Background: an optimization exercise with open tools, aiming at small area and a short achievable clock period. Do not read the settings as production practice.
RTL that was checked went through simulation tests only; none was proved equivalent to the original.
Some runs may be left out. An edit can pass the tests and still lose a function that they never use.
No functional check of the RTL was part of run 10.
The clock port is modelled as an ideal driver; clocking choices that lean on that would not hold on a real chip.
Power figures rest on the tool's default switching activity, not on a simulated workload.

**flow/config.mk**
```make
export PLATFORM = sky130hd
export DESIGN_NAME = sram_controller
export DESIGN_NICKNAME = sram_controller
export VERILOG_FILES = /design/flow/design.v
export SDC_FILE = /design/flow/constraint.sdc
export NUM_CORES = 4
export LEC_CHECK = 0
export CAP_MARGIN = 20
export CORE_MARGIN = 2
export CORE_UTILIZATION = 40
export GPL_TIMING_DRIVEN = 0
export PLACE_DENSITY = 0.6
export SLEW_MARGIN = 20
```
**flow/standard.sh**
```bash
#!/bin/bash
# synth_recipe.tcl (not shown) runs the flow's synth.tcl, then flattens the netlist and writes it again
# the make line also repeats each setting of config.mk as NAME=value (left out here)
make -C /OpenROAD-flow-scripts/flow DESIGN_CONFIG=/design/flow/config.mk WORK_HOME=/design/flow/orfs CLKGATE_MAP_FILE= SYNTH_SCRIPT=/design/flow/synth_recipe.tcl "${@:-finish}"
```
**flow/flow/tighten.tcl**
```tcl
# Wraps ORFS's repair_timing_helper so that the stage's own timing repair runs
# against a tighter input delay (IO_FAST_IN_DELAY, max only, instead of the
# SDC's), which makes the repair speed up every path from an input port, to
# registers and to output ports alike. The SDC's input delay is restored
# right after the repair, so nothing of it is written to the stage's SDC.
proc io_fast_inputs { } {
  set clk_src [get_full_name [get_property [lindex [all_clocks] 0] sources]]
  set ins {}
  foreach p [all_inputs] {
    if { [get_full_name $p] ne $clk_src } { lappend ins $p }
  }
  return $ins
}

if { [info commands io_fast_orig_repair_timing_helper] eq "" } {
  rename repair_timing_helper io_fast_orig_repair_timing_helper
  proc repair_timing_helper { args } {
    set clk [lindex [all_clocks] 0]
    set ins [io_fast_inputs]
    set_input_delay -max $::env(IO_FAST_IN_DELAY) -clock $clk $ins
    io_fast_orig_repair_timing_helper {*}$args
    set_input_delay -max [expr { $::env(FLOW_PERIOD_NS) * 0.2 }] -clock $clk $ins
    report_worst_slack -max
  }
}
```
**flow/flow/io_fast.tcl**
```tcl
# Port-to-port paths: after buffer_ports, let each input buffer drive only the
# pins that lead combinationally to an output port, and move its other loads
# (those that only reach registers) behind a buffer of their own. Port buffers
# are then sized for speed.

proc io_fast_reaches_output { pin } {
  set paths [find_timing_paths -through $pin -to [all_outputs] -group_path_count 1]
  return [expr { [llength $paths] > 0 }]
}

proc io_fast { } {
  set in_cell  $::env(IO_FAST_IN_CELL)
  set out_cell $::env(IO_FAST_OUT_CELL)
  set iso_cell $::env(IO_FAST_ISO_CELL)
  set clk_port [get_full_name [get_property [lindex [all_clocks] 0] sources]]
  set n_iso 0
  foreach port [get_ports -filter "direction==output"] {
    set net [get_nets [get_full_name $port]]
    set drv [get_pins -of_objects $net -filter "direction==output"]
    if { [llength $drv] != 1 } { continue }
    set inst [get_cells -of_objects $drv]
    if { [string match "*__buf_*" [get_property $inst ref_name]] ||
         [string match "*__clkdlybuf*" [get_property $inst ref_name]] ||
         [string match "*__clkbuf_*" [get_property $inst ref_name]] } {
      replace_cell $inst $out_cell
    }
  }
  foreach port [get_ports -filter "direction==input"] {
    set pname [get_full_name $port]
    if { $pname eq $clk_port } { continue }
    set loads [get_pins -of_objects [get_nets $pname] -filter "direction==input"]
    if { [llength $loads] != 1 } { continue }
    set inbuf [get_cells -of_objects $loads]
    set ref [get_property $inbuf ref_name]
    if { ![string match "*buf*" $ref] } { continue }
    replace_cell $inbuf $in_cell
    set xnet [get_nets -of_objects [get_pins -of_objects $inbuf -filter "direction==output"]]
    set keep {}
    set move {}
    foreach s [get_pins -of_objects $xnet -filter "direction==input"] {
      if { [io_fast_reaches_output $s] } {
        lappend keep $s
      } else {
        lappend move $s
      }
    }
    if { [llength $keep] > 0 && [llength $move] > 1 } {
      insert_buffer -buffer_cell $iso_cell -net $xnet -load_pins $move
      incr n_iso
    }
  }
  puts "io_fast: isolated the register loads of $n_iso input ports"
}

io_fast
```
**flow/design.v**
```verilog
`default_nettype none
module sram_controller_pmu_sync (
    input  logic clk,
    input  logic reset_n,
    input  logic pwr_save_req,
    input  logic pwr_restore_req,
    output logic pwr_save_req_sync,
    output logic pwr_restore_req_sync
);
    logic [2:0] save_q;
    logic [2:0] restore_q;
    always_ff @(posedge clk or negedge reset_n) begin
        if (!reset_n) begin
            save_q    <= 3'b000;
            restore_q <= 3'b000;
        end else begin
            save_q    <= {save_q[1:0], pwr_save_req};
            restore_q <= {restore_q[1:0], pwr_restore_req};
        end
    end
    assign pwr_save_req_sync    = save_q[2];
    assign pwr_restore_req_sync = restore_q[2];
endmodule
`default_nettype wire
`default_nettype none
module sram_controller_wakeup_timer (
    input  logic clk,
    input  logic reset_n,
    input  logic enable,
    output logic timer_done
);
    logic [2:0] count;
    always_ff @(posedge clk or negedge reset_n) begin
        if (!reset_n) begin
            count <= 3'd0;
        end else if (enable) begin
            count <= count + 3'd1;
        end else begin
            count <= 3'd0;
        end
    end
    assign timer_done = count[2];
endmodule
`default_nettype wire
`default_nettype none
module sram_controller_fsm (
    input  logic       clk,
    input  logic       reset_n,
    input  logic       pwr_save_req_sync,
    input  logic       pwr_restore_req_sync,
    output logic [1:0] fsm_state,
    output logic       hready
);
    logic [1:0] state;
    logic       timer_done;
    sram_controller_wakeup_timer i_wakeup_timer (
        .clk(clk),
        .reset_n(reset_n),
        .enable(state[1]),
        .timer_done(timer_done)
    );
    always_ff @(posedge clk or negedge reset_n) begin
        if (!reset_n) begin
            state <= 2'b00;
        end else begin
            case (state)
                2'b00:   state <= {1'b0, pwr_save_req_sync};
                2'b01:   state <= pwr_restore_req_sync ? 2'b10 : 2'b01;
                2'b10:   state <= timer_done ? 2'b00 : 2'b10;
                default: state <= 2'b00;
            endcase
        end
    end
    assign fsm_state = state;
    assign hready    = ~(state[1] | state[0]);
endmodule
`default_nettype wire
`default_nettype none
module sram_controller_parity (
    input  logic        clk,
    input  logic        reset_n,
    input  logic [31:0] rdata,
    input  logic        read_enable,
    input  logic        parity_in,
    output logic        parity_error
);
    always_ff @(posedge clk or negedge reset_n) begin
        if (!reset_n) begin
            parity_error <= 1'b0;
        end else begin
            parity_error <= read_enable & ~(^rdata ^ parity_in);
        end
    end
endmodule
`default_nettype wire
`default_nettype none
module sram_controller_parity_storage (
    input  logic       clk,
    input  logic       reset_n,
    input  logic       write_enable,
    input  logic [7:0] addr,
    input  logic       write_parity,
    output logic       read_parity
);
    logic [255:0] bits;
    logic [15:0]  row_sel;
    logic [15:0]  col_sel;
    logic         wdata;
    always_comb begin
        for (int i = 0; i < 16; i++) begin
            row_sel[i] = ~reset_n | (write_enable & (addr[7:4] == i[3:0]));
            col_sel[i] = ~reset_n | (addr[3:0] == i[3:0]);
        end
    end
    assign wdata = write_parity & reset_n;
    always_ff @(posedge clk) begin
        for (int k = 0; k < 256; k++) begin
            if (row_sel[k / 16] & col_sel[k % 16]) begin
                bits[k] <= wdata;
            end
        end
    end
    assign read_parity = bits[addr];
endmodule
`default_nettype wire
`default_nettype none
module sram_controller_ahb_lite (
    input  logic        hclk,
    input  logic        hreset_n,
    input  logic        hsel,
    input  logic [7:0]  haddr,
    input  logic        hwrite,
    input  logic [1:0]  htrans,
    input  logic [2:0]  hsize,
    input  logic [31:0] hwdata,
    output logic [31:0] hrdata,
    output logic        hresp,
    output logic        sram_csb0,
    output logic        sram_web0,
    output logic [7:0]  sram_addr0,
    output logic [31:0] sram_din0,
    output logic [3:0]  sram_wmask0,
    input  logic [31:0] sram_dout0,
    output logic        parity_error
);
    logic valid;
    logic read_enable;
    logic write_enable;
    logic parity_in;
    assign valid        = hsel & htrans[1];
    assign read_enable  = valid & ~hwrite;
    assign write_enable = valid & hwrite;
    assign sram_csb0  = ~valid;
    assign sram_web0  = ~write_enable;
    assign sram_addr0 = haddr;
    assign sram_din0  = hwdata;
    assign hresp      = 1'b0;
    always_comb begin
        case (hsize)
            3'b000:  sram_wmask0 = 4'b0001 << haddr[1:0];
            3'b001:  sram_wmask0 = haddr[1] ? 4'b1100 : 4'b0011;
            default: sram_wmask0 = 4'b1111;
        endcase
    end
    always_ff @(posedge hclk or negedge hreset_n) begin
        if (!hreset_n) begin
            hrdata <= 32'h0;
        end else if (read_enable) begin
            hrdata <= sram_dout0;
        end
    end
    sram_controller_parity_storage i_parity_storage (
        .clk(hclk),
        .reset_n(hreset_n),
        .write_enable(write_enable),
        .addr(haddr),
        .write_parity(~^hwdata),
        .read_parity(parity_in)
    );
    sram_controller_parity i_parity (
        .clk(hclk),
        .reset_n(hreset_n),
        .rdata(sram_dout0),
        .read_enable(read_enable),
        .parity_in(parity_in),
        .parity_error(parity_error)
    );
endmodule
`default_nettype wire
`default_nettype none
module sram_controller (
    input  logic        hclk,
    input  logic        hreset_n,
    input  logic        hsel,
    input  logic [7:0]  haddr,
    input  logic        hwrite,
    input  logic [1:0]  htrans,
    input  logic [2:0]  hsize,
    input  logic [31:0] hwdata,
    output logic [31:0] hrdata,
    output logic        hready,
    output logic        hresp,
    input  logic        pwr_save_req,
    input  logic        pwr_restore_req,
    output logic        sram_csb0,
    output logic        sram_web0,
    output logic [7:0]  sram_addr0,
    output logic [31:0] sram_din0,
    output logic [3:0]  sram_wmask0,
    input  logic [31:0] sram_dout0,
    output logic        parity_error,
    output logic [1:0]  fsm_state
);
    logic pwr_save_req_sync;
    logic pwr_restore_req_sync;
    sram_controller_pmu_sync i_pmu_sync (
        .clk(hclk),
        .reset_n(hreset_n),
        .pwr_save_req(pwr_save_req),
        .pwr_restore_req(pwr_restore_req),
        .pwr_save_req_sync(pwr_save_req_sync),
        .pwr_restore_req_sync(pwr_restore_req_sync)
    );
    sram_controller_fsm i_fsm (
        .clk(hclk),
        .reset_n(hreset_n),
        .pwr_save_req_sync(pwr_save_req_sync),
        .pwr_restore_req_sync(pwr_restore_req_sync),
        .fsm_state(fsm_state),
        .hready(hready)
    );
    sram_controller_ahb_lite i_ahb_lite (
        .hclk(hclk),
        .hreset_n(hreset_n),
        .hsel(hsel),
        .haddr(haddr),
        .hwrite(hwrite),
        .htrans(htrans),
        .hsize(hsize),
        .hwdata(hwdata),
        .hrdata(hrdata),
        .hresp(hresp),
        .sram_csb0(sram_csb0),
        .sram_web0(sram_web0),
        .sram_addr0(sram_addr0),
        .sram_din0(sram_din0),
        .sram_wmask0(sram_wmask0),
        .sram_dout0(sram_dout0),
        .parity_error(parity_error)
    );
endmodule
`default_nettype wire
```
**flow/flow/run.sh**
```bash
#!/bin/bash
# Own layout flow: the standard ORFS flow (standard.sh: unchanged synthesis,
# floorplan, power grid and tap cells, placement, routing), with hooks that
# change how the paths from the input ports are built:
#  - synthesis buffers are removed at floorplan (REMOVE_ABC_BUFFERS) and the
#    ports are buffered with buf_2;
#  - io_fast.tcl (before the placement resizer): each input buffer drives only
#    the pins that lead to an output port; its loads that only reach registers
#    are moved behind a buffer of their own;
#  - tighten.tcl (CTS and global route stages): the stage's timing repair runs
#    against a tighter input delay (the SDC's is restored right after);
#  - the clock tree uses larger sink clusters and no dummy loads.
# The make run's full output goes to standard_flow.log in the work folder;
# ORFS's own per-step logs are under orfs/logs/.
set -euo pipefail
cd "$(dirname "${BASH_SOURCE[0]}")/.."
F=$PWD/flow

export REMOVE_ABC_BUFFERS=1
export BUFFER_PORTS_ARGS="-buffer_cell sky130_fd_sc_hd__buf_2"
export IO_FAST_IN_CELL=sky130_fd_sc_hd__buf_2
export IO_FAST_OUT_CELL=sky130_fd_sc_hd__buf_2
export IO_FAST_ISO_CELL=sky130_fd_sc_hd__buf_4
export IO_FAST_IN_DELAY=${IO_FAST_IN_DELAY:-7.6}
export PRE_RESIZE_TCL=$F/io_fast.tcl
export PRE_CTS_TCL=$F/tighten.tcl
export PRE_GLOBAL_ROUTE_TCL=$F/tighten.tcl
export CTS_ARGS="-sink_clustering_enable -repair_clock_nets -buf_list {sky130_fd_sc_hd__clkbuf_16} -sink_clustering_size 25 -sink_clustering_max_diameter 80 -dont_use_dummy_load"

bash standard.sh > standard_flow.log 2>&1
```
**flow/constraint.sdc**
```tcl
create_clock -name core_clock -period 10.0 [get_ports {hclk}]
set_input_delay 2.0000 -clock core_clock [delete_from_list [all_inputs] [get_ports {hclk}]]
set_output_delay 2.0000 -clock core_clock [all_outputs]
set_load 0.01 [all_outputs]
```
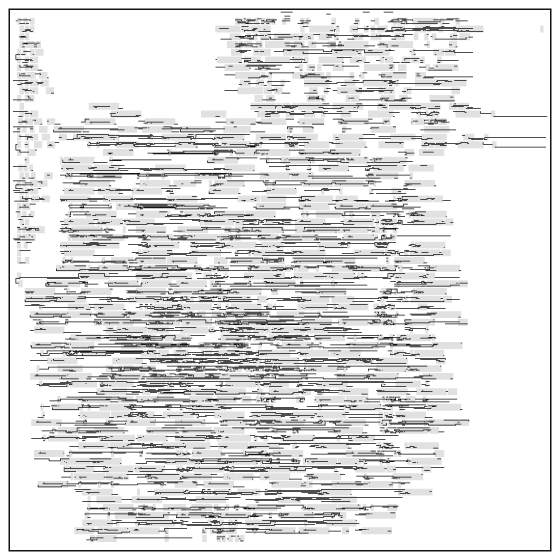
Run 1: met1 routing
Cells faint in the background.
1150 nets have wire on it. The wires run mostly horizontal. The layer holds 41% of the routed length.
grt met1 use: 0.230
total number of vias: 8618
Total Routed Length: 31900 µm

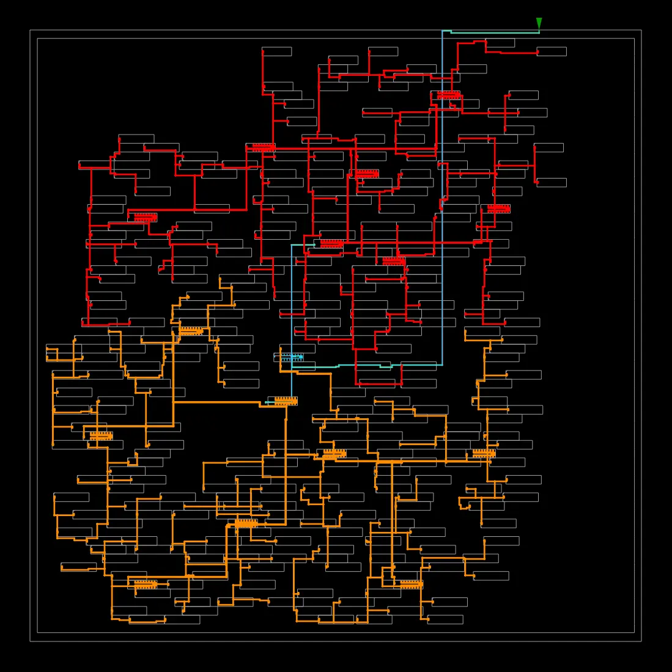
Run 1: CTS result over the die
clock sinks: 300
Inserted Clock Buffers: 16

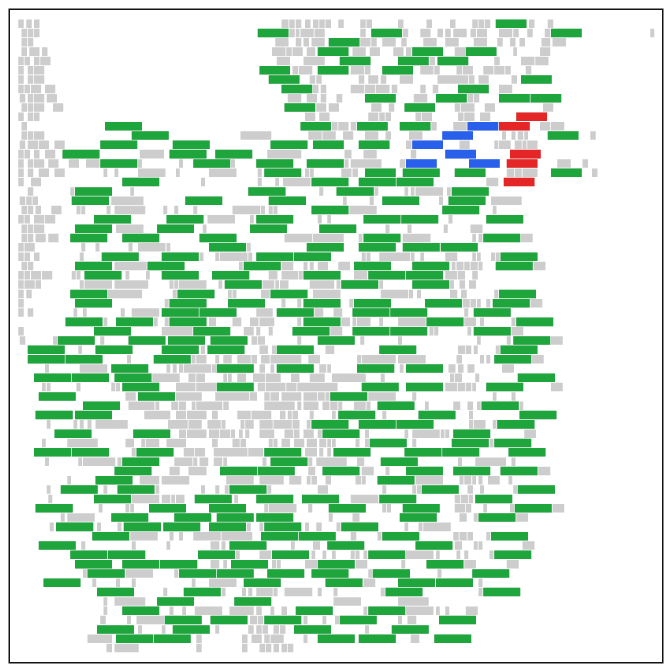
Run 1: hierarchy map of the flops
Other cells in grey.
i_fsm: shown in red, placed flops 5, where top right. i_pmu_sync: shown in blue, placed flops 6. i_ahb_lite: shown in green, placed flops 289, where spread over the die.
non-filler cells, final: 1606
Die ar.: 36200 µm²

==> flow_summary_export.csv, run 1 <==
group,metric,value,unit
layout,regArea,8790,µm²
layout,final_util,0.461,
routing,dr_wl_met2,16400,µm
yosys,synth_commonest_cells,"nor2_1, edfxtp_1, xnor2_1, buf_4, clkbuf_1",
yosys,synthXorXnorAreaFrac,0.0397,
yosys,synth-compound-area-share,0.0317,
setup_path,crit_buf_inv,3,
placement,dp_cells,1585,
timing,fin_skew,0.0402,ns
setup_path,start_kind,"primary input",
pwr,pg_seq,2070,µW
setup_path,cp_num_cells,4,
timing,period_needed,4.50,ns
timing,worstMarginPinSlew,1.11,ns
pwr,p_int,2650,µW
setup_path,cp_slowest_cell,"buf_2",
global_route,grt_pass1_vias,8537,
hold_path,hold_class,"flop to flop",
placement,dp_slack,4.81,ns
routing,first_pass_iters,5,
yosys,synth_edf_count,256,
die,ios,166,
die,start_util,0.404,
layout,fin_area,15800,µm²
layout,dominant_cells,"registers",
pwr,combPwrFrac,0.251,
timing,final.setup.tns,0,ns
yosys,synth_top_area_frac,0.554,
die,die_h,190,µm
setup_path,cp-endpoint,"sram_wmask0[3]",
yosys,synth.top_cells.by_area,"edfxtp_1, dfrtp_1, nor2_1",
layout,final_cell_mix,"nor2_1, edfxtp_1, buf_2",
layout,num-fill-cells,3118,
setup_path,path_max_fanout,5,
routing,wire_per_inst,19.8,µm
yosys,yosysUniqueCellTypes,43,
clock_network,cts_resized,22,
setup_path,arrival,2.50,ns
global_route,antenna_found_initial,0,
layout,reg.largest.list,"i_ahb_lite.i_parity_storage.bits x256, i_ahb_lite.hrdata x32",
placement,gp_congestion,0.787,
die,fp-row-count,68,
pwr,pg_clk,658,µW
timing,maxSlewHeadroom,0.261,
yosys,yosys_warnings,6,
layout,area_delta_synth_final,14.1,%
pwr,leakagePower,0.00562,µW
layout,inverters,4,
routing,wl_met1,13200,µm
setup_path,r2r-end,"i_ahb_lite.i_parity.parity_error",
yosys,syn_inst,1055,
pwr,sequentialPowerShare,0.568,
layout,nNetsFinal,1237,
routing,highest_layer,"met4",
die,die_w,190,µm
global_route,grt_pass1_wl,48900,µm
timing,max_freq,222,MHz
hold_path,hold_path_depth,0,
placement,port-buffer-count,163,
clock_network,clk_pin_slew,0.09,ns
yosys,synth_area,13900,µm²
hold_path,holdPathEnd,"i_pmu_sync.save_q[1]",
global_route,track_usage,0.176,
routing,wl_met3,1580,µm
clock_network,cts_post_setup_buffers_inserted,1,
global_route,overflow,0,
layout,multi_input_comb_cells,635,
timing,finalCritPeriodShare,0.450,
timing,setup_viol,0,
clock_network,clk_latency,0.52,ns
yosys,synth_most_common_cell,"nor2_1",
setup_path,crit_type,"primary input to output port",
layout,final_common_cell,"nor2_1",
pwr,switching_share,0.272,
yosys,synth_top_flop_cell,"edfxtp_1",
global_route,grt_max_degree,46,
hold_path,min_from,"i_pmu_sync.save_q[0]",
setup_path,crit-reg2reg-launch,"i_ahb_lite.i_parity_storage.bits[84]",
setup_path,end_kind,"output port",
timing,slew_viol_final,0,
pwr,p_comb,914,µW
pwr,power_frac_clock,0.181,
routing,detail-route-antenna-nets,0,
yosys,avgSynthCellArea,13.2,µm²
layout,multi_input_area,4690,µm²
yosys,synth-seq-area-share,0.633,
yosys,synthArstFlopShare,0.147,
setup_path,critical_path.startpoint,"haddr[1]",
placement,placed_cell_area,15300,µm²
layout,multi_input_area_share,0.296,
pwr,largestPowerGroup,"registers",
run,drv_cap,0,
layout,largest_register_ffs,256,
pwr,powerDensity,230,nW/µm²
outcome,outcome,"no timing/DRC/antenna violations",
layout,seq_share,0.555,
timing,finalHoldViolations,0,
placement,dpl.hpwl,20500,µm
yosys,synth_top_cell_by_area,"edfxtp_1",
die,taps,455,
setup_path,cp.required,8.00,ns
timing,whs,0.356,ns
setup_path,reg2reg_setup_slack,7.63,ns
layout,n_antenna_cell,0,
setup_path,r2r_cells,6,
clock_network,cts_tree,"yes",
pwr,finalPower,3640,µW
global_route,use_met3,0.0195,
routing,route.detailed.drc,0,
layout,seq_cells,300,
pwr,p_sw,989,µW
setup_path,cp_cell_sequence,"buf_12 -> clkinvlp_4 -> o21ai_2 -> buf_2",
layout,top_register,"i_ahb_lite.i_parity_storage.bits",
global_route,use_met2,0.313,
routing,drtIter0Drc,739,
yosys,synth_top_family_by_area,"multiplexers",
timing,rsz0062_at_grt,"yes",
layout,drive_above_1_share,0.287,
yosys,synth_mux_area_frac,0.131,
yosys,synth_fa_ha_area_frac,0.000901,
die,coreArea,34400,µm²
setup_path,slowest_delay,0.15,ns
pwr,peakVddDrop,144,µV
timing,worst_slack,5.50,ns
clock_network,hold_buffers,0,
global_route,busiest_layer,"met2",
setup_path,crit_family,"buffers and inverters",
## Run 2: what changed since run 1
--- a/flow/flow/run.sh
+++ b/flow/flow/run.sh
@@ -3,7 +3,7 @@
 # floorplan, power grid and tap cells, placement, routing), with hooks that
 # change how the paths from the input ports are built:
 #  - synthesis buffers are removed at floorplan (REMOVE_ABC_BUFFERS) and the
-#    ports are buffered with buf_2;
+#    ports are buffered with buf_1;
 #  - io_fast.tcl (before the placement resizer): each input buffer drives only
 #    the pins that lead to an output port; its loads that only reach registers
 #    are moved behind a buffer of their own;
@@ -17,14 +17,14 @@
 F=$PWD/flow
 
 export REMOVE_ABC_BUFFERS=1
-export BUFFER_PORTS_ARGS="-buffer_cell sky130_fd_sc_hd__buf_2"
-export IO_FAST_IN_CELL=sky130_fd_sc_hd__buf_2
-export IO_FAST_OUT_CELL=sky130_fd_sc_hd__buf_2
+export BUFFER_PORTS_ARGS="-buffer_cell sky130_fd_sc_hd__buf_1"
+export IO_FAST_IN_CELL=sky130_fd_sc_hd__buf_1
+export IO_FAST_OUT_CELL=sky130_fd_sc_hd__buf_1
 export IO_FAST_ISO_CELL=sky130_fd_sc_hd__buf_4
 export IO_FAST_IN_DELAY=${IO_FAST_IN_DELAY:-7.6}
 export PRE_RESIZE_TCL=$F/io_fast.tcl
 export PRE_CTS_TCL=$F/tighten.tcl
 export PRE_GLOBAL_ROUTE_TCL=$F/tighten.tcl
-export CTS_ARGS="-sink_clustering_enable -repair_clock_nets -buf_list {sky130_fd_sc_hd__clkbuf_16} -sink_clustering_size 25 -sink_clustering_max_diameter 80 -dont_use_dummy_load"
+export CTS_ARGS="-sink_clustering_enable -repair_clock_nets -buf_list {sky130_fd_sc_hd__clkbuf_8} -sink_clustering_size 16 -sink_clustering_max_diameter 50 -dont_use_dummy_load"
 
 bash standard.sh > standard_flow.log 2>&1
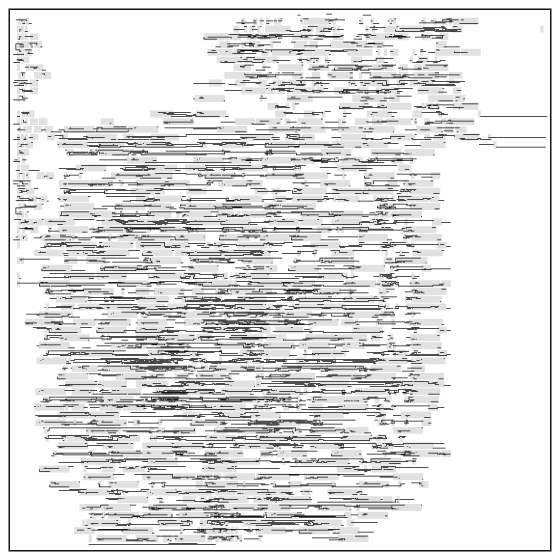
Run 2: met1 routing
Cells faint in the background.
The longest straight run is 45.5 µm. The wires run mostly horizontal. The layer carries 13200 µm of wire. The layer holds 42% of the routed length. 1155 nets have wire on it.
grt met1 use: 0.228
Total Routed Length: 31600 µm
total number of vias: 8616

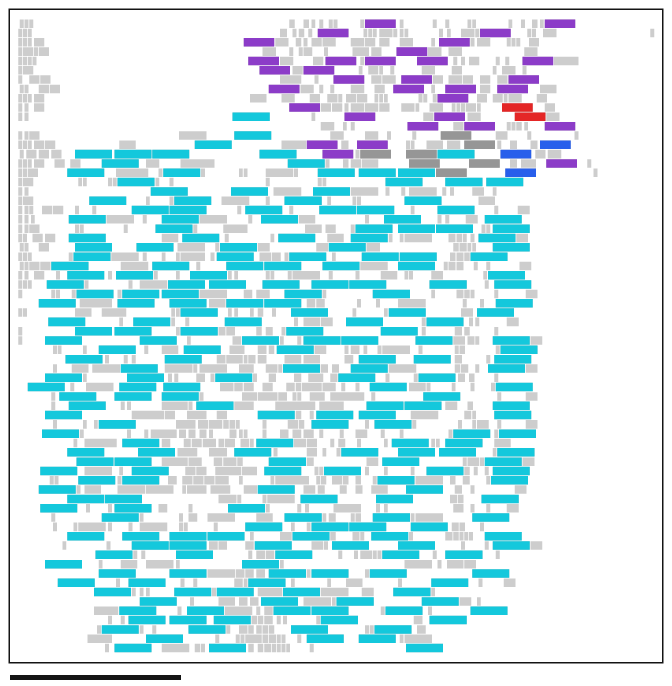
Run 2: sequential cells coloured by netlist name
The bar under the picture is 50 µm long. Other sequential cells in the stronger grey, the rest of the logic in the fainter grey.
i_ahb_lite.hrdata: shown in purple, placed flops 32. i_fsm.state: shown in red, placed flops 2. i_ahb_lite.i_parity_storage.bits: shown in cyan, placed flops 256. i_fsm.i_wakeup_timer.count: shown in blue, placed flops 3.
fin util: 0.454
sequential power: 2070 µW
Seq/total area: 0.563

==> run 2 against run 1 <==
Sequential power hardly changed. Still clean. Sequential cell count did not move. Critical path type unchanged. Clock skew decreased by 0.015 ns. Synthesized area did not move. Synthesized cell count unchanged. Register-to-register slack worse by 0.03 ns. Via count hardly changed. Wire length fell by 0.82%. Cell count grew 1.2%. Combinational power decreased by 4.5%.
==> flow_summary_export.csv, run 2 <==
group,metric,value,unit
pwr,finalPower,3570,µW
layout,largest_register_ffs,256,
yosys,synth_top_cell_by_area,"edfxtp_1",
timing,whs,0.354,ns
layout,final_cells,1626,
pwr,peakVddDrop,137,µV
pwr,pg_clk,617,µW
hold_path,hold_path_depth,0,
routing,wire_per_inst,19.4,µm
yosys,synth_fa_ha_area_frac,0.000901,
setup_path,cp_cell_sequence,"buf_12 -> clkinvlp_4 -> o21ai_1 -> buf_2",
layout,n_antenna_cell,0,
routing,first_pass_iters,5,
layout,multi_input_area_share,0.300,
routing,dr_wl_met2,16300,µm
setup_path,cp_slowest_cell,"o21ai_1",
setup_path,crit_type,"primary input to output port",
setup_path,r2r_cells,7,
die,die_w,190,µm
timing,finalCritPeriodShare,0.454,
layout,final_cell_mix,"nor2_1, edfxtp_1, buf_1",
die,die_h,190,µm
hold_path,min_from,"i_pmu_sync.restore_q[1]",
setup_path,crit_family,"buffers and inverters",
clock_network,cts_tree,"yes",
timing,final.setup.tns,0,ns
hold_path,holdPathEnd,"i_pmu_sync.restore_q[2]",
global_route,antenna_found_initial,0,
timing,finalHoldViolations,0,
yosys,synth-compound-area-share,0.0317,
die,start_util,0.404,
setup_path,crit-reg2reg-launch,"i_ahb_lite.i_parity_storage.bits[84]",
pwr,combPwrFrac,0.245,
yosys,synth_most_common_cell,"nor2_1",
layout,regArea,8790,µm²
outcome,outcome,"no timing/DRC/antenna violations",
clock_network,cts_post_setup_buffers_inserted,14,
setup_path,end_kind,"output port",
yosys,synth.top_cells.by_area,"edfxtp_1, dfrtp_1, nor2_1",
layout,top_register,"i_ahb_lite.i_parity_storage.bits",
pwr,leakagePower,0.00521,µW
routing,wl_met3,1380,µm
setup_path,start_kind,"primary input",
setup_path,cp_num_cells,4,
yosys,synth-seq-area-share,0.633,
timing,slew_viol_final,0,
yosys,synthXorXnorAreaFrac,0.0397,
layout,final_common_cell,"nor2_1",
placement,dp_cells,1583,
layout,dominant_cells,"registers",
layout,nNetsFinal,1257,
yosys,synth-seq-cells,300,
routing,detail-route-antenna-nets,0,
global_route,track_usage,0.174,
global_route,grt_max_degree,45,
layout,reg.largest.list,"i_ahb_lite.i_parity_storage.bits x256, i_ahb_lite.hrdata x32",
layout,num-fill-cells,3146,
timing,period_needed,4.54,ns
pwr,largestPowerGroup,"registers",
yosys,synth_top_family_by_area,"multiplexers",
routing,highest_layer,"met4",
run,drv_cap,0,
yosys,yosys_warnings,6,
die,taps,455,
layout,drive_above_1_share,0.173,
global_route,overflow,0,
placement,placed_cell_area,15000,µm²
clock_network,numCtsBuffers,27,
global_route,grt_pass1_wl,48800,µm
timing,worstMarginPinSlew,1.12,ns
yosys,synth_area,13900,µm²
timing,maxSlewHeadroom,0.255,
timing,fin_skew,0.0248,ns
setup_path,reg2reg_setup_slack,7.60,ns
clock_network,cts_resized,30,
layout,multi_input_area,4680,µm²
setup_path,slowest_delay,0.15,ns
routing,viasPerCell,5.30,
pwr,p_comb,873,µW
pwr,power_frac_clock,0.173,
global_route,busiest_layer,"met2",
yosys,syn_inst,1055,
pwr,powerDensity,228,nW/µm²
global_route,use_met2,0.309,
routing,drtIter0Drc,605,
setup_path,critical_path.startpoint,"haddr[1]",
die,fp-row-count,68,
yosys,synth_mux_area_frac,0.131,
timing,max_freq,220,MHz
yosys,synth_edf_count,256,
die,coreArea,34400,µm²
global_route,grt_pass1_vias,8665,
routing,route.detailed.drc,0,
setup_path,path_max_fanout,5,
pwr,p_sw,992,µW
yosys,synth_top_area_frac,0.554,
yosys,synth_commonest_cells,"nor2_1, edfxtp_1, xnor2_1, buf_4, clkbuf_1",
placement,dp_slack,4.62,ns
clock_network,cts_sinks,300,
setup_path,cp-endpoint,"sram_wmask0[2]",
global_route,use_met3,0.0171,
yosys,synthArstFlopShare,0.147,
setup_path,r2r-end,"i_ahb_lite.i_parity.parity_error",
setup_path,arrival,2.54,ns
pwr,sequentialPowerShare,0.582,
pwr,switching_share,0.278,
layout,fin_area,15600,µm²
timing,worst_slack,5.46,ns
placement,dpl.hpwl,20300,µm
clock_network,clk_pin_slew,0.09,ns
placement,gp_congestion,0.793,
## Run 3: what changed since run 2
--- a/flow/flow/run.sh
+++ b/flow/flow/run.sh
@@ -21,7 +21,7 @@
 export IO_FAST_IN_CELL=sky130_fd_sc_hd__buf_1
 export IO_FAST_OUT_CELL=sky130_fd_sc_hd__buf_1
 export IO_FAST_ISO_CELL=sky130_fd_sc_hd__buf_4
-export IO_FAST_IN_DELAY=${IO_FAST_IN_DELAY:-7.6}
+export IO_FAST_IN_DELAY=${IO_FAST_IN_DELAY:-7.85}
 export PRE_RESIZE_TCL=$F/io_fast.tcl
 export PRE_CTS_TCL=$F/tighten.tcl
 export PRE_GLOBAL_ROUTE_TCL=$F/tighten.tcl
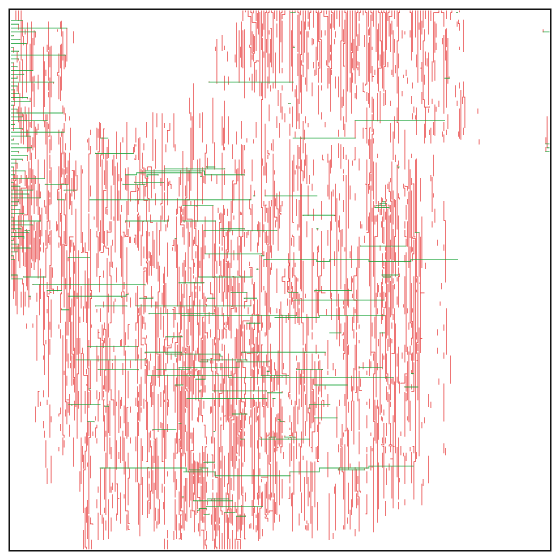
Run 3: metal layers overlaid
Two of the layers only.
metal 3: shown in green, wire length 1830 µm. metal 2: shown in red, wire length 17800 µm.
total number of vias: 9051
total track usage: 0.181

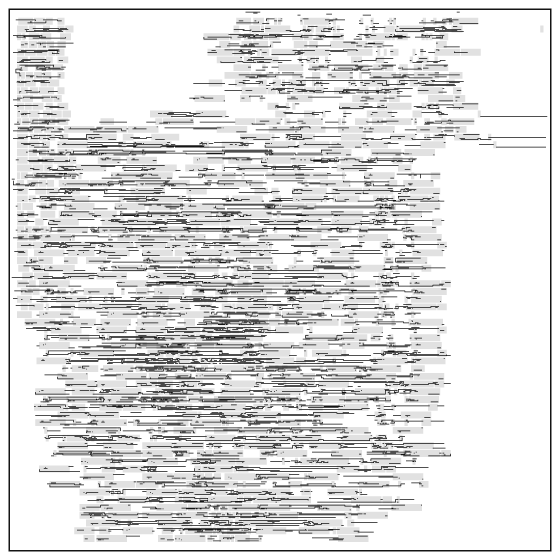
Run 3: met1 routing
Cells faint in the background.
The layer carries 14000 µm of wire. The layer holds 40% of the routed length.
Total Routed Length: 34500 µm
grt met1 use: 0.235

==> run 3 against run 2 <==
Wire length grew 9.1%. Cell count grew 4.2%. Critical path type unchanged. Synthesized cell count is the same. Global-route usage grew 0.68 points. Sequential power is essentially flat.
==> flow_summary_export.csv, run 3 <==
group,metric,value,unit
yosys,synth.top_cells.by_area,"edfxtp_1, dfrtp_1, nor2_1",
yosys,synth_edf_count,256,
layout,final_util,0.491,
setup_path,path_max_fanout,5,
setup_path,cp_num_cells,4,
routing,wl_met3,1830,µm
timing,worstMarginPinSlew,1.22,ns
routing,dr_wl_met2,17800,µm
setup_path,crit_type,"primary input to output port",
pwr,combPwrFrac,0.262,
layout,multi_input_area,4770,µm²
layout,nNetsFinal,1326,
setup_path,reg2reg_setup_slack,7.61,ns
clock_network,hold_buffers,0,
layout,regArea,8790,µm²
die,die_w,190,µm
yosys,synth_most_common_cell,"nor2_1",
setup_path,r2r-end,"i_ahb_lite.i_parity.parity_error",
yosys,synth-seq-cells,300,
pwr,pg_clk,621,µW
die,start_util,0.404,
routing,detail-route-antenna-nets,0,
timing,maxSlewHeadroom,0.188,
yosys,synth_top_family_by_area,"multiplexers",
hold_path,hold_class,"flop to flop",
hold_path,min_from,"i_pmu_sync.restore_q[1]",
pwr,p_sw,1030,µW
timing,max_freq,219,MHz
pwr,finalPower,3650,µW
yosys,synth_mux_area_frac,0.131,
placement,dp_slack,4.62,ns
global_route,busiest_layer,"met2",
setup_path,crit_buf_inv,3,
yosys,synth_top_area_frac,0.554,
layout,seq_share,0.521,
yosys,synth_top_flop_cell,"edfxtp_1",
clock_network,cts_post_setup_buffers_inserted,55,
routing,highest_layer,"met4",
setup_path,r2r_cells,7,
clock_network,cts_resized,172,
global_route,overflow,0,
layout,final_common_cell,"nor2_1",
timing,finalCritPeriodShare,0.457,
clock_network,cts_sinks,300,
yosys,yosys_warnings,6,
run,drv_cap,0,
pwr,largestPowerGroup,"registers",
clock_network,clk_latency,0.57,ns
setup_path,slowest_delay,0.16,ns
setup_path,cp-endpoint,"sram_wmask0[2]",
setup_path,start_kind,"primary input",
setup_path,cp_cell_sequence,"buf_12 -> clkinvlp_4 -> o21ai_2 -> buf_2",
layout,final_cells,1695,
pwr,switching_share,0.281,
setup_path,critical_path.startpoint,"haddr[1]",
timing,slew_viol_final,0,
routing,wire_per_inst,20.3,µm
timing,worst_slack,5.43,ns
hold_path,hold_path_depth,0,
layout,multi_input_comb_cells,637,
pwr,sequentialPowerShare,0.568,
die,die_h,190,µm
global_route,use_met3,0.0223,
setup_path,end_kind,"output port",
layout,area_delta_synth_final,21.6,%
pwr,leakagePower,0.00594,µW
die,fp-row-count,68,
placement,gp_congestion,0.793,
yosys,synth-seq-area-share,0.633,
pwr,powerDensity,216,nW/µm²
setup_path,crit-reg2reg-launch,"i_ahb_lite.i_parity_storage.bits[149]",
timing,final.setup.tns,0,ns
pwr,power_frac_clock,0.170,
setup_path,cp_slowest_cell,"o21ai_2",
setup_path,cp.required,8.00,ns
yosys,avgSynthCellArea,13.2,µm²
layout,top_register,"i_ahb_lite.i_parity_storage.bits",
layout,drive_above_1_share,0.290,
global_route,antenna_found_initial,0,
global_route,grt_pass1_vias,9024,
layout,reg.largest.list,"i_ahb_lite.i_parity_storage.bits x256, i_ahb_lite.hrdata x32",
die,ios,166,
placement,dp_cells,1583,
clock_network,numCtsBuffers,27,
timing,rsz0062_at_grt,"yes",
timing,whs,0.353,ns
placement,placed_cell_area,15000,µm²
timing,finalHoldViolations,0,
setup_path,crit_family,"buffers and inverters",
hold_path,holdPathEnd,"i_pmu_sync.restore_q[2]",
outcome,outcome,"no timing/DRC/antenna violations",
routing,wl_met1,14000,µm
yosys,synthArstFlopShare,0.147,
yosys,synth_commonest_cells,"nor2_1, edfxtp_1, xnor2_1, buf_4, clkbuf_1",
pwr,peakVddDrop,153,µV
pwr,p_int,2630,µW
yosys,synth-compound-area-share,0.0317,
routing,route.detailed.drc,0,
## Run 4: what changed since run 3
--- a/flow/design.v
+++ b/flow/design.v
@@ -105,18 +105,20 @@
     logic [255:0] bits;
     logic [15:0]  row_sel;
     logic [15:0]  col_sel;
-    logic         wdata;
     always_comb begin
         for (int i = 0; i < 16; i++) begin
-            row_sel[i] = ~reset_n | (write_enable & (addr[7:4] == i[3:0]));
-            col_sel[i] = ~reset_n | (addr[3:0] == i[3:0]);
-        end
-    end
-    assign wdata = write_parity & reset_n;
-    always_ff @(posedge clk) begin
-        for (int k = 0; k < 256; k++) begin
-            if (row_sel[k / 16] & col_sel[k % 16]) begin
-                bits[k] <= wdata;
+            row_sel[i] = write_enable & (addr[7:4] == i[3:0]);
+            col_sel[i] = (addr[3:0] == i[3:0]);
+        end
+    end
+    always_ff @(posedge clk or negedge reset_n) begin
+        if (!reset_n) begin
+            bits <= 256'b0;
+        end else begin
+            for (int k = 0; k < 256; k++) begin
+                if (row_sel[k / 16] & col_sel[k % 16]) begin
+                    bits[k] <= write_parity;
+                end
             end
         end
     end
==> flow/flow/run.sh (replaced) <==
#!/bin/bash
# Own layout flow: the standard ORFS flow (standard.sh: unchanged synthesis,
# floorplan, power grid and tap cells, placement, routing), with hooks that
# change how the paths from the input ports are built:
#  - synthesis buffers are removed at floorplan (REMOVE_ABC_BUFFERS) and the
#    ports are buffered with buf_2;
#  - io_fast.tcl (before the placement resizer): each input buffer drives only
#    the pins that lead to an output port; its loads that only reach registers
#    are moved behind a buffer of their own;
#  - tighten.tcl (CTS and global route stages): the stage's timing repair runs
#    against a tighter input delay (the SDC's is restored right after);
#  - the clock tree uses larger sink clusters and no dummy loads.
# The make run's full output goes to standard_flow.log in the work folder;
# ORFS's own per-step logs are under orfs/logs/.
set -euo pipefail
cd "$(dirname "${BASH_SOURCE[0]}")/.."
F=$PWD/flow

export REMOVE_ABC_BUFFERS=1
export BUFFER_PORTS_ARGS="-buffer_cell sky130_fd_sc_hd__buf_2"
export IO_FAST_IN_CELL=sky130_fd_sc_hd__buf_2
export IO_FAST_OUT_CELL=sky130_fd_sc_hd__buf_2
export IO_FAST_ISO_CELL=sky130_fd_sc_hd__buf_4
export IO_FAST_IN_DELAY=${IO_FAST_IN_DELAY:-7.6}
export PRE_RESIZE_TCL=$F/io_fast.tcl
export PRE_CTS_TCL=$F/tighten.tcl
export PRE_GLOBAL_ROUTE_TCL=$F/tighten.tcl
export CTS_ARGS="-sink_clustering_enable -repair_clock_nets -buf_list {sky130_fd_sc_hd__clkbuf_16} -sink_clustering_size 25 -sink_clustering_max_diameter 80 -dont_use_dummy_load"

bash standard.sh > standard_flow.log 2>&1
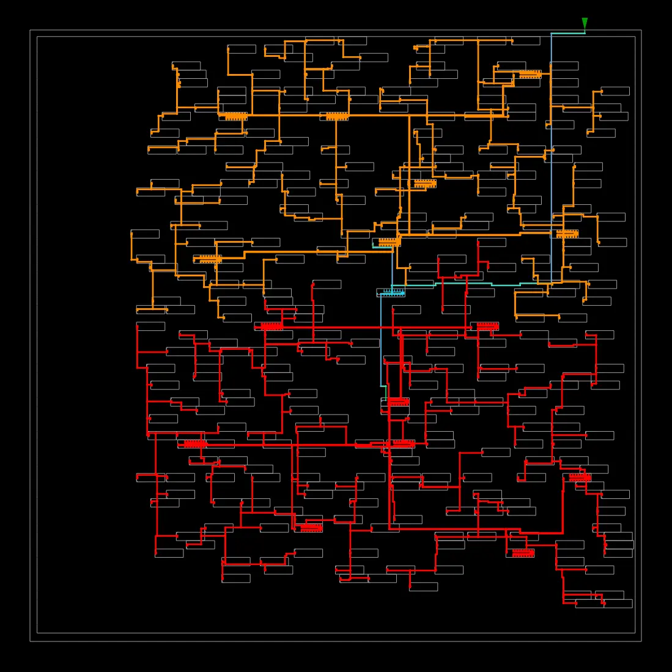
Run 4: CTS result over the die
Seq cells: 300

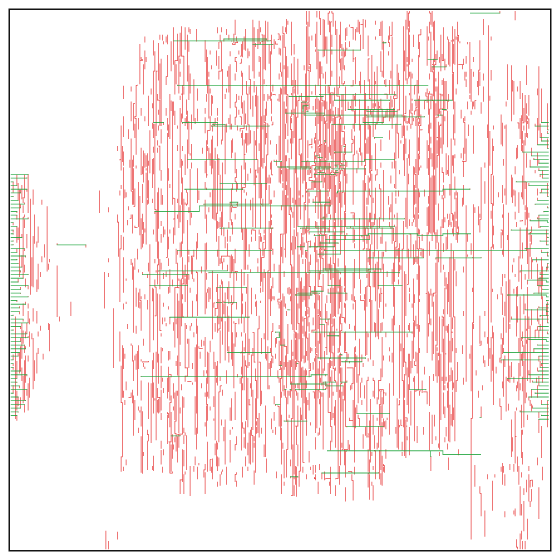
Run 4: metal layers overlaid
Two of the layers only.
metal 3: shown in green, wire length 2350 µm. metal 2: shown in red, wire length 17600 µm.
wire length per cell: 18.2 µm
Total Routed Length: 37800 µm

==> run 4 against run 3 <==
Still clean. Synthesized cell count increased by 42%. Design area decreased by 0.91%. Clock power increased by 8.4%. Fmax increased by 0.61%. Wire length increased by 9.6%. Critical path type unchanged. Largest cell class unchanged.
==> flow_summary_export.csv, run 4 <==
group,metric,value,unit
yosys,synthXorXnorAreaFrac,0.0367,
routing,dr_total_vias,11300,
setup_path,cp.required,8.00,ns
layout,multi_input_comb_cells,1041,
global_route,use_met3,0.0238,
layout,largest_register_ffs,256,
yosys,synth_top_cell_by_area,"dfrtp_1",
layout,drive_above_1_share,0.205,
placement,port-buffer-count,163,
layout,area_delta_synth_final,11.2,%
global_route,track_usage,0.194,
hold_path,hold_path_depth,0,
pwr,pg_seq,1340,µW
setup_path,cp_num_cells,4,
timing,finalHoldViolations,0,
layout,reg.largest.list,"i_ahb_lite.i_parity_storage.bits x256, i_ahb_lite.hrdata x32",
yosys,avgSynthCellArea,10.0,µm²
setup_path,crit_type,"primary input to output port",
pwr,pg_clk,673,µW
timing,slew_viol_final,0,
yosys,synth_fa_ha_area_frac,0.000831,
layout,final_cells,2075,
timing,worst_slack,5.46,ns
layout,n_antenna_cell,1,
yosys,synth_top_flop_cell,"dfrtp_1",
clock_network,cts_sinks,300,
yosys,synth_top_family_by_area,"compound AO/OA/AOI/OAI gates",
layout,multi_input_area,6780,µm²
setup_path,crit-reg2reg-launch,"i_ahb_lite.i_parity_storage.bits[215]",
placement,placed_cell_area,16200,µm²
layout,num-fill-cells,3540,
outcome,outcome,"no timing/DRC/antenna violations",
global_route,grt_pass1_vias,10800,
timing,final.setup.tns,0,ns
placement,dp_slack,4.76,ns
setup_path,end_kind,"output port",
pwr,switching_share,0.368,
die,start_util,0.402,
pwr,largestPowerGroup,"registers",
pwr,finalPower,3160,µW
layout,multi_input_area_share,0.405,
yosys,synth_most_common_cell,"nand2_1",
pwr,powerDensity,189,nW/µm²
setup_path,r2r-end,"i_ahb_lite.i_parity.parity_error",
layout,final_common_cell,"nand2_1",
routing,first_pass_iters,5,
clock_network,cts_tree,"yes",
timing,finalCritPeriodShare,0.454,
layout,seq_share,0.449,
setup_path,cp_cell_sequence,"buf_12 -> nor2b_1 -> o21ai_0 -> buf_2",
placement,dpl.hpwl,25200,µm
layout,final_cell_mix,"nand2_1, dfrtp_1, o21ai_0",
global_route,use_met1,0.274,
layout,fin_area,16700,µm²
die,dieArea,39200,µm²
setup_path,cp_slowest_cell,"buf_2",
setup_path,crit_buf_inv,2,
setup_path,arrival,2.54,ns
routing,detail-route-antenna-nets,0,
layout,dominant_cells,"registers",
hold_path,holdPathEnd,"i_pmu_sync.save_q[2]",
yosys,yosys_warnings,6,
timing,period_needed,4.54,ns
setup_path,cp-endpoint,"sram_wmask0[0]",
placement,gp_congestion,0.811,
pwr,combPwrFrac,0.362,
timing,maxSlewHeadroom,0.267,
## Run 5: what changed since run 4
--- a/flow/design.v
+++ b/flow/design.v
@@ -105,20 +105,18 @@
     logic [255:0] bits;
     logic [15:0]  row_sel;
     logic [15:0]  col_sel;
+    logic         wdata;
     always_comb begin
         for (int i = 0; i < 16; i++) begin
-            row_sel[i] = write_enable & (addr[7:4] == i[3:0]);
-            col_sel[i] = (addr[3:0] == i[3:0]);
-        end
-    end
-    always_ff @(posedge clk or negedge reset_n) begin
-        if (!reset_n) begin
-            bits <= 256'b0;
-        end else begin
-            for (int k = 0; k < 256; k++) begin
-                if (row_sel[k / 16] & col_sel[k % 16]) begin
-                    bits[k] <= write_parity;
-                end
+            row_sel[i] = ~reset_n | (write_enable & (addr[7:4] == i[3:0]));
+            col_sel[i] = ~reset_n | (addr[3:0] == i[3:0]);
+        end
+    end
+    assign wdata = write_parity & reset_n;
+    always_ff @(posedge clk) begin
+        for (int k = 0; k < 256; k++) begin
+            if (row_sel[k / 16] & col_sel[k % 16]) begin
+                bits[k] <= wdata;
             end
         end
     end
==> flow/flow/run.sh (replaced) <==
#!/bin/bash
# Own layout flow: the standard ORFS flow (standard.sh: unchanged synthesis,
# floorplan, power grid and tap cells, placement, routing), with hooks that
# change how the port-to-port paths are built:
#  - io_fast.tcl (before the placement resizer): port buffers get fixed cells,
#    and each input buffer drives only the pins that lead to an output port;
#    its loads that only reach registers are moved behind a buffer of their own;
#  - post_cts.tcl: sizes up cells towards a larger setup margin, no buffering;
#  - the clock tree uses larger sink clusters and no dummy loads.
# The make run's full output goes to standard_flow.log in the work folder;
# ORFS's own per-step logs are under orfs/logs/.
set -euo pipefail
cd "$(dirname "${BASH_SOURCE[0]}")/.."
F=$PWD/flow

export IO_FAST_IN_CELL=sky130_fd_sc_hd__buf_2
export IO_FAST_OUT_CELL=sky130_fd_sc_hd__buf_4
export IO_FAST_ISO_CELL=sky130_fd_sc_hd__buf_4
export IO_FAST_SETUP_MARGIN=5.85
export PRE_RESIZE_TCL=$F/io_fast.tcl
export POST_CTS_TCL=$F/post_cts.tcl
export CTS_ARGS="-sink_clustering_enable -repair_clock_nets -buf_list {sky130_fd_sc_hd__clkbuf_16} -sink_clustering_size 25 -sink_clustering_max_diameter 80 -dont_use_dummy_load"

bash standard.sh > standard_flow.log 2>&1
==> flow/flow/post_cts.tcl (new file) <==
# After clock tree synthesis: size up the cells on the port-to-port paths
# (no new buffers) towards a larger setup margin, then legalise.
log_cmd repair_timing -setup -setup_margin $::env(IO_FAST_SETUP_MARGIN) \
  -sequence "sizeup,swap" -skip_buffering -skip_gate_cloning -skip_last_gasp \
  -skip_pin_swap -verbose
detailed_placement
check_placement -verbose
report_worst_slack -max
removed: flow/flow/tighten.tcl
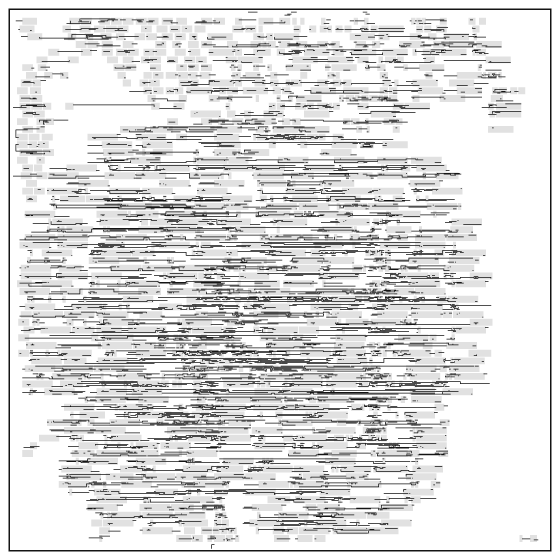
Run 5: met1 routing
Cells faint in the background.
The layer holds 40% of the routed length. The wires run mostly horizontal. 1245 nets have wire on it. The longest straight run is 93.8 µm.
grt met1 use: 0.254
total number of vias: 8895

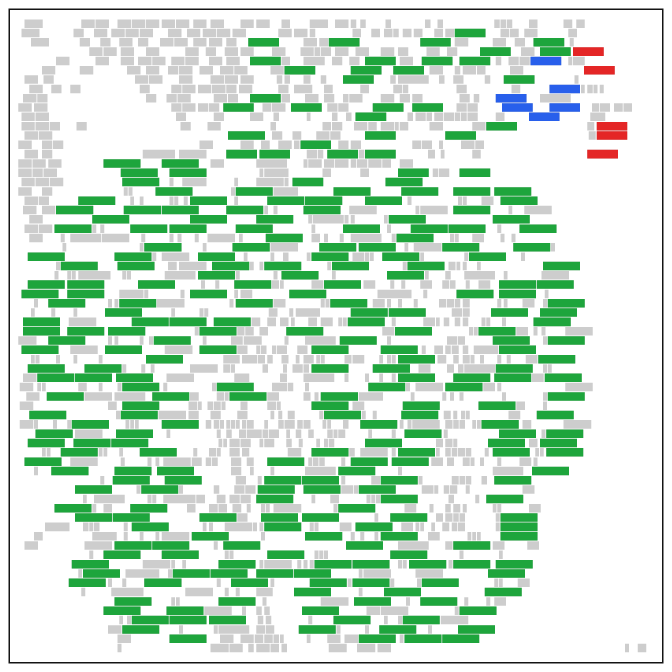
Run 5: hierarchy map of the flops
Other cells in grey.
i_pmu_sync: shown in blue, placed flops 6, where top right. i_ahb_lite: shown in green, placed flops 289, where spread over the die. i_fsm: shown in red, placed flops 5, where top right.
fin util: 0.490
non-filler cells, final: 1698

==> run 5 against run 4 <==
Still clean on timing, DRC and antenna. First-iteration DRC count is 9.0% lower. Critical path type unchanged. Power is 18% higher. Sequential share of layout area is 7.3 points higher. Clock skew up 0.0063 ns. Critical endpoint is now sram_wmask0[3]. Cell count fell by 18%. Highest routed layer unchanged. Clock power is 3% higher. Fmax is 14% lower. Critical path depth grew 5. Register-to-register slack got worse by 0.18 ns. Design area increased by 0.59%.
==> flow_summary_export.csv, run 5 <==
group,metric,value,unit
timing,finalHoldViolations,0,
setup_path,r2r-end,"i_ahb_lite.i_parity.parity_error",
pwr,combPwrFrac,0.257,
routing,dr_wl_met2,17600,µm
pwr,finalPower,3720,µW
yosys,yosys_warnings,6,
timing,period_needed,5.30,ns
placement,placed_cell_area,15600,µm²
setup_path,cp.required,8.00,ns
pwr,power_frac_clock,0.186,
layout,multi_input_comb_cells,635,
routing,route.detailed.drc,0,
layout,regArea,8790,µm²
setup_path,crit_buf_inv,7,
yosys,synthXorXnorAreaFrac,0.0397,
layout,seq_share,0.522,
layout,fin_area,16800,µm²
die,start_util,0.404,
routing,wl,35000,µm
setup_path,start_kind,"primary input",
global_route,use_met3,0.0289,
clock_network,cts_tree,"yes",
yosys,yosysUniqueCellTypes,43,
timing,fin_skew,0.0266,ns
clock_network,clk_pin_slew,0.08,ns
pwr,peakVddDrop,117,µV
routing,first_pass_iters,5,
global_route,busiest_layer,"met2",
yosys,synth-seq-cells,300,
layout,multi_input_area_share,0.269,
yosys,synth-seq-area-share,0.633,
routing,wl_met1,14100,µm
global_route,use_met2,0.333,
timing,final.setup.tns,0,ns
pwr,leakagePower,0.00610,µW
layout,seq_cells,300,
setup_path,crit_family,"buffers and inverters",
global_route,grt_pass1_vias,8993,
global_route,track_usage,0.194,
layout,num-fill-cells,3129,
pwr,switching_share,0.275,
setup_path,cp_slowest_cell,"buf_16",
yosys,synthArstFlopShare,0.147,
pwr,p_comb,954,µW
timing,whs,0.353,ns
setup_path,reg2reg_setup_slack,7.50,ns
global_route,grt_pass1_wl,52700,µm
timing,worst_slack,4.70,ns
setup_path,path_max_fanout,10,
routing,highest_layer,"met4",
pwr,pg_clk,692,µW
timing,worstMarginPinSlew,1.15,ns
pwr,p_sw,1020,µW
layout,nNetsFinal,1329,
yosys,synth_mux_area_frac,0.131,
yosys,synth_commonest_cells,"nor2_1, edfxtp_1, xnor2_1, buf_4, clkbuf_1",
placement,port-buffer-count,160,
layout,final_cell_mix,"nor2_1, edfxtp_1, buf_6",
timing,slew_viol_final,0,
die,fp-row-count,68,
setup_path,cp_cell_sequence,"buf_12 -> buf_12 -> buf_16 -> buf_12 -> buf_12 -> buf_8 -> nor2_1 -> o21ai_1 -> buf_4",
yosys,synth_top_area_frac,0.554,
setup_path,slowest_delay,0.17,ns
timing,setup_viol,0,
yosys,syn_inst,1055,
die,dieArea,36200,µm²
timing,rsz0062_at_grt,"no",
timing,maxSlewHeadroom,0.227,
setup_path,r2r_cells,7,
global_route,antenna_found_initial,0,
placement,dp_cells,1681,
routing,drtIter0Drc,720,
setup_path,critical_path.startpoint,"haddr[0]",
pwr,p_int,2700,µW
hold_path,min_from,"i_pmu_sync.save_q[1]",
pwr,sequentialPowerShare,0.557,
layout,multi_input_area,4520,µm²
routing,detail-route-antenna-nets,0,
setup_path,cp-endpoint,"sram_wmask0[3]",
layout,n_antenna_cell,0,
layout,dominant_cells,"registers",
die,die_h,190,µm
clock_network,cts_sinks,300,
yosys,synth-compound-area-share,0.0317,
die,ios,166,
placement,gp_congestion,0.833,
die,die_w,190,µm
hold_path,holdPathEnd,"i_pmu_sync.save_q[2]",
outcome,outcome,"no timing/DRC/antenna violations",
yosys,synth_top_family_by_area,"multiplexers",
pwr,pg_seq,2070,µW
setup_path,end_kind,"output port",
pwr,powerDensity,221,nW/µm²
global_route,grt_max_degree,46,
pwr,largestPowerGroup,"registers",
layout,drive_above_1_share,0.294,
yosys,synth_fa_ha_area_frac,0.000901,
setup_path,crit-reg2reg-launch,"i_ahb_lite.i_parity_storage.bits[214]",
yosys,synth_top_cell_by_area,"edfxtp_1",
hold_path,hold_class,"flop to flop",
setup_path,crit_type,"primary input to output port",
yosys,synth_top_flop_cell,"edfxtp_1",
clock_network,clk_latency,0.51,ns
setup_path,cp_num_cells,9,
setup_path,arrival,3.30,ns
routing,wl_met3,2250,µm
placement,dp_slack,4.18,ns
die,taps,455,
yosys,synth_most_common_cell,"nor2_1",
routing,wire_per_inst,20.6,µm
die,coreArea,34400,µm²
timing,max_freq,189,MHz
yosys,avgSynthCellArea,13.2,µm²
routing,viasPerCell,5.24,
layout,area_delta_synth_final,21.2,%
layout,top_register,"i_ahb_lite.i_parity_storage.bits",
global_route,overflow,0,
yosys,synth.top_cells.by_area,"edfxtp_1, dfrtp_1, nor2_1",
hold_path,hold_path_depth,0,
placement,dpl.hpwl,24400,µm
yosys,synth_area,13900,µm²
layout,largest_register_ffs,256,
yosys,synth_edf_count,256,
layout,inverters,4,
run,drv_cap,0,
layout,final_common_cell,"nor2_1",
layout,reg.largest.list,"i_ahb_lite.i_parity_storage.bits x256, i_ahb_lite.hrdata x32",
timing,finalCritPeriodShare,0.530,
## Run 6: what changed since run 5
==> flow/flow/run.sh (replaced) <==
#!/bin/bash
# Own layout flow: the standard ORFS flow (standard.sh: unchanged synthesis,
# floorplan, power grid and tap cells, placement, routing), with hooks that
# change how the port-to-port paths are built:
#  - synthesis buffers are removed at floorplan (REMOVE_ABC_BUFFERS) and the
#    ports are buffered with buf_2;
#  - io_fast.tcl (before the placement resizer): each input buffer drives only
#    the pins that lead to an output port; its loads that only reach registers
#    are moved behind a buffer of their own;
#  - post_cts.tcl: one extra timing repair of the paths to the outputs against
#    a tighter output delay (the SDC's is restored right after);
#  - the clock tree uses larger sink clusters and no dummy loads.
# The make run's full output goes to standard_flow.log in the work folder;
# ORFS's own per-step logs are under orfs/logs/.
set -euo pipefail
cd "$(dirname "${BASH_SOURCE[0]}")/.."
F=$PWD/flow

export REMOVE_ABC_BUFFERS=1
export BUFFER_PORTS_ARGS="-buffer_cell sky130_fd_sc_hd__buf_2"
export IO_FAST_IN_CELL=sky130_fd_sc_hd__buf_2
export IO_FAST_OUT_CELL=sky130_fd_sc_hd__buf_2
export IO_FAST_ISO_CELL=sky130_fd_sc_hd__buf_4
export IO_FAST_OUT_DELAY=7.6
export PRE_RESIZE_TCL=$F/io_fast.tcl
export POST_CTS_TCL=$F/post_cts.tcl
export CTS_ARGS="-sink_clustering_enable -repair_clock_nets -buf_list {sky130_fd_sc_hd__clkbuf_16} -sink_clustering_size 25 -sink_clustering_max_diameter 80 -dont_use_dummy_load"

bash standard.sh > standard_flow.log 2>&1
==> flow/flow/post_cts.tcl (replaced) <==
# After clock tree synthesis: repair the paths to the output ports against a
# tighter output delay (IO_FAST_OUT_DELAY instead of the SDC's), so that the
# port-to-port paths are made fast, then restore the SDC's output delay and
# legalise. Only this repair sees the tighter delay; nothing of it is written.
set io_clk [lindex [all_clocks] 0]
set io_sdc_out [expr {$::env(FLOW_PERIOD_NS) * 0.2}]
set_output_delay $::env(IO_FAST_OUT_DELAY) -clock $io_clk [all_outputs]
log_cmd repair_timing -setup -setup_margin 0 -skip_last_gasp -verbose
set_output_delay $io_sdc_out -clock $io_clk [all_outputs]
detailed_placement
check_placement -verbose
estimate_parasitics -placement
report_worst_slack -max
report_checks -to [all_outputs] -group_path_count 5 -format end
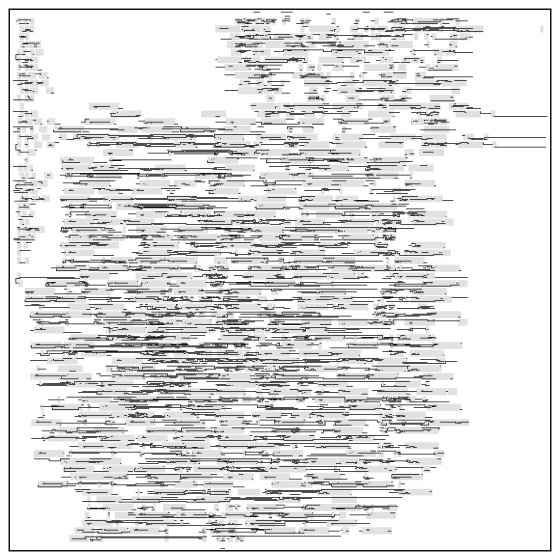
Run 6: met1 routing
Cells faint in the background.
The wires run mostly horizontal. The layer holds 41% of the routed length. The longest straight run is 45.5 µm. The layer carries 13100 µm of wire.
Total Routed Length: 31700 µm
grt met1 use: 0.229
total number of vias: 8617

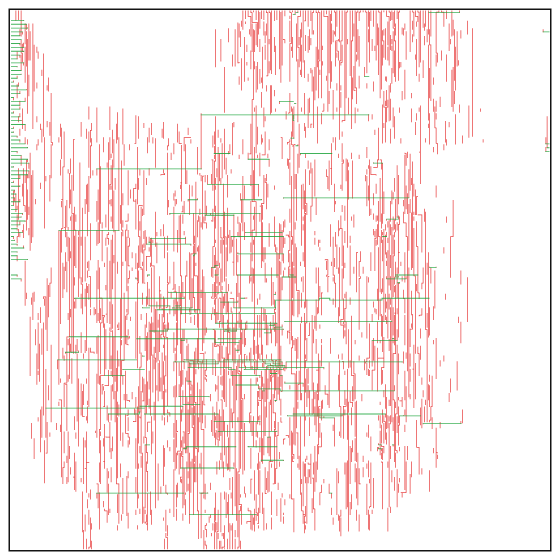
Run 6: metal layers overlaid
Two of the layers only.
metal 3: shown in green, wire length 1670 µm. metal 2: shown in red, wire length 16200 µm.
total track usage: 0.175
wire length per cell: 19.8 µm

==> run 6 against run 5 <==
Still clean on timing, DRC and antenna. Fmax rose by 13%. Synthesized area stayed put. Highest routed layer unchanged. Wire length decreased by 9.5%. First-iteration DRC count is 2.4% lower. Largest cell class unchanged. Worst hold slack improved by 0.0032 ns. Synthesized cell count is the same. Setup slack better by 0.61 ns. Via count shrank 3.1%. Cell count is 5.5% lower.
==> flow_summary_export.csv, run 6 <==
group,metric,value,unit
outcome,outcome,"no timing/DRC/antenna violations",
setup_path,crit_family,"simple AND/OR/NAND/NOR gates",
pwr,peakVddDrop,143,µV
yosys,synthXorXnorAreaFrac,0.0397,
placement,port-buffer-count,163,
setup_path,crit_type,"primary input to flop",
layout,num-fill-cells,3125,
setup_path,r2r-end,"i_ahb_lite.i_parity.parity_error",
yosys,synth_top_area_frac,0.554,
setup_path,cp_slowest_cell,"and2_1",
layout,final_cell_mix,"nor2_1, edfxtp_1, buf_2",
routing,first_pass_iters,5,
timing,worstMarginPinSlew,1.13,ns
timing,setup_viol,0,
die,die_h,190,µm
setup_path,crit-reg2reg-launch,"i_ahb_lite.i_parity_storage.bits[84]",
global_route,grt_pass1_wl,48700,µm
yosys,synth_commonest_cells,"nor2_1, edfxtp_1, xnor2_1, buf_4, clkbuf_1",
layout,top_register,"i_ahb_lite.i_parity_storage.bits",
yosys,synth_top_cell_by_area,"edfxtp_1",
global_route,antenna_found_initial,0,
setup_path,start_kind,"primary input",
yosys,synth-compound-area-share,0.0317,
layout,reg.largest.list,"i_ahb_lite.i_parity_storage.bits x256, i_ahb_lite.hrdata x32",
clock_network,clk_latency,0.51,ns
hold_path,holdPathEnd,"i_pmu_sync.save_q[1]",
layout,final_cells,1604,
die,dieArea,36200,µm²
timing,worst_slack,5.31,ns
setup_path,arrival,5.12,ns
setup_path,cp-endpoint,"i_ahb_lite.i_parity.parity_error",
placement,placed_cell_area,15300,µm²
layout,multi_input_area,4680,µm²
timing,finalCritPeriodShare,0.469,
yosys,avgSynthCellArea,13.2,µm²
layout,fin_area,15800,µm²
pwr,power_frac_clock,0.181,
routing,highest_layer,"met4",
routing,drtIter0Drc,703,
global_route,use_met3,0.0201,
yosys,synth_fa_ha_area_frac,0.000901,
yosys,synth_area,13900,µm²
hold_path,min_from,"i_pmu_sync.save_q[0]",
timing,fin_skew,0.0355,ns
timing,max_freq,213,MHz
layout,multi_input_area_share,0.297,
global_route,overflow,0,
pwr,powerDensity,231,nW/µm²
timing,rsz0062_at_grt,"no",
timing,period_needed,4.69,ns
layout,seq_cells,300,
clock_network,cts_tree,"yes",
timing,slew_viol_final,0,
setup_path,cp_num_cells,11,
setup_path,slowest_delay,0.87,ns
die,start_util,0.404,
setup_path,cp.required,10.42,ns
setup_path,crit_buf_inv,3,
layout,nNetsFinal,1235,
pwr,pg_clk,658,µW
pwr,leakagePower,0.00558,µW
placement,dp_cells,1585,
placement,dp_slack,4.81,ns
layout,drive_above_1_share,0.284,
yosys,synth_edf_count,256,
die,die_w,190,µm
die,fp-row-count,68,
yosys,synth_most_common_cell,"nor2_1",
routing,wl_met1,13100,µm
setup_path,critical_path.startpoint,"haddr[1]",
yosys,synth_mux_area_frac,0.131,
layout,area_delta_synth_final,13.5,%
die,coreArea,34400,µm²
clock_network,clk_pin_slew,0.09,ns
clock_network,cts_sinks,300,
yosys,yosysUniqueCellTypes,43,
die,taps,455,
routing,dr_wl_met2,16200,µm
setup_path,r2r_cells,6,
hold_path,hold_class,"flop to flop",
global_route,use_met2,0.309,
layout,largest_register_ffs,256,
routing,detail-route-antenna-nets,0,
timing,maxSlewHeadroom,0.248,
layout,n_antenna_cell,0,
layout,final_common_cell,"nor2_1",
global_route,grt_max_degree,67,
pwr,p_int,2650,µW
layout,multi_input_comb_cells,635,
pwr,sequentialPowerShare,0.569,
yosys,synth_top_family_by_area,"multiplexers",
layout,final_util,0.459,
run,drv_cap,0,
layout,regArea,8790,µm²
setup_path,reg2reg_setup_slack,7.63,ns
layout,dominant_cells,"registers",
yosys,synth-seq-cells,300,
global_route,busiest_layer,"met2",
placement,dpl.hpwl,20500,µm
routing,wl_met3,1670,µm
layout,inverters,4,
## Run 7: what changed since run 6
==> flow/run.sh (new file) <==
#!/bin/bash
# synth_recipe.tcl (not shown) runs the flow's synth.tcl, then flattens the netlist and writes it again
# the make line also repeats each setting of config.mk as NAME=value (left out here)
make -C /OpenROAD-flow-scripts/flow DESIGN_CONFIG=/design/flow/config.mk WORK_HOME=/design/flow/orfs CLKGATE_MAP_FILE= SYNTH_SCRIPT=/design/flow/synth_recipe.tcl finish
--- a/flow/config.mk
+++ b/flow/config.mk
@@ -8,6 +8,5 @@
 export CAP_MARGIN = 20
 export CORE_MARGIN = 2
 export CORE_UTILIZATION = 40
-export GPL_TIMING_DRIVEN = 0
 export PLACE_DENSITY = 0.6
 export SLEW_MARGIN = 20
removed: flow/flow/run.sh
removed: flow/flow/io_fast.tcl
removed: flow/flow/post_cts.tcl
removed: flow/standard.sh
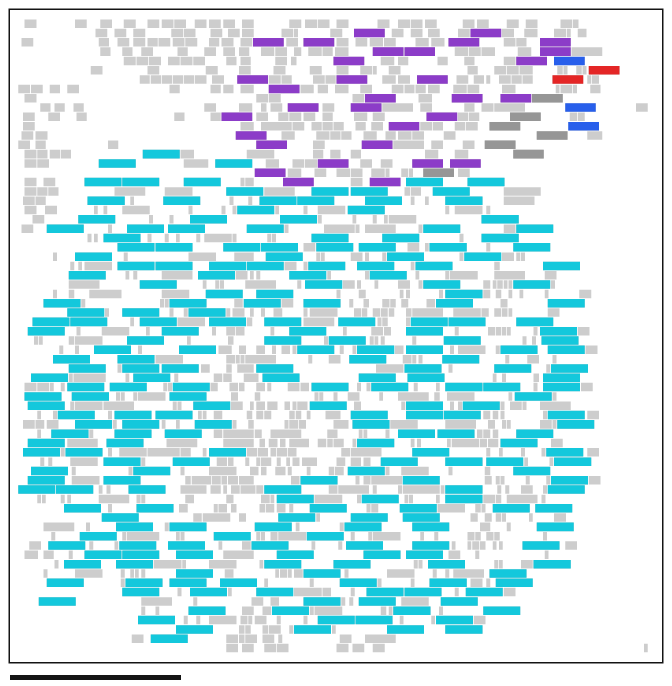
Run 7: sequential cells coloured by netlist name
The bar under the picture is 50 µm long. Other sequential cells in the stronger grey, the rest of the logic in the fainter grey.
i_ahb_lite.i_parity_storage.bits: shown in cyan, placed flops 256. i_fsm.state: shown in red, placed flops 2. i_ahb_lite.hrdata: shown in purple, placed flops 32. i_fsm.i_wakeup_timer.count: shown in blue, placed flops 3.
register area: 8790 µm²
fin util: 0.490
Seq/total area: 0.522
sequential power: 2090 µW

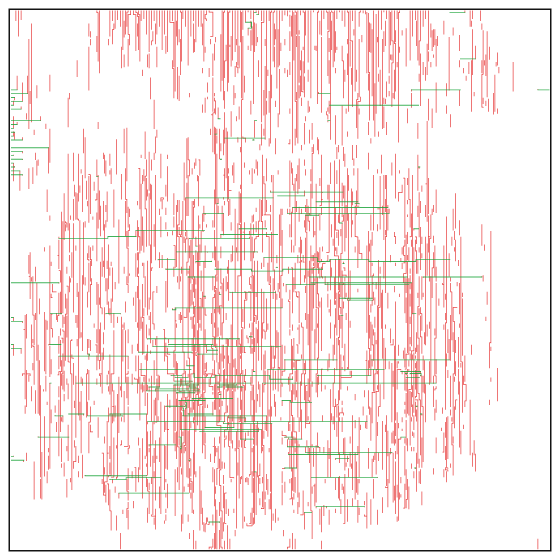
Run 7: metal layers overlaid
Two of the layers only.
metal 2: shown in red, wire length 16700 µm. metal 3: shown in green, wire length 1880 µm.
wire length per cell: 20.3 µm
total number of vias: 8712
total track usage: 0.184

==> run 7 against run 6 <==
Sequential power about the same. Clock power up 84%. Die area unchanged. Fmax down 18%. Worst hold slack worse by 0.010 ns. Critical path depth down 9. Sequential share of layout area down 3.5 points. Synthesized area unchanged. Core utilization up 3.1 points. Via count up 1.1%. Clock skew down 0.023 ns. Wire length up 5.5%. Critical path type is now primary input to output port. Largest power group unchanged. Highest routed layer unchanged.
==> flow_summary_export.csv, run 7 <==
group,metric,value,unit
layout,num-fill-cells,3049,
die,ios,166,
timing,fin_skew,0.0123,ns
layout,bufAreaShareNonClock,0.111,
clock_network,hold_buffers,0,
timing,slew_viol_final,0,
layout,top_register,"i_ahb_lite.i_parity_storage.bits",
yosys,synth.top_cells.by_area,"edfxtp_1, dfrtp_1, nor2_1",
timing,period_needed,5.72,ns
placement,dp_slack,4.29,ns
yosys,synth_top_cell_by_area,"edfxtp_1",
global_route,antenna_found_initial,0,
layout,multi_input_comb_cells,635,
routing,first_pass_iters,5,
placement,gp_congestion,0.749,
timing,finalCritPeriodShare,0.572,
setup_path,crit_type,"primary input to output port",
pwr,sequentialPowerShare,0.505,
yosys,synth_edf_count,256,
global_route,grt_pass1_wl,50400,µm
yosys,synth-seq-area-share,0.633,
routing,route.detailed.drc,0,
setup_path,r2r_cells,7,
setup_path,cp_cell_sequence,"clkdlybuf4s50_1 -> clkdlybuf4s50_1",
pwr,finalPower,4140,µW
yosys,syn_inst,1055,
hold_path,hold_class,"flop to flop",
die,start_util,0.404,
clock_network,numCtsBuffers,35,
layout,inverters,4,
yosys,synth_most_common_cell,"nor2_1",
yosys,synth-compound-area-share,0.0317,
global_route,use_met3,0.0285,
pwr,leakagePower,0.00581,µW
setup_path,crit_buf_inv,2,
timing,worst_slack,4.28,ns
yosys,synth_top_family_by_area,"multiplexers",
layout,dominant_cells,"registers",
placement,port-buffer-count,163,
layout,multi_input_area_share,0.268,
yosys,synth_top_area_frac,0.554,
global_route,use_met1,0.241,
setup_path,end_kind,"output port",
yosys,avgSynthCellArea,13.2,µm²
routing,dr_wl_met2,16700,µm
setup_path,critical_path.startpoint,"haddr[7]",
outcome,outcome,"no timing/DRC/antenna violations",
layout,largest_register_ffs,256,
placement,dp_cells,1587,
yosys,yosys_warnings,6,
setup_path,crit-reg2reg-launch,"i_ahb_lite.i_parity_storage.bits[86]",
timing,setup_viol,0,
die,taps,455,
setup_path,slowest_delay,1.03,ns
setup_path,cp.required,8.00,ns
global_route,overflow,0,
layout,final_common_cell,"nor2_1",
run,drv_cap,0,
placement,dpl.hpwl,20400,µm
yosys,synth_top_flop_cell,"edfxtp_1",
clock_network,clk_latency,0.51,ns
clock_network,cts_tree,"yes",
layout,reg.largest.list,"i_ahb_lite.i_parity_storage.bits x256, i_ahb_lite.hrdata x32",
layout,multi_input_area,4510,µm²
yosys,synth-seq-cells,300,
setup_path,cp_slowest_cell,"clkdlybuf4s50_1",
setup_path,cp_num_cells,2,
pwr,p_comb,837,µW
yosys,synth_area,13900,µm²
layout,nNetsFinal,1253,
pwr,p_int,3050,µW
layout,seq_cells,300,
hold_path,holdPathEnd,"i_pmu_sync.save_q[1]",
pwr,power_frac_clock,0.293,
die,coreArea,34400,µm²
pwr,combPwrFrac,0.202,
setup_path,start_kind,"primary input",
die,fp-row-count,68,
layout,n_antenna_cell,0,
die,die_w,190,µm
hold_path,min_from,"i_pmu_sync.save_q[0]",
setup_path,cp-endpoint,"sram_addr0[7]",
timing,rsz0062_at_grt,"no",
pwr,p_sw,1090,µW
placement,placed_cell_area,15700,µm²
layout,fin_area,16800,µm²
clock_network,cts_resized,0,
routing,wl,33400,µm
setup_path,path_max_fanout,18,
timing,whs,0.346,ns
yosys,synth_fa_ha_area_frac,0.000901,
layout,final_cells,1649,
global_route,busiest_layer,"met2",
timing,finalHoldViolations,0,
timing,max_freq,175,MHz
routing,highest_layer,"met4",
global_route,grt_pass1_vias,8688,
layout,drive_above_1_share,0.149,
layout,area_delta_synth_final,21.2,%
pwr,largestPowerGroup,"registers",
routing,wl_met1,13800,µm
routing,drtIter0Drc,685,
pwr,pg_clk,1210,µW
## Run 8: what changed since run 7
--- a/flow/config.mk
+++ b/flow/config.mk
@@ -8,5 +8,7 @@
 export CAP_MARGIN = 20
 export CORE_MARGIN = 2
 export CORE_UTILIZATION = 40
+export CTS_BUF_LIST = sky130_fd_sc_hd__clkbuf_4
 export PLACE_DENSITY = 0.6
+export SETUP_SLACK_MARGIN = 5
 export SLEW_MARGIN = 20
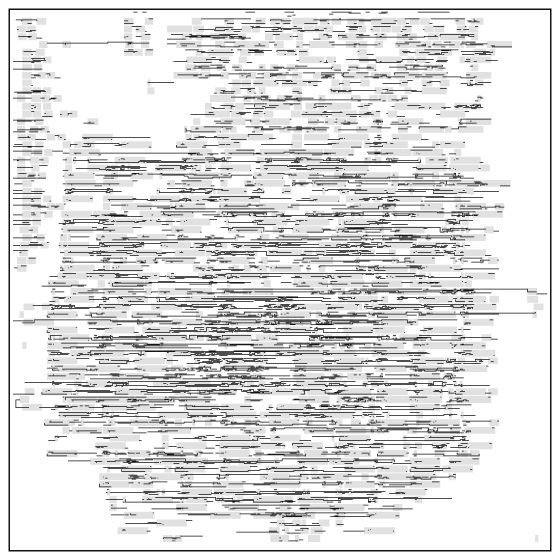
Run 8: met1 routing
Cells faint in the background.
The layer carries 13700 µm of wire. 1233 nets have wire on it. The layer holds 41% of the routed length.
Total Routed Length: 33300 µm
grt met1 use: 0.241

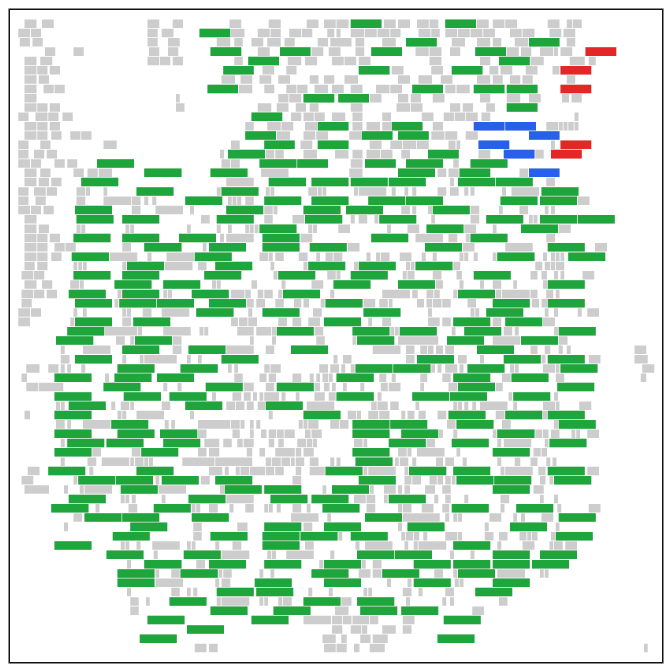
Run 8: hierarchy map of the flops
Other cells in grey.
i_pmu_sync: shown in blue, placed flops 6, where top right. i_fsm: shown in red, placed flops 5, where top right. i_ahb_lite: shown in green, placed flops 289, where spread over the die.
fin util: 0.489
non-filler cells, final: 1731

==> run 8 against run 7 <==
Design area hardly changed. Combinational power is 1% lower. Fmax is 15% higher. Clock skew up 0.025 ns. Via count increased by 3.5%. Critical path type unchanged. Still clean. Largest power group unchanged. Register-to-register slack worse by 0.03 ns. Cell count grew 5.0%. Synthesized area did not move.
==> flow_summary_export.csv, run 8 <==
group,metric,value,unit
timing,rsz0062_at_grt,"no",
setup_path,arrival,2.97,ns
clock_network,numCtsBuffers,80,
layout,multi_input_area,4530,µm²
yosys,yosysUniqueCellTypes,43,
yosys,synth-simple-area-share,0.114,
yosys,synth_edf_count,256,
hold_path,holdPathEnd,"i_pmu_sync.restore_q[1]",
layout,n_all_buffers,200,
setup_path,critical_path.startpoint,"haddr[4]",
global_route,track_usage,0.186,
global_route,overflow,0,
layout,fin_area,16800,µm²
yosys,synthXorXnorAreaFrac,0.0397,
layout,inverters,4,
layout,clkbuf_count,122,
timing,slew_viol_final,0,
layout,multi_input_comb_cells,635,
yosys,avgSynthCellArea,13.2,µm²
clock_network,clockBufferDepth,3,
yosys,syn_inst,1055,
layout,clk_share,0.0609,
clock_network,cts_sinks,300,
setup_path,reg2reg_setup_slack,7.49,ns
yosys,synth-seq-area-share,0.633,
routing,highest_layer,"met4",
outcome,outcome,"no timing/DRC/antenna violations",
layout,n_antenna_cell,1,
setup_path,crit_type,"primary input to output port",
pwr,p_int,2930,µW
timing,finalCritPeriodShare,0.497,
pwr,combPwrFrac,0.206,
routing,viasPerCell,5.21,
setup_path,cp_slowest_cell,"clkdlybuf4s50_1",
layout,nNetsFinal,1305,
clock_network,htreeDepth,3,
timing,max_freq,201,MHz
clock_network,clk_pin_slew,0.06,ns
clock_network,cts_root_buf,"clkbuf_4",
layout,regArea,8790,µm²
setup_path,start_kind,"primary input",
yosys,synth-seq-cells,300,
clock_network,cts_resized,71,
placement,port-buffer-count,163,
setup_path,path_max_fanout,12,
timing,period_needed,4.97,ns
routing,detail-route-antenna-nets,0,
yosys,synth_fa_ha_area_frac,0.000901,
timing,fin_skew,0.0374,ns
routing,drtIter0Drc,603,
setup_path,crit_family,"buffers and inverters",
clock_network,cts_post_setup_buffers_inserted,2,
yosys,synth_commonest_cells,"nor2_1, edfxtp_1, xnor2_1, buf_4, clkbuf_1",
yosys,synth_mux_area_frac,0.131,
clock_network,hold_buffers,0,
routing,dr_wl_met2,16400,µm
pwr,powerDensity,238,nW/µm²
timing,setup_viol,0,
setup_path,crit_buf_inv,2,
routing,wl_met1,13700,µm
layout,bufAreaShareNonClock,0.113,
yosys,synthArstFlopShare,0.147,
yosys,synth_most_common_cell,"nor2_1",
routing,dr_total_vias,9014,
layout,largest_register_ffs,256,
routing,wire_per_inst,19.2,µm
pwr,leakagePower,0.00601,µW
layout,dominant_cells,"registers",
pwr,power_frac_clock,0.273,
layout,drive_above_1_share,0.216,
die,fp-row-count,68,
yosys,synth_top_area_frac,0.554,
pwr,pg_clk,1090,µW
placement,dp_slack,4.24,ns
yosys,synth_top_flop_cell,"edfxtp_1",
layout,final_common_cell,"nor2_1",
hold_path,hold_class,"flop to flop",
global_route,antenna_found_initial,1,
global_route,grt_pass1_vias,9183,
global_route,grt_max_degree,130,
setup_path,cp.required,8.00,ns
yosys,yosys_warnings,6,
hold_path,min_from,"i_pmu_sync.restore_q[0]",
global_route,use_met2,0.302,
pwr,finalPower,4000,µW
die,die_w,190,µm
layout,seq_share,0.522,
pwr,peakVddDrop,196,µV
run,drv_cap,0,
timing,maxSlewHeadroom,0.286,
placement,placed_cell_area,15700,µm²
placement,gp_congestion,0.772,
setup_path,crit-reg2reg-launch,"i_ahb_lite.i_parity_storage.bits[222]",
routing,first_pass_iters,5,
routing,wl_met3,2420,µm
die,taps,455,
pwr,p_comb,826,µW
timing,final.setup.tns,0,ns
die,die_h,190,µm
clock_network,clk_latency,0.73,ns
setup_path,r2r-end,"i_ahb_lite.i_parity.parity_error",
layout,top_register,"i_ahb_lite.i_parity_storage.bits",
setup_path,cp_cell_sequence,"clkdlybuf4s15_2 -> clkdlybuf4s50_1",
die,ios,166,
layout,reg.largest.list,"i_ahb_lite.i_parity_storage.bits x256, i_ahb_lite.hrdata x32",
yosys,synth_area,13900,µm²
setup_path,end_kind,"output port",
timing,worstMarginPinSlew,1.07,ns
global_route,use_met3,0.0445,
die,dieArea,36200,µm²
layout,seq_cells,300,
layout,num-fill-cells,3098,
setup_path,slowest_delay,0.60,ns
pwr,p_sw,1070,µW
pwr,largestPowerGroup,"registers",
timing,worst_slack,5.03,ns
hold_path,hold_path_depth,0,
die,start_util,0.404,
pwr,switching_share,0.268,
layout,area_delta_synth_final,21.1,%
pwr,pg_seq,2080,µW
layout,final_cell_mix,"nor2_1, edfxtp_1, clkbuf_4",
routing,route.detailed.drc,0,
setup_path,cp_num_cells,2,
setup_path,cp-endpoint,"sram_addr0[4]",
yosys,synth_top_cell_by_area,"edfxtp_1",
global_route,grt_pass1_wl,50800,µm
pwr,sequentialPowerShare,0.521,
placement,dp_cells,1591,
clock_network,cts_tree,"yes",
timing,whs,0.348,ns
placement,dpl.hpwl,20300,µm
yosys,synth.top_cells.by_area,"edfxtp_1, dfrtp_1, nor2_1",
layout,multi_input_area_share,0.269,
global_route,busiest_layer,"met2",
yosys,synth-compound-area-share,0.0317,
yosys,synth_top_family_by_area,"multiplexers",
die,coreArea,34400,µm²
timing,finalHoldViolations,0,
setup_path,r2r_cells,6,
## Run 9: what changed since run 8
--- a/flow/config.mk
+++ b/flow/config.mk
@@ -7,8 +7,7 @@
 export LEC_CHECK = 0
 export CAP_MARGIN = 20
 export CORE_MARGIN = 2
-export CORE_UTILIZATION = 40
-export CTS_BUF_LIST = sky130_fd_sc_hd__clkbuf_4
-export PLACE_DENSITY = 0.6
-export SETUP_SLACK_MARGIN = 5
+export CORE_UTILIZATION = 60
+export CTS_BUF_LIST = sky130_fd_sc_hd__clkbuf_2 sky130_fd_sc_hd__clkbuf_4
+export PLACE_DENSITY = 0.7
 export SLEW_MARGIN = 20
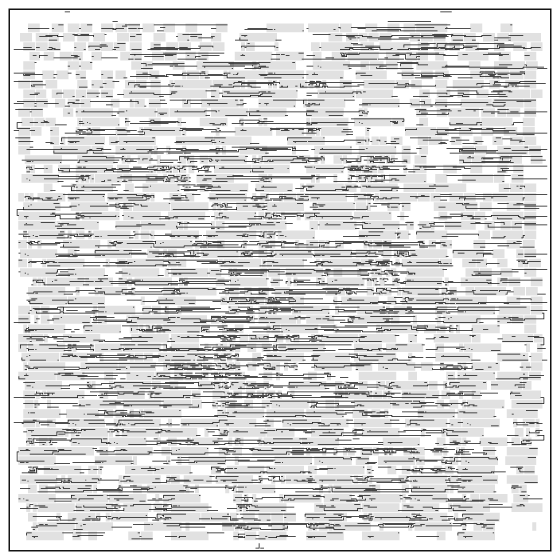
Run 9: met1 routing
Cells faint in the background.
The longest straight run is 65.8 µm. The wires run mostly horizontal. 1225 nets have wire on it. The layer carries 12900 µm of wire.
total number of vias: 9136
grt met1 use: 0.363
Total Routed Length: 31700 µm

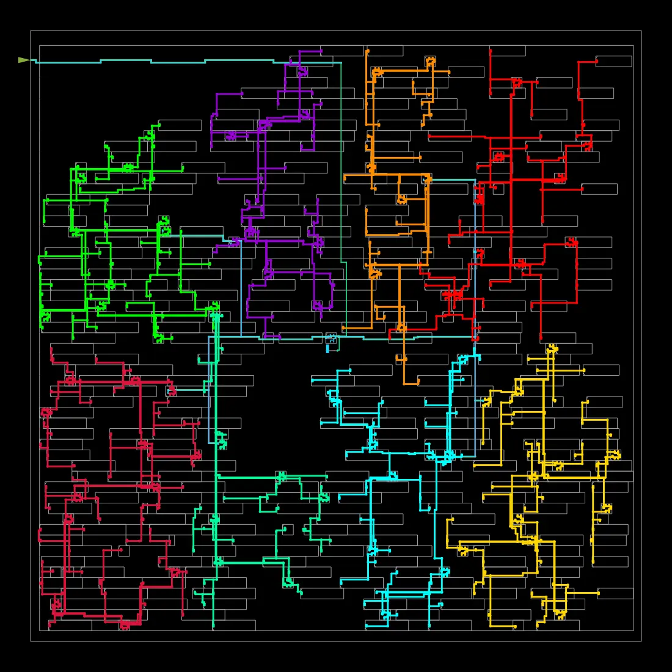
Run 9: CTS result over the die
H-tree lvl count: 3
Root Buffer: clkbuf_4
Inserted Clock Buffers: 77

==> run 9 against run 8 <==
First-iteration DRC count up 39%. Critical path depth is the same. Synthesized area unchanged. Via count up 1.4%. Core utilization rose by 24 points. Worst hold slack about the same. Wire length decreased by 4.8%. Clock skew rose by 0.0062 ns. Setup slack lost 0.74 ns. Sequential cell count did not move. Critical endpoint is now sram_addr0[7].
==> flow_summary_export.csv, run 9 <==
group,metric,value,unit
setup_path,end_kind,"output port",
run,drv_cap,0,
setup_path,cp.required,8.00,ns
timing,fin_skew,0.0436,ns
global_route,overflow,0,
timing,whs,0.348,ns
timing,maxSlewHeadroom,0.256,
placement,placed_cell_area,15500,µm²
yosys,synth-seq-cells,300,
timing,worst_slack,4.29,ns
setup_path,r2r-end,"i_ahb_lite.i_parity.parity_error",
layout,clk_share,0.0600,
pwr,finalPower,3980,µW
setup_path,crit_path_frequent_cell,"clkdlybuf4s50_1",
layout,fin_area,16500,µm²
layout,bufAreaShareNonClock,0.114,
yosys,yosysUniqueCellTypes,43,
die,dieArea,24400,µm²
clock_network,cts_sinks,300,
layout,inverters,4,
layout,n_all_buffers,196,
global_route,use_met2,0.421,
pwr,leakagePower,0.00587,µW
global_route,track_usage,0.266,
clock_network,clockBufferDepth,3,
yosys,synth-compound-area-share,0.0317,
setup_path,slowest_delay,1.02,ns
global_route,busiest_layer,"met2",
routing,detail-route-antenna-nets,0,
pwr,largestPowerGroup,"registers",
global_route,use_met3,0.0617,
setup_path,cp_cell_sequence,"clkdlybuf4s50_1 -> clkdlybuf4s50_1",
pwr,p_comb,827,µW
pwr,peakVddDrop,295,µV
pwr,pg_clk,1060,µW
die,die_h,156,µm
setup_path,r2r_cells,7,
routing,route.detailed.drc,0,
yosys,syn_inst,1055,
yosys,synth_edf_count,256,
yosys,synth_most_common_cell,"nor2_1",
yosys,synth_mux_area_frac,0.131,
setup_path,crit_buf_inv,2,
pwr,combPwrFrac,0.208,
pwr,powerDensity,241,nW/µm²
layout,multi_input_comb_cells,635,
hold_path,hold_class,"flop to flop",
yosys,synthXorXnorAreaFrac,0.0397,
die,coreArea,22700,µm²
setup_path,cp-endpoint,"sram_addr0[7]",
timing,period_needed,5.71,ns
setup_path,path_max_fanout,18,
pwr,power_frac_clock,0.266,
global_route,grt_pass1_vias,9023,
setup_path,crit-reg2reg-launch,"i_ahb_lite.i_parity_storage.bits[86]",
setup_path,crit_family,"buffers and inverters",
clock_network,clk_latency,0.71,ns
layout,final_cell_mix,"nor2_1, edfxtp_1, clkdlybuf4s50_1",
placement,dp_slack,4.31,ns
routing,viasPerCell,5.89,
timing,final.setup.tns,0,ns
routing,wl_met3,2890,µm
hold_path,hold_path_depth,0,
timing,finalHoldViolations,0,
setup_path,arrival,3.71,ns
routing,first_pass_iters,5,
setup_path,critical_path.startpoint,"haddr[7]",
layout,seq_share,0.533,
yosys,synth_fa_ha_area_frac,0.000901,
die,die_w,156,µm
yosys,synth-simple-area-share,0.114,
layout,largest_register_ffs,256,
yosys,avgSynthCellArea,13.2,µm²
global_route,grt_pass1_wl,48700,µm
timing,slew_viol_final,0,
routing,drtIter0Drc,837,
die,fp-row-count,55,
clock_network,hold_buffers,0,
setup_path,crit_type,"primary input to output port",
layout,final_cells,1551,
setup_path,cp_num_cells,2,
layout,regArea,8790,µm²
pwr,pg_seq,2090,µW
pwr,p_sw,1060,µW
layout,clkbuf_count,117,
routing,highest_layer,"met4",
placement,gp_congestion,0.831,
layout,multi_input_area,4470,µm²
placement,dp_cells,1420,
routing,dr_wl_met2,15200,µm
layout,multi_input_area_share,0.271,
clock_network,clk_pin_slew,0.06,ns
setup_path,reg2reg_setup_slack,7.54,ns
timing,max_freq,175,MHz
timing,rsz0062_at_grt,"no",
layout,n_antenna_cell,1,
yosys,synthArstFlopShare,0.147,
routing,wire_per_inst,20.4,µm
global_route,grt_max_degree,217,
layout,top_register,"i_ahb_lite.i_parity_storage.bits",
outcome,outcome,"no timing/DRC/antenna violations",
yosys,yosys_warnings,6,
pwr,p_int,2910,µW
yosys,synth_top_flop_cell,"edfxtp_1",
clock_network,cts_tree,"yes",
clock_network,cts_post_setup_buffers_inserted,0,
layout,final_util,0.727,
yosys,synth_commonest_cells,"nor2_1, edfxtp_1, xnor2_1, buf_4, clkbuf_1",
yosys,synth_area,13900,µm²
yosys,synth_top_cell_by_area,"edfxtp_1",
routing,wl_met1,12900,µm
clock_network,cts_resized,0,
die,taps,285,
timing,finalCritPeriodShare,0.571,
global_route,antenna_found_initial,1,
yosys,synth_top_area_frac,0.554,
hold_path,holdPathEnd,"i_pmu_sync.restore_q[1]",
hold_path,min_from,"i_pmu_sync.restore_q[0]",
die,ios,166,
layout,seq_cells,300,
pwr,switching_share,0.267,
placement,port-buffer-count,163,
layout,area_delta_synth_final,18.9,%
layout,final_common_cell,"nor2_1",
layout,reg.largest.list,"i_ahb_lite.i_parity_storage.bits x256, i_ahb_lite.hrdata x32",
layout,drive_above_1_share,0.196,
die,start_util,0.611,
yosys,synth-seq-area-share,0.633,
timing,worstMarginPinSlew,1.12,ns
placement,dpl.hpwl,19900,µm
setup_path,start_kind,"primary input",
yosys,synth.top_cells.by_area,"edfxtp_1, dfrtp_1, nor2_1",
layout,num-fill-cells,1590,
timing,setup_viol,0,
setup_path,cp_slowest_cell,"clkdlybuf4s50_1",
layout,nNetsFinal,1298,
pwr,sequentialPowerShare,0.526,
yosys,synth_top_family_by_area,"multiplexers",
layout,dominant_cells,"registers",
## Run 10: what changed since run 9
--- a/flow/design.v
+++ b/flow/design.v
@@ -94,6 +94,39 @@
 endmodule
 `default_nettype wire
 `default_nettype none
+module sram_controller_parity_bit (
+    input  logic clk,
+    input  logic row,
+    input  logic col_set,
+    input  logic col_clr,
+    output logic q
+);
+    always_ff @(posedge clk) begin
+        q <= (q & ~(row & col_clr)) | (row & col_set);
+    end
+endmodule
+module sram_controller_parity_sel4 (
+    input  logic [3:0] bits,
+    input  logic [3:0] sel,
+    output logic       out
+);
+    assign out = |(bits & sel);
+endmodule
+module sram_controller_parity_sel16 (
+    input  logic [15:0] bits,
+    input  logic [15:0] sel,
+    output logic        out
+);
+    logic [3:0] part;
+    for (genvar g = 0; g < 4; g++) begin : g_part
+        sram_controller_parity_sel4 u_sel (
+            .bits(bits[g * 4 +: 4]),
+            .sel(sel[g * 4 +: 4]),
+            .out(part[g])
+        );
+    end
+    assign out = |part;
+endmodule
 module sram_controller_parity_storage (
     input  logic       clk,
     input  logic       reset_n,
@@ -104,23 +137,41 @@
 );
     logic [255:0] bits;
     logic [15:0]  row_sel;
-    logic [15:0]  col_sel;
-    logic         wdata;
+    logic [15:0]  col_set;
+    logic [15:0]  col_clr;
+    logic [15:0]  row_hit;
+    logic [15:0]  col_hit;
+    logic [15:0]  row_val;
     always_comb begin
         for (int i = 0; i < 16; i++) begin
+            row_hit[i] = (addr[7:4] == i[3:0]);
+            col_hit[i] = (addr[3:0] == i[3:0]);
             row_sel[i] = ~reset_n | (write_enable & (addr[7:4] == i[3:0]));
-            col_sel[i] = ~reset_n | (addr[3:0] == i[3:0]);
-        end
-    end
-    assign wdata = write_parity & reset_n;
-    always_ff @(posedge clk) begin
-        for (int k = 0; k < 256; k++) begin
-            if (row_sel[k / 16] & col_sel[k % 16]) begin
-                bits[k] <= wdata;
-            end
-        end
-    end
-    assign read_parity = bits[addr];
+            col_set[i] = reset_n & write_parity & (addr[3:0] == i[3:0]);
+            col_clr[i] = ~reset_n | (~write_parity & (addr[3:0] == i[3:0]));
+        end
+    end
+    for (genvar k = 0; k < 256; k++) begin : g_bit
+        sram_controller_parity_bit u_bit (
+            .clk(clk),
+            .row(row_sel[k / 16]),
+            .col_set(col_set[k % 16]),
+            .col_clr(col_clr[k % 16]),
+            .q(bits[k])
+        );
+    end
+    for (genvar i = 0; i < 16; i++) begin : g_row
+        sram_controller_parity_sel16 u_row (
+            .bits(bits[i * 16 +: 16]),
+            .sel(col_hit),
+            .out(row_val[i])
+        );
+    end
+    sram_controller_parity_sel16 u_col (
+        .bits(row_val),
+        .sel(row_hit),
+        .out(read_parity)
+    );
 endmodule
 `default_nettype wire
 `default_nettype none
==> flow/flow/run.sh (new file) <==
#!/bin/bash
# Own layout flow: the standard ORFS flow (standard.sh: unchanged synthesis,
# floorplan, power grid and tap cells, placement, routing), with hooks that
# change how the paths from the input ports are built:
#  - synthesis buffers are removed at floorplan (REMOVE_ABC_BUFFERS) and the
#    ports are buffered with buf_1;
#  - io_fast.tcl (before the placement resizer): each input buffer drives only
#    the pins that lead to an output port; its loads that only reach registers
#    are moved behind a buffer of their own;
#  - tighten.tcl (CTS and global route stages): the stage's timing repair runs
#    against a tighter input delay (the SDC's is restored right after);
#  - the clock tree uses larger sink clusters and no dummy loads.
# The make run's full output goes to standard_flow.log in the work folder;
# ORFS's own per-step logs are under orfs/logs/.
set -euo pipefail
cd "$(dirname "${BASH_SOURCE[0]}")/.."
F=$PWD/flow

export REMOVE_ABC_BUFFERS=1
export BUFFER_PORTS_ARGS="-buffer_cell sky130_fd_sc_hd__buf_1"
export IO_FAST_IN_CELL=sky130_fd_sc_hd__buf_1
export IO_FAST_OUT_CELL=sky130_fd_sc_hd__buf_1
export IO_FAST_ISO_CELL=sky130_fd_sc_hd__buf_4
export IO_FAST_IN_DELAY=${IO_FAST_IN_DELAY:-7.6}
export PRE_RESIZE_TCL=$F/io_fast.tcl
export PRE_CTS_TCL=$F/tighten.tcl
export PRE_GLOBAL_ROUTE_TCL=$F/tighten.tcl
export CTS_ARGS="-sink_clustering_enable -repair_clock_nets -buf_list {sky130_fd_sc_hd__clkbuf_8} -sink_clustering_size 16 -sink_clustering_max_diameter 50 -dont_use_dummy_load"

bash standard.sh > standard_flow.log 2>&1
==> flow/flow/io_fast.tcl (new file) <==
# Port-to-port paths: after buffer_ports, let each input buffer drive only the
# pins that lead combinationally to an output port, and move its other loads
# (those that only reach registers) behind a buffer of their own. Port buffers
# are then sized for speed.

proc io_fast_reaches_output { pin } {
  set paths [find_timing_paths -through $pin -to [all_outputs] -group_path_count 1]
  return [expr { [llength $paths] > 0 }]
}

proc io_fast { } {
  set in_cell  $::env(IO_FAST_IN_CELL)
  set out_cell $::env(IO_FAST_OUT_CELL)
  set iso_cell $::env(IO_FAST_ISO_CELL)
  set clk_port [get_full_name [get_property [lindex [all_clocks] 0] sources]]
  set n_iso 0
  foreach port [get_ports -filter "direction==output"] {
    set net [get_nets [get_full_name $port]]
    set drv [get_pins -of_objects $net -filter "direction==output"]
    if { [llength $drv] != 1 } { continue }
    set inst [get_cells -of_objects $drv]
    if { [string match "*__buf_*" [get_property $inst ref_name]] ||
         [string match "*__clkdlybuf*" [get_property $inst ref_name]] ||
         [string match "*__clkbuf_*" [get_property $inst ref_name]] } {
      replace_cell $inst $out_cell
    }
  }
  foreach port [get_ports -filter "direction==input"] {
    set pname [get_full_name $port]
    if { $pname eq $clk_port } { continue }
    set loads [get_pins -of_objects [get_nets $pname] -filter "direction==input"]
    if { [llength $loads] != 1 } { continue }
    set inbuf [get_cells -of_objects $loads]
    set ref [get_property $inbuf ref_name]
    if { ![string match "*buf*" $ref] } { continue }
    replace_cell $inbuf $in_cell
    set xnet [get_nets -of_objects [get_pins -of_objects $inbuf -filter "direction==output"]]
    set keep {}
    set move {}
    foreach s [get_pins -of_objects $xnet -filter "direction==input"] {
      if { [io_fast_reaches_output $s] } {
        lappend keep $s
      } else {
        lappend move $s
      }
    }
    if { [llength $keep] > 0 && [llength $move] > 1 } {
      insert_buffer -buffer_cell $iso_cell -net $xnet -load_pins $move
      incr n_iso
    }
  }
  puts "io_fast: isolated the register loads of $n_iso input ports"
}

io_fast
==> flow/flow/tighten.tcl (new file) <==
# Wraps ORFS's repair_timing_helper so that the stage's own timing repair runs
# against a tighter input delay (IO_FAST_IN_DELAY, max only, instead of the
# SDC's), which makes the repair speed up every path from an input port, to
# registers and to output ports alike. The SDC's input delay is restored
# right after the repair, so nothing of it is written to the stage's SDC.
proc io_fast_inputs { } {
  set clk_src [get_full_name [get_property [lindex [all_clocks] 0] sources]]
  set ins {}
  foreach p [all_inputs] {
    if { [get_full_name $p] ne $clk_src } { lappend ins $p }
  }
  return $ins
}

if { [info commands io_fast_orig_repair_timing_helper] eq "" } {
  rename repair_timing_helper io_fast_orig_repair_timing_helper
  proc repair_timing_helper { args } {
    set clk [lindex [all_clocks] 0]
    set ins [io_fast_inputs]
    set_input_delay -max $::env(IO_FAST_IN_DELAY) -clock $clk $ins
    io_fast_orig_repair_timing_helper {*}$args
    set_input_delay -max [expr { $::env(FLOW_PERIOD_NS) * 0.2 }] -clock $clk $ins
    report_worst_slack -max
  }
}
==> flow/standard.sh (new file) <==
#!/bin/bash
# synth_recipe.tcl (not shown) runs the flow's synth.tcl, then flattens the netlist and writes it again
# the make line also repeats each setting of config.mk as NAME=value (left out here)
make -C /OpenROAD-flow-scripts/flow DESIGN_CONFIG=/design/flow/config.mk WORK_HOME=/design/flow/orfs CLKGATE_MAP_FILE= SYNTH_SCRIPT=/design/flow/synth_recipe.tcl "${@:-finish}"
--- a/flow/config.mk
+++ b/flow/config.mk
@@ -7,7 +7,9 @@
 export LEC_CHECK = 0
 export CAP_MARGIN = 20
 export CORE_MARGIN = 2
-export CORE_UTILIZATION = 60
-export CTS_BUF_LIST = sky130_fd_sc_hd__clkbuf_2 sky130_fd_sc_hd__clkbuf_4
-export PLACE_DENSITY = 0.7
+export CORE_UTILIZATION = 40
+export GPL_TIMING_DRIVEN = 0
+export PLACE_DENSITY = 0.6
 export SLEW_MARGIN = 20
+export SYNTH_HIERARCHICAL = 1
+export SYNTH_MINIMUM_KEEP_SIZE = 0
removed: flow/run.sh
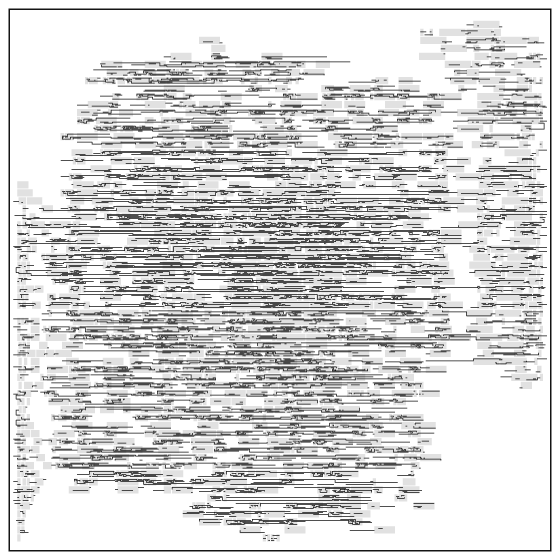
Run 10: met1 routing
Cells faint in the background.
The longest straight run is 46.9 µm. The layer holds 43% of the routed length. The wires run mostly horizontal.
Total Routed Length: 40900 µm
grt met1 use: 0.323
total number of vias: 11400

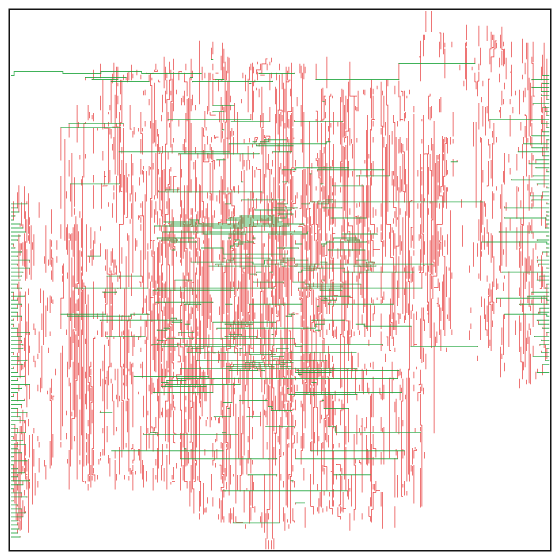
Run 10: metal layers overlaid
Two of the layers only.
metal 3: shown in green, wire length 3440 µm. metal 2: shown in red, wire length 18200 µm.
wire length per cell: 21.1 µm
total track usage: 0.235

==> run 10 against run 9 <==
Critical path depth grew 15. Clock skew shrank 0.0040 ns. Sequential share of layout area shrank 14 points. Critical path type is now primary input to flop. Global-route usage shrank 3.1 points. Cell count grew 25%. Combinational power shrank 24%. Design area shrank 2.7%. Sequential power shrank about 30%. Largest cell class is now multi-input combinational cells. Synthesized cell count grew 25%. Die area grew 37%. Critical endpoint is now i_ahb_lite.i_parity.parity_error. Worst hold slack lost 0.034 ns.
==> flow_summary_export.csv, run 10 <==
group,metric,value,unit
yosys,synth_top_cell_by_area,"dfxtp_1",
yosys,synth_top_family_by_area,"compound AO/OA/AOI/OAI gates",
layout,top_register,"i_ahb_lite.i_parity_storage.g_bit.u_bit.q",
setup_path,cp.required,10.47,ns
setup_path,critical_path.startpoint,"haddr[2]",
pwr,powerDensity,171,nW/µm²
routing,route.detailed.drc,0,
timing,worst_slack,5.09,ns
routing,wl_met3,3440,µm
clock_network,cts_resized,131,
die,coreArea,31600,µm²
layout,n_antenna_cell,0,
setup_path,cp-endpoint,"i_ahb_lite.i_parity.parity_error",
setup_path,start_kind,"primary input",
outcome,outcome,"no timing/DRC/antenna violations",
layout,final_cells,1941,
pwr,p_comb,630,µW
layout,area_delta_synth_final,25.3,%
setup_path,path_max_fanout,6,
layout,num-fill-cells,2823,
yosys,syn_inst,1316,
yosys,synthArstFlopShare,0.147,
timing,finalHoldViolations,0,
timing,rsz0062_at_grt,"yes",
pwr,p_sw,847,µW
layout,largest_register_ffs,256,
yosys,synth_mux_area_frac,0.0289,
timing,slew_viol_final,0,
pwr,sequentialPowerShare,0.532,
hold_path,hold_path_depth,0,
pwr,finalPower,2740,µW
global_route,grt_pass1_vias,10500,
global_route,overflow,0,
hold_path,holdPathEnd,"i_pmu_sync.restore_q[1]",
timing,fin_skew,0.0396,ns
placement,gp_congestion,0.836,
layout,seq_cells,300,
yosys,synth_top_area_frac,0.400,
timing,setup_viol,0,
routing,highest_layer,"met4",
layout,reg.largest.list,"i_ahb_lite.i_parity_storage.g_bit.u_bit.q x256, i_ahb_lite.hrdata x32",
pwr,largestPowerGroup,"registers",
timing,finalCritPeriodShare,0.491,
global_route,use_met2,0.379,
yosys,synth-seq-area-share,0.486,
yosys,synth_fa_ha_area_frac,0.000976,
yosys,avgSynthCellArea,9.74,µm²
global_route,use_met3,0.0312,
yosys,synthXorXnorAreaFrac,0.0438,
placement,dp_cells,1864,
setup_path,slowest_delay,0.53,ns
die,die_w,183,µm
layout,final_cell_mix,"nand2_1, a22o_1, dfxtp_1",
setup_path,cp_slowest_cell,"or4_4",
setup_path,reg2reg_setup_slack,6.83,ns
pwr,combPwrFrac,0.230,
layout,dominant_cells,"multi-input combinational cells",
yosys,synth-compound-area-share,0.270,
clock_network,clk_latency,0.58,ns
pwr,leakagePower,0.00637,µW
global_route,busiest_layer,"met2",
setup_path,crit_type,"primary input to flop",
timing,period_needed,4.91,ns
layout,seq_share,0.388,
setup_path,arrival,5.38,ns
pwr,power_frac_clock,0.238,
global_route,grt_max_degree,33,
yosys,synth.top_cells.by_area,"dfxtp_1, a22o_1, nand2_1",
die,ios,166,
clock_network,hold_buffers,0,
timing,worstMarginPinSlew,0.932,ns
setup_path,r2r-end,"i_ahb_lite.i_parity.parity_error",
layout,final_util,0.509,
placement,port-buffer-count,163,
timing,final.setup.tns,0,ns
timing,whs,0.314,ns
timing,maxSlewHeadroom,0.378,
yosys,synth-seq-cells,300,
yosys,synth-simple-area-share,0.140,
pwr,pg_clk,652,µW
setup_path,crit_buf_inv,4,
layout,multi_input_area_share,0.443,
pwr,p_int,1890,µW
layout,multi_input_area,7110,µm²
die,dieArea,33500,µm²
setup_path,cp_cell_sequence,"buf_6 -> buf_6 -> nand2b_4 -> buf_4 -> nor2_2 -> buf_4 -> a22oi_2 -> nand2_1 -> or4_1 -> a22oi_1 -> nand2_1 -> or4_4 -> xnor2_2 -> xnor2_1 -> xnor2_1 -> xnor3_1 -> mux2i_1",
die,die_h,183,µm
layout,nNetsFinal,1625,
layout,inverters,2,
yosys,yosys_warnings,13,
pwr,peakVddDrop,132,µV
hold_path,min_from,"i_pmu_sync.restore_q[0]",
placement,placed_cell_area,14500,µm²
layout,fin_area,16100,µm²
clock_network,cts_tree,"yes",
setup_path,r2r_cells,11,
routing,viasPerCell,5.85,
routing,first_pass_iters,5,
hold_path,hold_class,"flop to flop",
placement,dpl.hpwl,26700,µm
layout,regArea,6230,µm²
layout,drive_above_1_share,0.209,
yosys,synth_commonest_cells,"nand2_1, a22o_1, dfxtp_1, a22oi_1, xnor2_1",
routing,wl_met1,17700,µm
layout,final_common_cell,"nand2_1",
setup_path,cp_num_cells,17,
pwr,pg_seq,1460,µW
clock_network,numCtsBuffers,29,
die,taps,402,
die,start_util,0.406,
setup_path,crit-reg2reg-launch,"i_ahb_lite.i_parity_storage.g_bit[208].u_bit.q",
placement,dp_slack,3.38,ns
global_route,grt_pass1_wl,61200,µm
routing,detail-route-antenna-nets,0,
die,fp-row-count,65,
yosys,synth_area,12800,µm²
run,drv_cap,0,
clock_network,cts_sinks,300,
yosys,yosysUniqueCellTypes,38,
yosys,synth_edf_count,0,
setup_path,end_kind,"flop",
routing,dr_wl_met2,18200,µm
routing,drtIter0Drc,1084,
global_route,antenna_found_initial,1,
clock_network,clk_pin_slew,0.08,ns
timing,max_freq,204,MHz
layout,multi_input_comb_cells,960,
yosys,synth_top_flop_cell,"dfxtp_1",
pwr,switching_share,0.309,
setup_path,crit_family,"simple AND/OR/NAND/NOR gates",
yosys,synth_most_common_cell,"nand2_1",
clock_network,cts_post_setup_buffers_inserted,26,
## Run 11: what changed since run 10
--- a/flow/design.v
+++ b/flow/design.v
@@ -76,6 +76,12 @@
 endmodule
 `default_nettype wire
 `default_nettype none
+module sram_controller_parity_xor32 (
+    input  logic [31:0] data,
+    output logic        parity
+);
+    assign parity = ^data;
+endmodule
 module sram_controller_parity (
     input  logic        clk,
     input  logic        reset_n,
@@ -84,11 +90,16 @@
     input  logic        parity_in,
     output logic        parity_error
 );
+    logic rdata_parity;
+    sram_controller_parity_xor32 i_rdata_parity (
+        .data(rdata),
+        .parity(rdata_parity)
+    );
     always_ff @(posedge clk or negedge reset_n) begin
         if (!reset_n) begin
             parity_error <= 1'b0;
         end else begin
-            parity_error <= read_enable & ~(^rdata ^ parity_in);
+            parity_error <= read_enable & ~(rdata_parity ^ parity_in);
         end
     end
 endmodule
@@ -105,9 +116,9 @@
         q <= (q & ~(row & col_clr)) | (row & col_set);
     end
 endmodule
-module sram_controller_parity_sel4 (
-    input  logic [3:0] bits,
-    input  logic [3:0] sel,
+module sram_controller_parity_sel8 (
+    input  logic [7:0] bits,
+    input  logic [7:0] sel,
     output logic       out
 );
     assign out = |(bits & sel);
@@ -117,11 +128,11 @@
     input  logic [15:0] sel,
     output logic        out
 );
-    logic [3:0] part;
-    for (genvar g = 0; g < 4; g++) begin : g_part
-        sram_controller_parity_sel4 u_sel (
-            .bits(bits[g * 4 +: 4]),
-            .sel(sel[g * 4 +: 4]),
+    logic [1:0] part;
+    for (genvar g = 0; g < 2; g++) begin : g_part
+        sram_controller_parity_sel8 u_sel (
+            .bits(bits[g * 8 +: 8]),
+            .sel(sel[g * 8 +: 8]),
             .out(part[g])
         );
     end
--- a/flow/flow/run.sh
+++ b/flow/flow/run.sh
@@ -21,7 +21,7 @@
 export IO_FAST_IN_CELL=sky130_fd_sc_hd__buf_1
 export IO_FAST_OUT_CELL=sky130_fd_sc_hd__buf_1
 export IO_FAST_ISO_CELL=sky130_fd_sc_hd__buf_4
-export IO_FAST_IN_DELAY=${IO_FAST_IN_DELAY:-7.6}
+export IO_FAST_IN_DELAY=${IO_FAST_IN_DELAY:-7.4}
 export PRE_RESIZE_TCL=$F/io_fast.tcl
 export PRE_CTS_TCL=$F/tighten.tcl
 export PRE_GLOBAL_ROUTE_TCL=$F/tighten.tcl
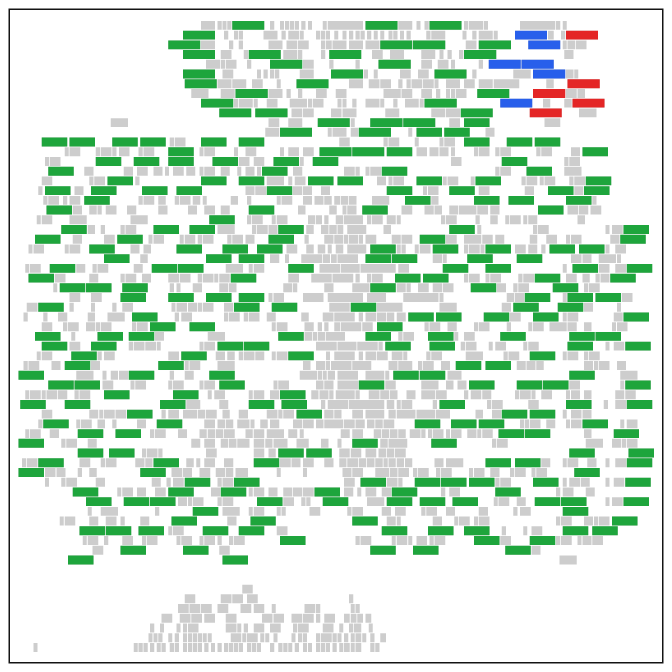
Run 11: hierarchy map of the flops
Other cells in grey.
i_pmu_sync: shown in blue, placed flops 6, where top right. i_ahb_lite: shown in green, placed flops 289. i_fsm: shown in red, placed flops 5, where top right.
Die ar.: 33300 µm²
non-filler cells, final: 1868
fin util: 0.473

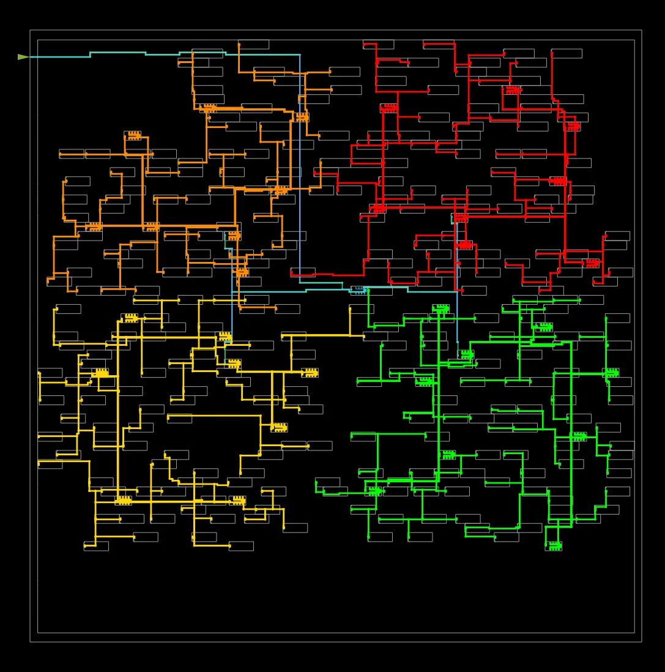
Run 11: CTS result over the die
Inserted Clock Buffers: 34

==> run 11 against run 10 <==
Still clean. Clock skew is 0.0058 ns lower. Setup slack improved by 0.34 ns. First-iteration DRC count fell by 14%. Worst hold slack better by 0.041 ns. Register-to-register slack better by 0.96 ns. Largest power group unchanged.
==> flow_summary_export.csv, run 11 <==
group,metric,value,unit
timing,period_needed,4.57,ns
global_route,grt_pass1_wl,58900,µm
yosys,synth_commonest_cells,"nand2_1, a22o_1, dfxtp_1, a22oi_1, xnor2_1",
hold_path,holdPathEnd,"i_pmu_sync.restore_q[1]",
yosys,yosys_warnings,13,
routing,drtIter0Drc,936,
layout,seq_share,0.418,
yosys,synth_mux_area_frac,0.0283,
pwr,finalPower,2740,µW
clock_network,hold_buffers,0,
layout,multi_input_area_share,0.434,
yosys,synth_most_common_cell,"nand2_1",
routing,highest_layer,"met4",
yosys,synth-seq-area-share,0.489,
yosys,synth-seq-cells,300,
die,ios,166,
global_route,track_usage,0.225,
yosys,synth_fa_ha_area_frac,0.000982,
yosys,synth_area,12700,µm²
global_route,use_met1,0.312,
yosys,synthArstFlopShare,0.147,
run,drv_cap,0,
die,start_util,0.405,
setup_path,cp_num_cells,4,
outcome,outcome,"no timing/DRC/antenna violations",
timing,worst_slack,5.43,ns
routing,wire_per_inst,20.3,µm
clock_network,clk_latency,0.53,ns
clock_network,cts_resized,3,
setup_path,crit_buf_inv,2,
pwr,p_comb,579,µW
clock_network,cts_tree,"yes",
pwr,p_sw,827,µW
placement,port-buffer-count,163,
global_route,grt_pass1_vias,10200,
global_route,grt_max_degree,33,
layout,final_common_cell,"nand2_1",
clock_network,cts_post_setup_buffers_inserted,0,
timing,maxSlewHeadroom,0.364,
placement,gp_congestion,0.837,
routing,wl_met1,17000,µm
routing,detail-route-antenna-nets,0,
setup_path,cp_slowest_cell,"buf_1",
hold_path,min_from,"i_pmu_sync.restore_q[0]",
pwr,largestPowerGroup,"registers",
yosys,syn_inst,1283,
pwr,p_int,1910,µW
layout,final_cell_mix,"nand2_1, a22o_1, dfxtp_1",
die,coreArea,31500,µm²
layout,nNetsFinal,1552,
pwr,leakagePower,0.00566,µW
yosys,yosysUniqueCellTypes,36,
yosys,synth-compound-area-share,0.271,
pwr,pg_seq,1450,µW
die,die_w,182,µm
clock_network,cts_sinks,300,
pwr,combPwrFrac,0.211,
yosys,synth_edf_count,0,
timing,finalCritPeriodShare,0.457,
hold_path,hold_class,"flop to flop",
setup_path,slowest_delay,0.16,ns
timing,max_freq,219,MHz
setup_path,r2r_cells,8,
setup_path,cp-endpoint,"sram_wmask0[0]",
yosys,synth_top_area_frac,0.402,
layout,regArea,6230,µm²
global_route,overflow,0,
setup_path,crit-reg2reg-launch,"i_ahb_lite.i_parity_storage.g_bit[216].u_bit.q",
yosys,avgSynthCellArea,9.93,µm²
yosys,synth_top_cell_by_area,"dfxtp_1",
global_route,use_met2,0.361,
layout,reg.largest.list,"i_ahb_lite.i_parity_storage.g_bit.u_bit.q x256, i_ahb_lite.hrdata x32",
setup_path,crit_family,"buffers and inverters",
timing,rsz0062_at_grt,"yes",
setup_path,crit_type,"primary input to output port",
## Run 12: what changed since run 11
--- a/flow/flow/run.sh
+++ b/flow/flow/run.sh
@@ -21,7 +21,7 @@
 export IO_FAST_IN_CELL=sky130_fd_sc_hd__buf_1
 export IO_FAST_OUT_CELL=sky130_fd_sc_hd__buf_1
 export IO_FAST_ISO_CELL=sky130_fd_sc_hd__buf_4
-export IO_FAST_IN_DELAY=${IO_FAST_IN_DELAY:-7.4}
+export IO_FAST_IN_DELAY=${IO_FAST_IN_DELAY:-7.6}
 export PRE_RESIZE_TCL=$F/io_fast.tcl
 export PRE_CTS_TCL=$F/tighten.tcl
 export PRE_GLOBAL_ROUTE_TCL=$F/tighten.tcl
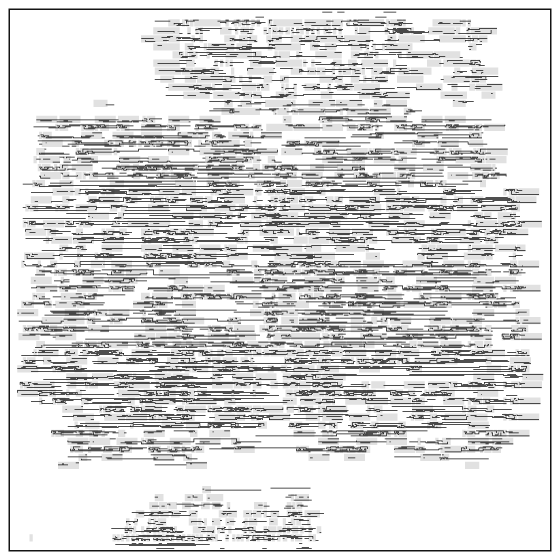
Run 12: met1 routing
Cells faint in the background.
1462 nets have wire on it. The wires run mostly horizontal. The longest straight run is 57.0 µm. The layer holds 45% of the routed length.
total number of vias: 10700
grt met1 use: 0.313
Total Routed Length: 37900 µm

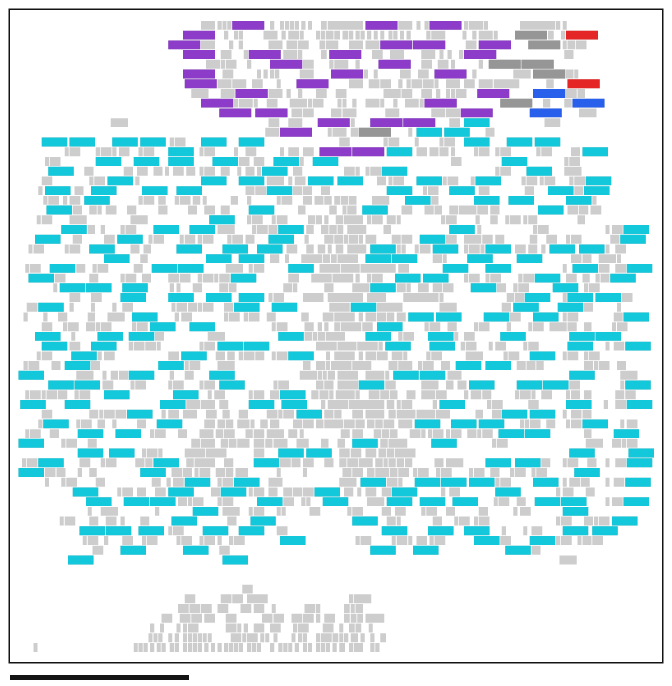
Run 12: sequential cells coloured by netlist name
The bar under the picture is 50 µm long. Other sequential cells in the stronger grey, the rest of the logic in the fainter grey.
i_ahb_lite.hrdata: shown in purple, placed flops 32, where top middle. i_ahb_lite.i_parity_storage.g_bit.u_bit.q: shown in cyan, placed flops 256. i_fsm.i_wakeup_timer.count: shown in blue, placed flops 3. i_fsm.state: shown in red, placed flops 2.
Another 7 sequential cells are not coloured.
fin util: 0.477
sequential power: 1450 µW
register area: 6230 µm²
Seq/total area: 0.415

==> run 12 against run 11 <==
Still clean on timing, DRC and antenna. Sequential cell count stayed put. Setup slack improved by 0.082 ns. Worst hold slack unchanged. Clock skew rose by 0.0019 ns. Via count about the same. Combinational power up 3%. Die area stayed put. Design area is 0.79% higher. Core utilization grew 0.37 points. Critical path type unchanged. Largest cell class unchanged.
==> flow_summary_export.csv, run 12 <==
group,metric,value,unit
global_route,grt_max_degree,33,
layout,area_delta_synth_final,17.8,%
layout,largest_register_ffs,256,
yosys,synth_top_flop_cell,"dfxtp_1",
setup_path,slowest_delay,0.14,ns
global_route,overflow,0,
layout,reg.largest.list,"i_ahb_lite.i_parity_storage.g_bit.u_bit.q x256, i_ahb_lite.hrdata x32",
setup_path,r2r_cells,8,
routing,dr_wl_met2,17700,µm
pwr,largestPowerGroup,"registers",
run,drv_cap,0,
pwr,finalPower,2750,µW
yosys,avgSynthCellArea,9.93,µm²
setup_path,start_kind,"primary input",
pwr,pg_clk,710,µW
clock_network,numCtsBuffers,34,
clock_network,clk_latency,0.53,ns
setup_path,crit_family,"buffers and inverters",
yosys,synth_top_family_by_area,"compound AO/OA/AOI/OAI gates",
routing,route.detailed.drc,0,
global_route,antenna_found_initial,1,
setup_path,crit-reg2reg-launch,"i_ahb_lite.i_parity_storage.g_bit[216].u_bit.q",
layout,final_cells,1868,
pwr,switching_share,0.303,
routing,wl_met1,16900,µm
clock_network,cts_sinks,300,
setup_path,cp.required,8.00,ns
yosys,synth-seq-area-share,0.489,
placement,port-buffer-count,163,
yosys,synthXorXnorAreaFrac,0.0440,
die,ios,166,
timing,maxSlewHeadroom,0.362,
die,die_h,182,µm
layout,dominant_cells,"multi-input combinational cells",
layout,fin_area,15000,µm²
placement,dp_cells,1833,
setup_path,cp_cell_sequence,"buf_8 -> nor2b_4 -> o21ai_1 -> buf_2",
global_route,use_met3,0.0309,
die,start_util,0.405,
routing,drtIter0Drc,904,
die,dieArea,33300,µm²
global_route,busiest_layer,"met2",
timing,rsz0062_at_grt,"yes",
timing,final.setup.tns,0,ns
die,taps,402,
timing,period_needed,4.49,ns
layout,drive_above_1_share,0.135,
yosys,yosysUniqueCellTypes,36,
die,fp-row-count,65,
yosys,yosys_warnings,13,
setup_path,cp_num_cells,4,
hold_path,hold_class,"flop to flop",
pwr,leakagePower,0.00571,µW
yosys,syn_inst,1283,
pwr,sequentialPowerShare,0.526,
routing,highest_layer,"met4",
layout,multi_input_area_share,0.437,
routing,first_pass_iters,5,
setup_path,critical_path.startpoint,"haddr[0]",
layout,n_antenna_cell,0,
placement,dp_slack,4.77,ns
pwr,powerDensity,183,nW/µm²
global_route,use_met2,0.362,
timing,setup_viol,0,
outcome,outcome,"no timing/DRC/antenna violations",
clock_network,cts_tree,"yes",
yosys,synth-compound-area-share,0.271,
yosys,synth-simple-area-share,0.135,
layout,multi_input_area,6550,µm²
hold_path,hold_path_depth,0,
die,coreArea,31500,µm²
yosys,synthArstFlopShare,0.147,
pwr,peakVddDrop,97.2,µV
yosys,synth_top_area_frac,0.402,
global_route,grt_pass1_vias,10300,
setup_path,cp_slowest_cell,"buf_2",
setup_path,r2r-end,"i_ahb_lite.i_parity.parity_error",
placement,dpl.hpwl,25900,µm
pwr,p_comb,594,µW
die,die_w,182,µm
global_route,track_usage,0.225,
routing,detail-route-antenna-nets,0,
timing,worst_slack,5.51,ns
setup_path,arrival,2.49,ns
routing,wire_per_inst,20.3,µm
setup_path,end_kind,"output port",
yosys,synth.top_cells.by_area,"dfxtp_1, a22o_1, dfrtp_1",
hold_path,min_from,"i_pmu_sync.restore_q[0]",
setup_path,path_max_fanout,4,
placement,placed_cell_area,14400,µm²
pwr,combPwrFrac,0.216,
pwr,p_sw,834,µW
yosys,synth_top_cell_by_area,"dfxtp_1",
timing,max_freq,223,MHz
setup_path,reg2reg_setup_slack,7.74,ns
timing,fin_skew,0.0357,ns
yosys,synth_edf_count,0,
clock_network,hold_buffers,0,
global_route,grt_pass1_wl,59100,µm
pwr,p_int,1920,µW

## Gallery

Hierarchy map of the flops.
Other cells in grey.
(a)
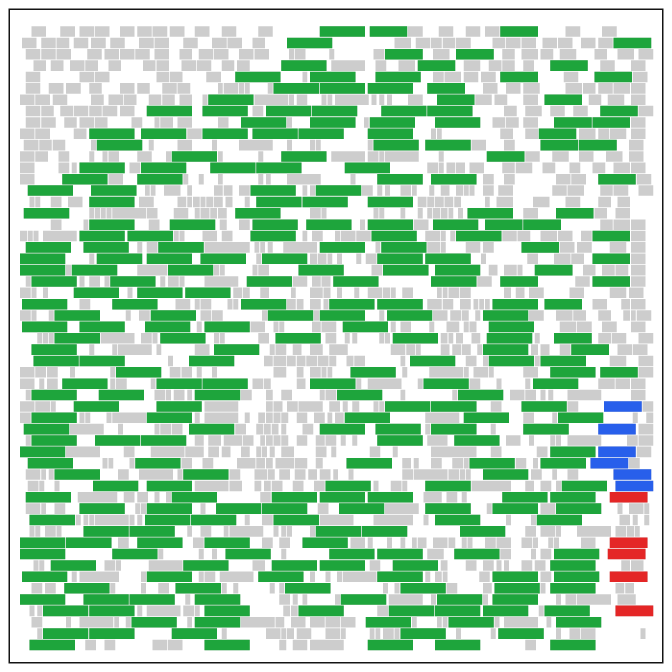
(b)
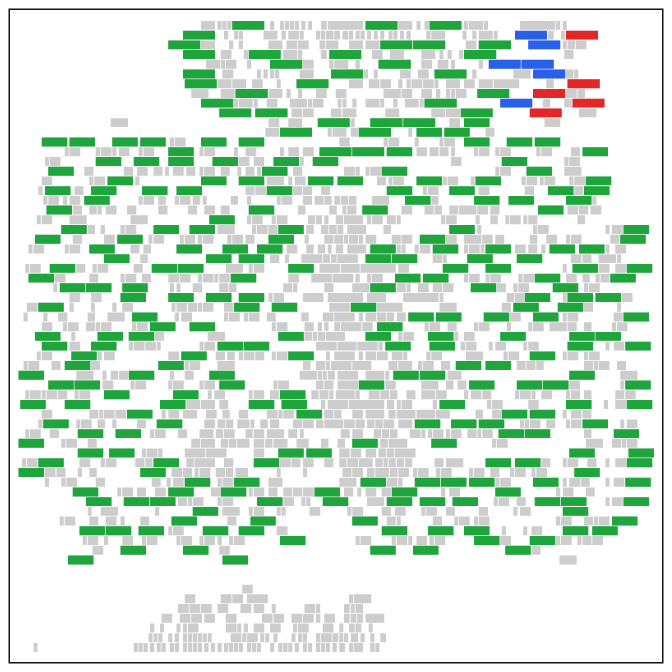
(c)
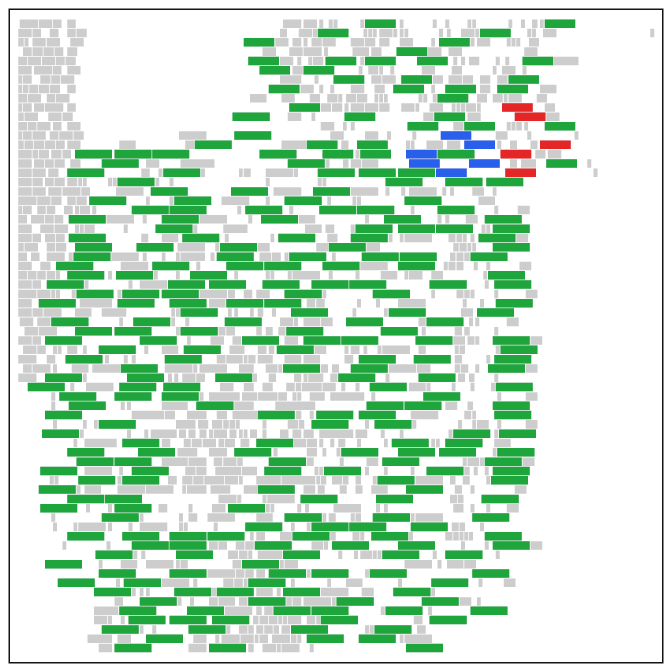
(d)
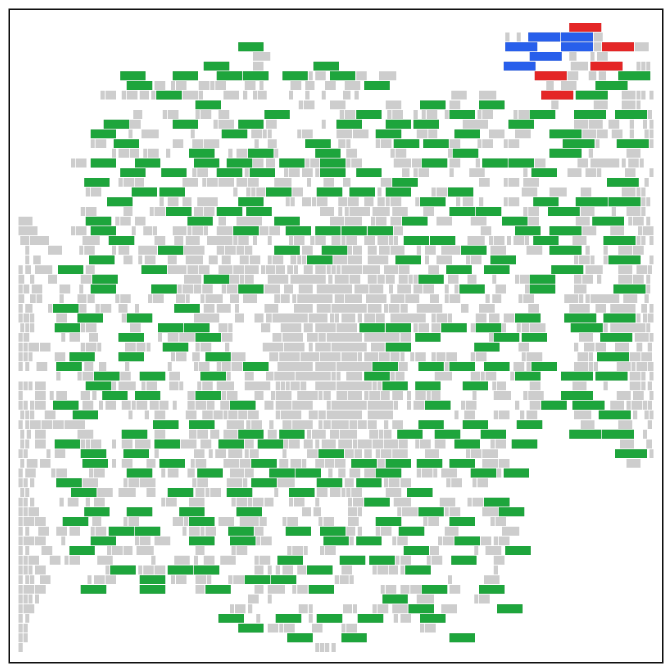
(e)
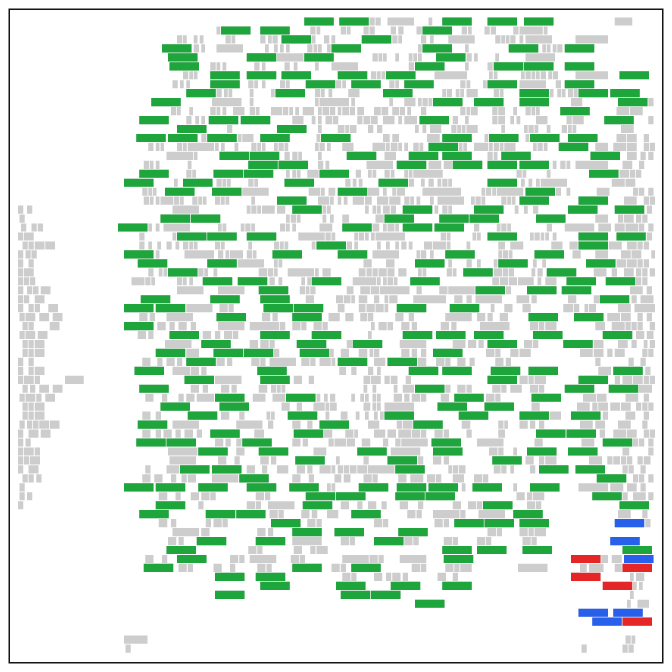
Run 4 is (e).
Run 10 is (d).
Run 9 is (a).
Run 3 is (c).
Run 12 is (b).

Key to (b):
i_pmu_sync: shown in blue, placed flops 6, where top right. i_fsm: shown in red, placed flops 5, where top right. i_ahb_lite: shown in green, placed flops 289.

-- what the ideal ports hide --
No port has a modelled driver above. Below, the same layouts with a new extraction and two added sets of constraints. Step 1 sets driving cells, clkbuf_16 on the clock port and buf_2 on the other inputs (assumed; they add their load-dependent delay and slew). Step 2 also shifts input and output timing later by t, the mid clock arrival at the registers, as if the neighbouring blocks saw the same clock. Three values: ideal, step 1, step 2; two values: the first two.
run | t, ns | setup WS [ns] | hold WS [ns] | slew at the worst register clock pin (ns) | pins driven straight from the clock port
run 1 | 0.547 | 5.503 / 5.440 / 5.136 | 0.356 / 0.356 / 0.356 | 0.10 / 0.10 | 1
run 2 | 0.604 | 5.462 / 5.393 / 5.079 | 0.354 / 0.354 / 0.354 | 0.10 / 0.10 | 1
run 3 | 0.606 | 5.431 / 5.361 / 4.993 | 0.353 / 0.353 / 0.353 | 0.10 / 0.10 | 1
run 4 | 0.551 | 5.459 / 5.405 / 5.125 | 0.352 / 0.352 / 0.352 | 0.10 / 0.10 | 1
run 5 | 0.547 | 4.700 / 4.621 / 4.621 | 0.353 / 0.353 / 0.353 | 0.10 / 0.10 | 1
run 6 | 0.545 | 5.309 / 5.300 / 4.755 | 0.356 / 0.356 / 0.356 | 0.10 / 0.10 | 1
run 7 | 0.560 | 4.285 / 4.260 / 4.260 | 0.346 / 0.346 / 0.346 | 0.06 / 0.06 | 1
run 8 | 0.744 | 5.029 / 5.005 / 4.575 | 0.348 / 0.348 / 0.348 | 0.07 / 0.07 | 1
run 9 | 0.726 | 4.292 / 4.271 / 4.271 | 0.348 / 0.348 / 0.348 | 0.07 / 0.07 | 1
run 10 | 0.618 | 5.088 / 5.093 / 4.475 | 0.314 / 0.314 / 0.314 | 0.10 / 0.10 | 1
run 11 | 0.562 | 5.432 / 5.406 / 5.004 | 0.355 / 0.355 / 0.355 | 0.10 / 0.10 | 1
run 12 | 0.562 | 5.514 / 5.471 / 5.136 | 0.355 / 0.355 / 0.355 | 0.10 / 0.10 | 1
After both steps setup and hold are still met in every run listed. For run 10, which loses most, drivers alone change the setup slack by +0.005 ns; drivers and shift together by -0.613 ns.
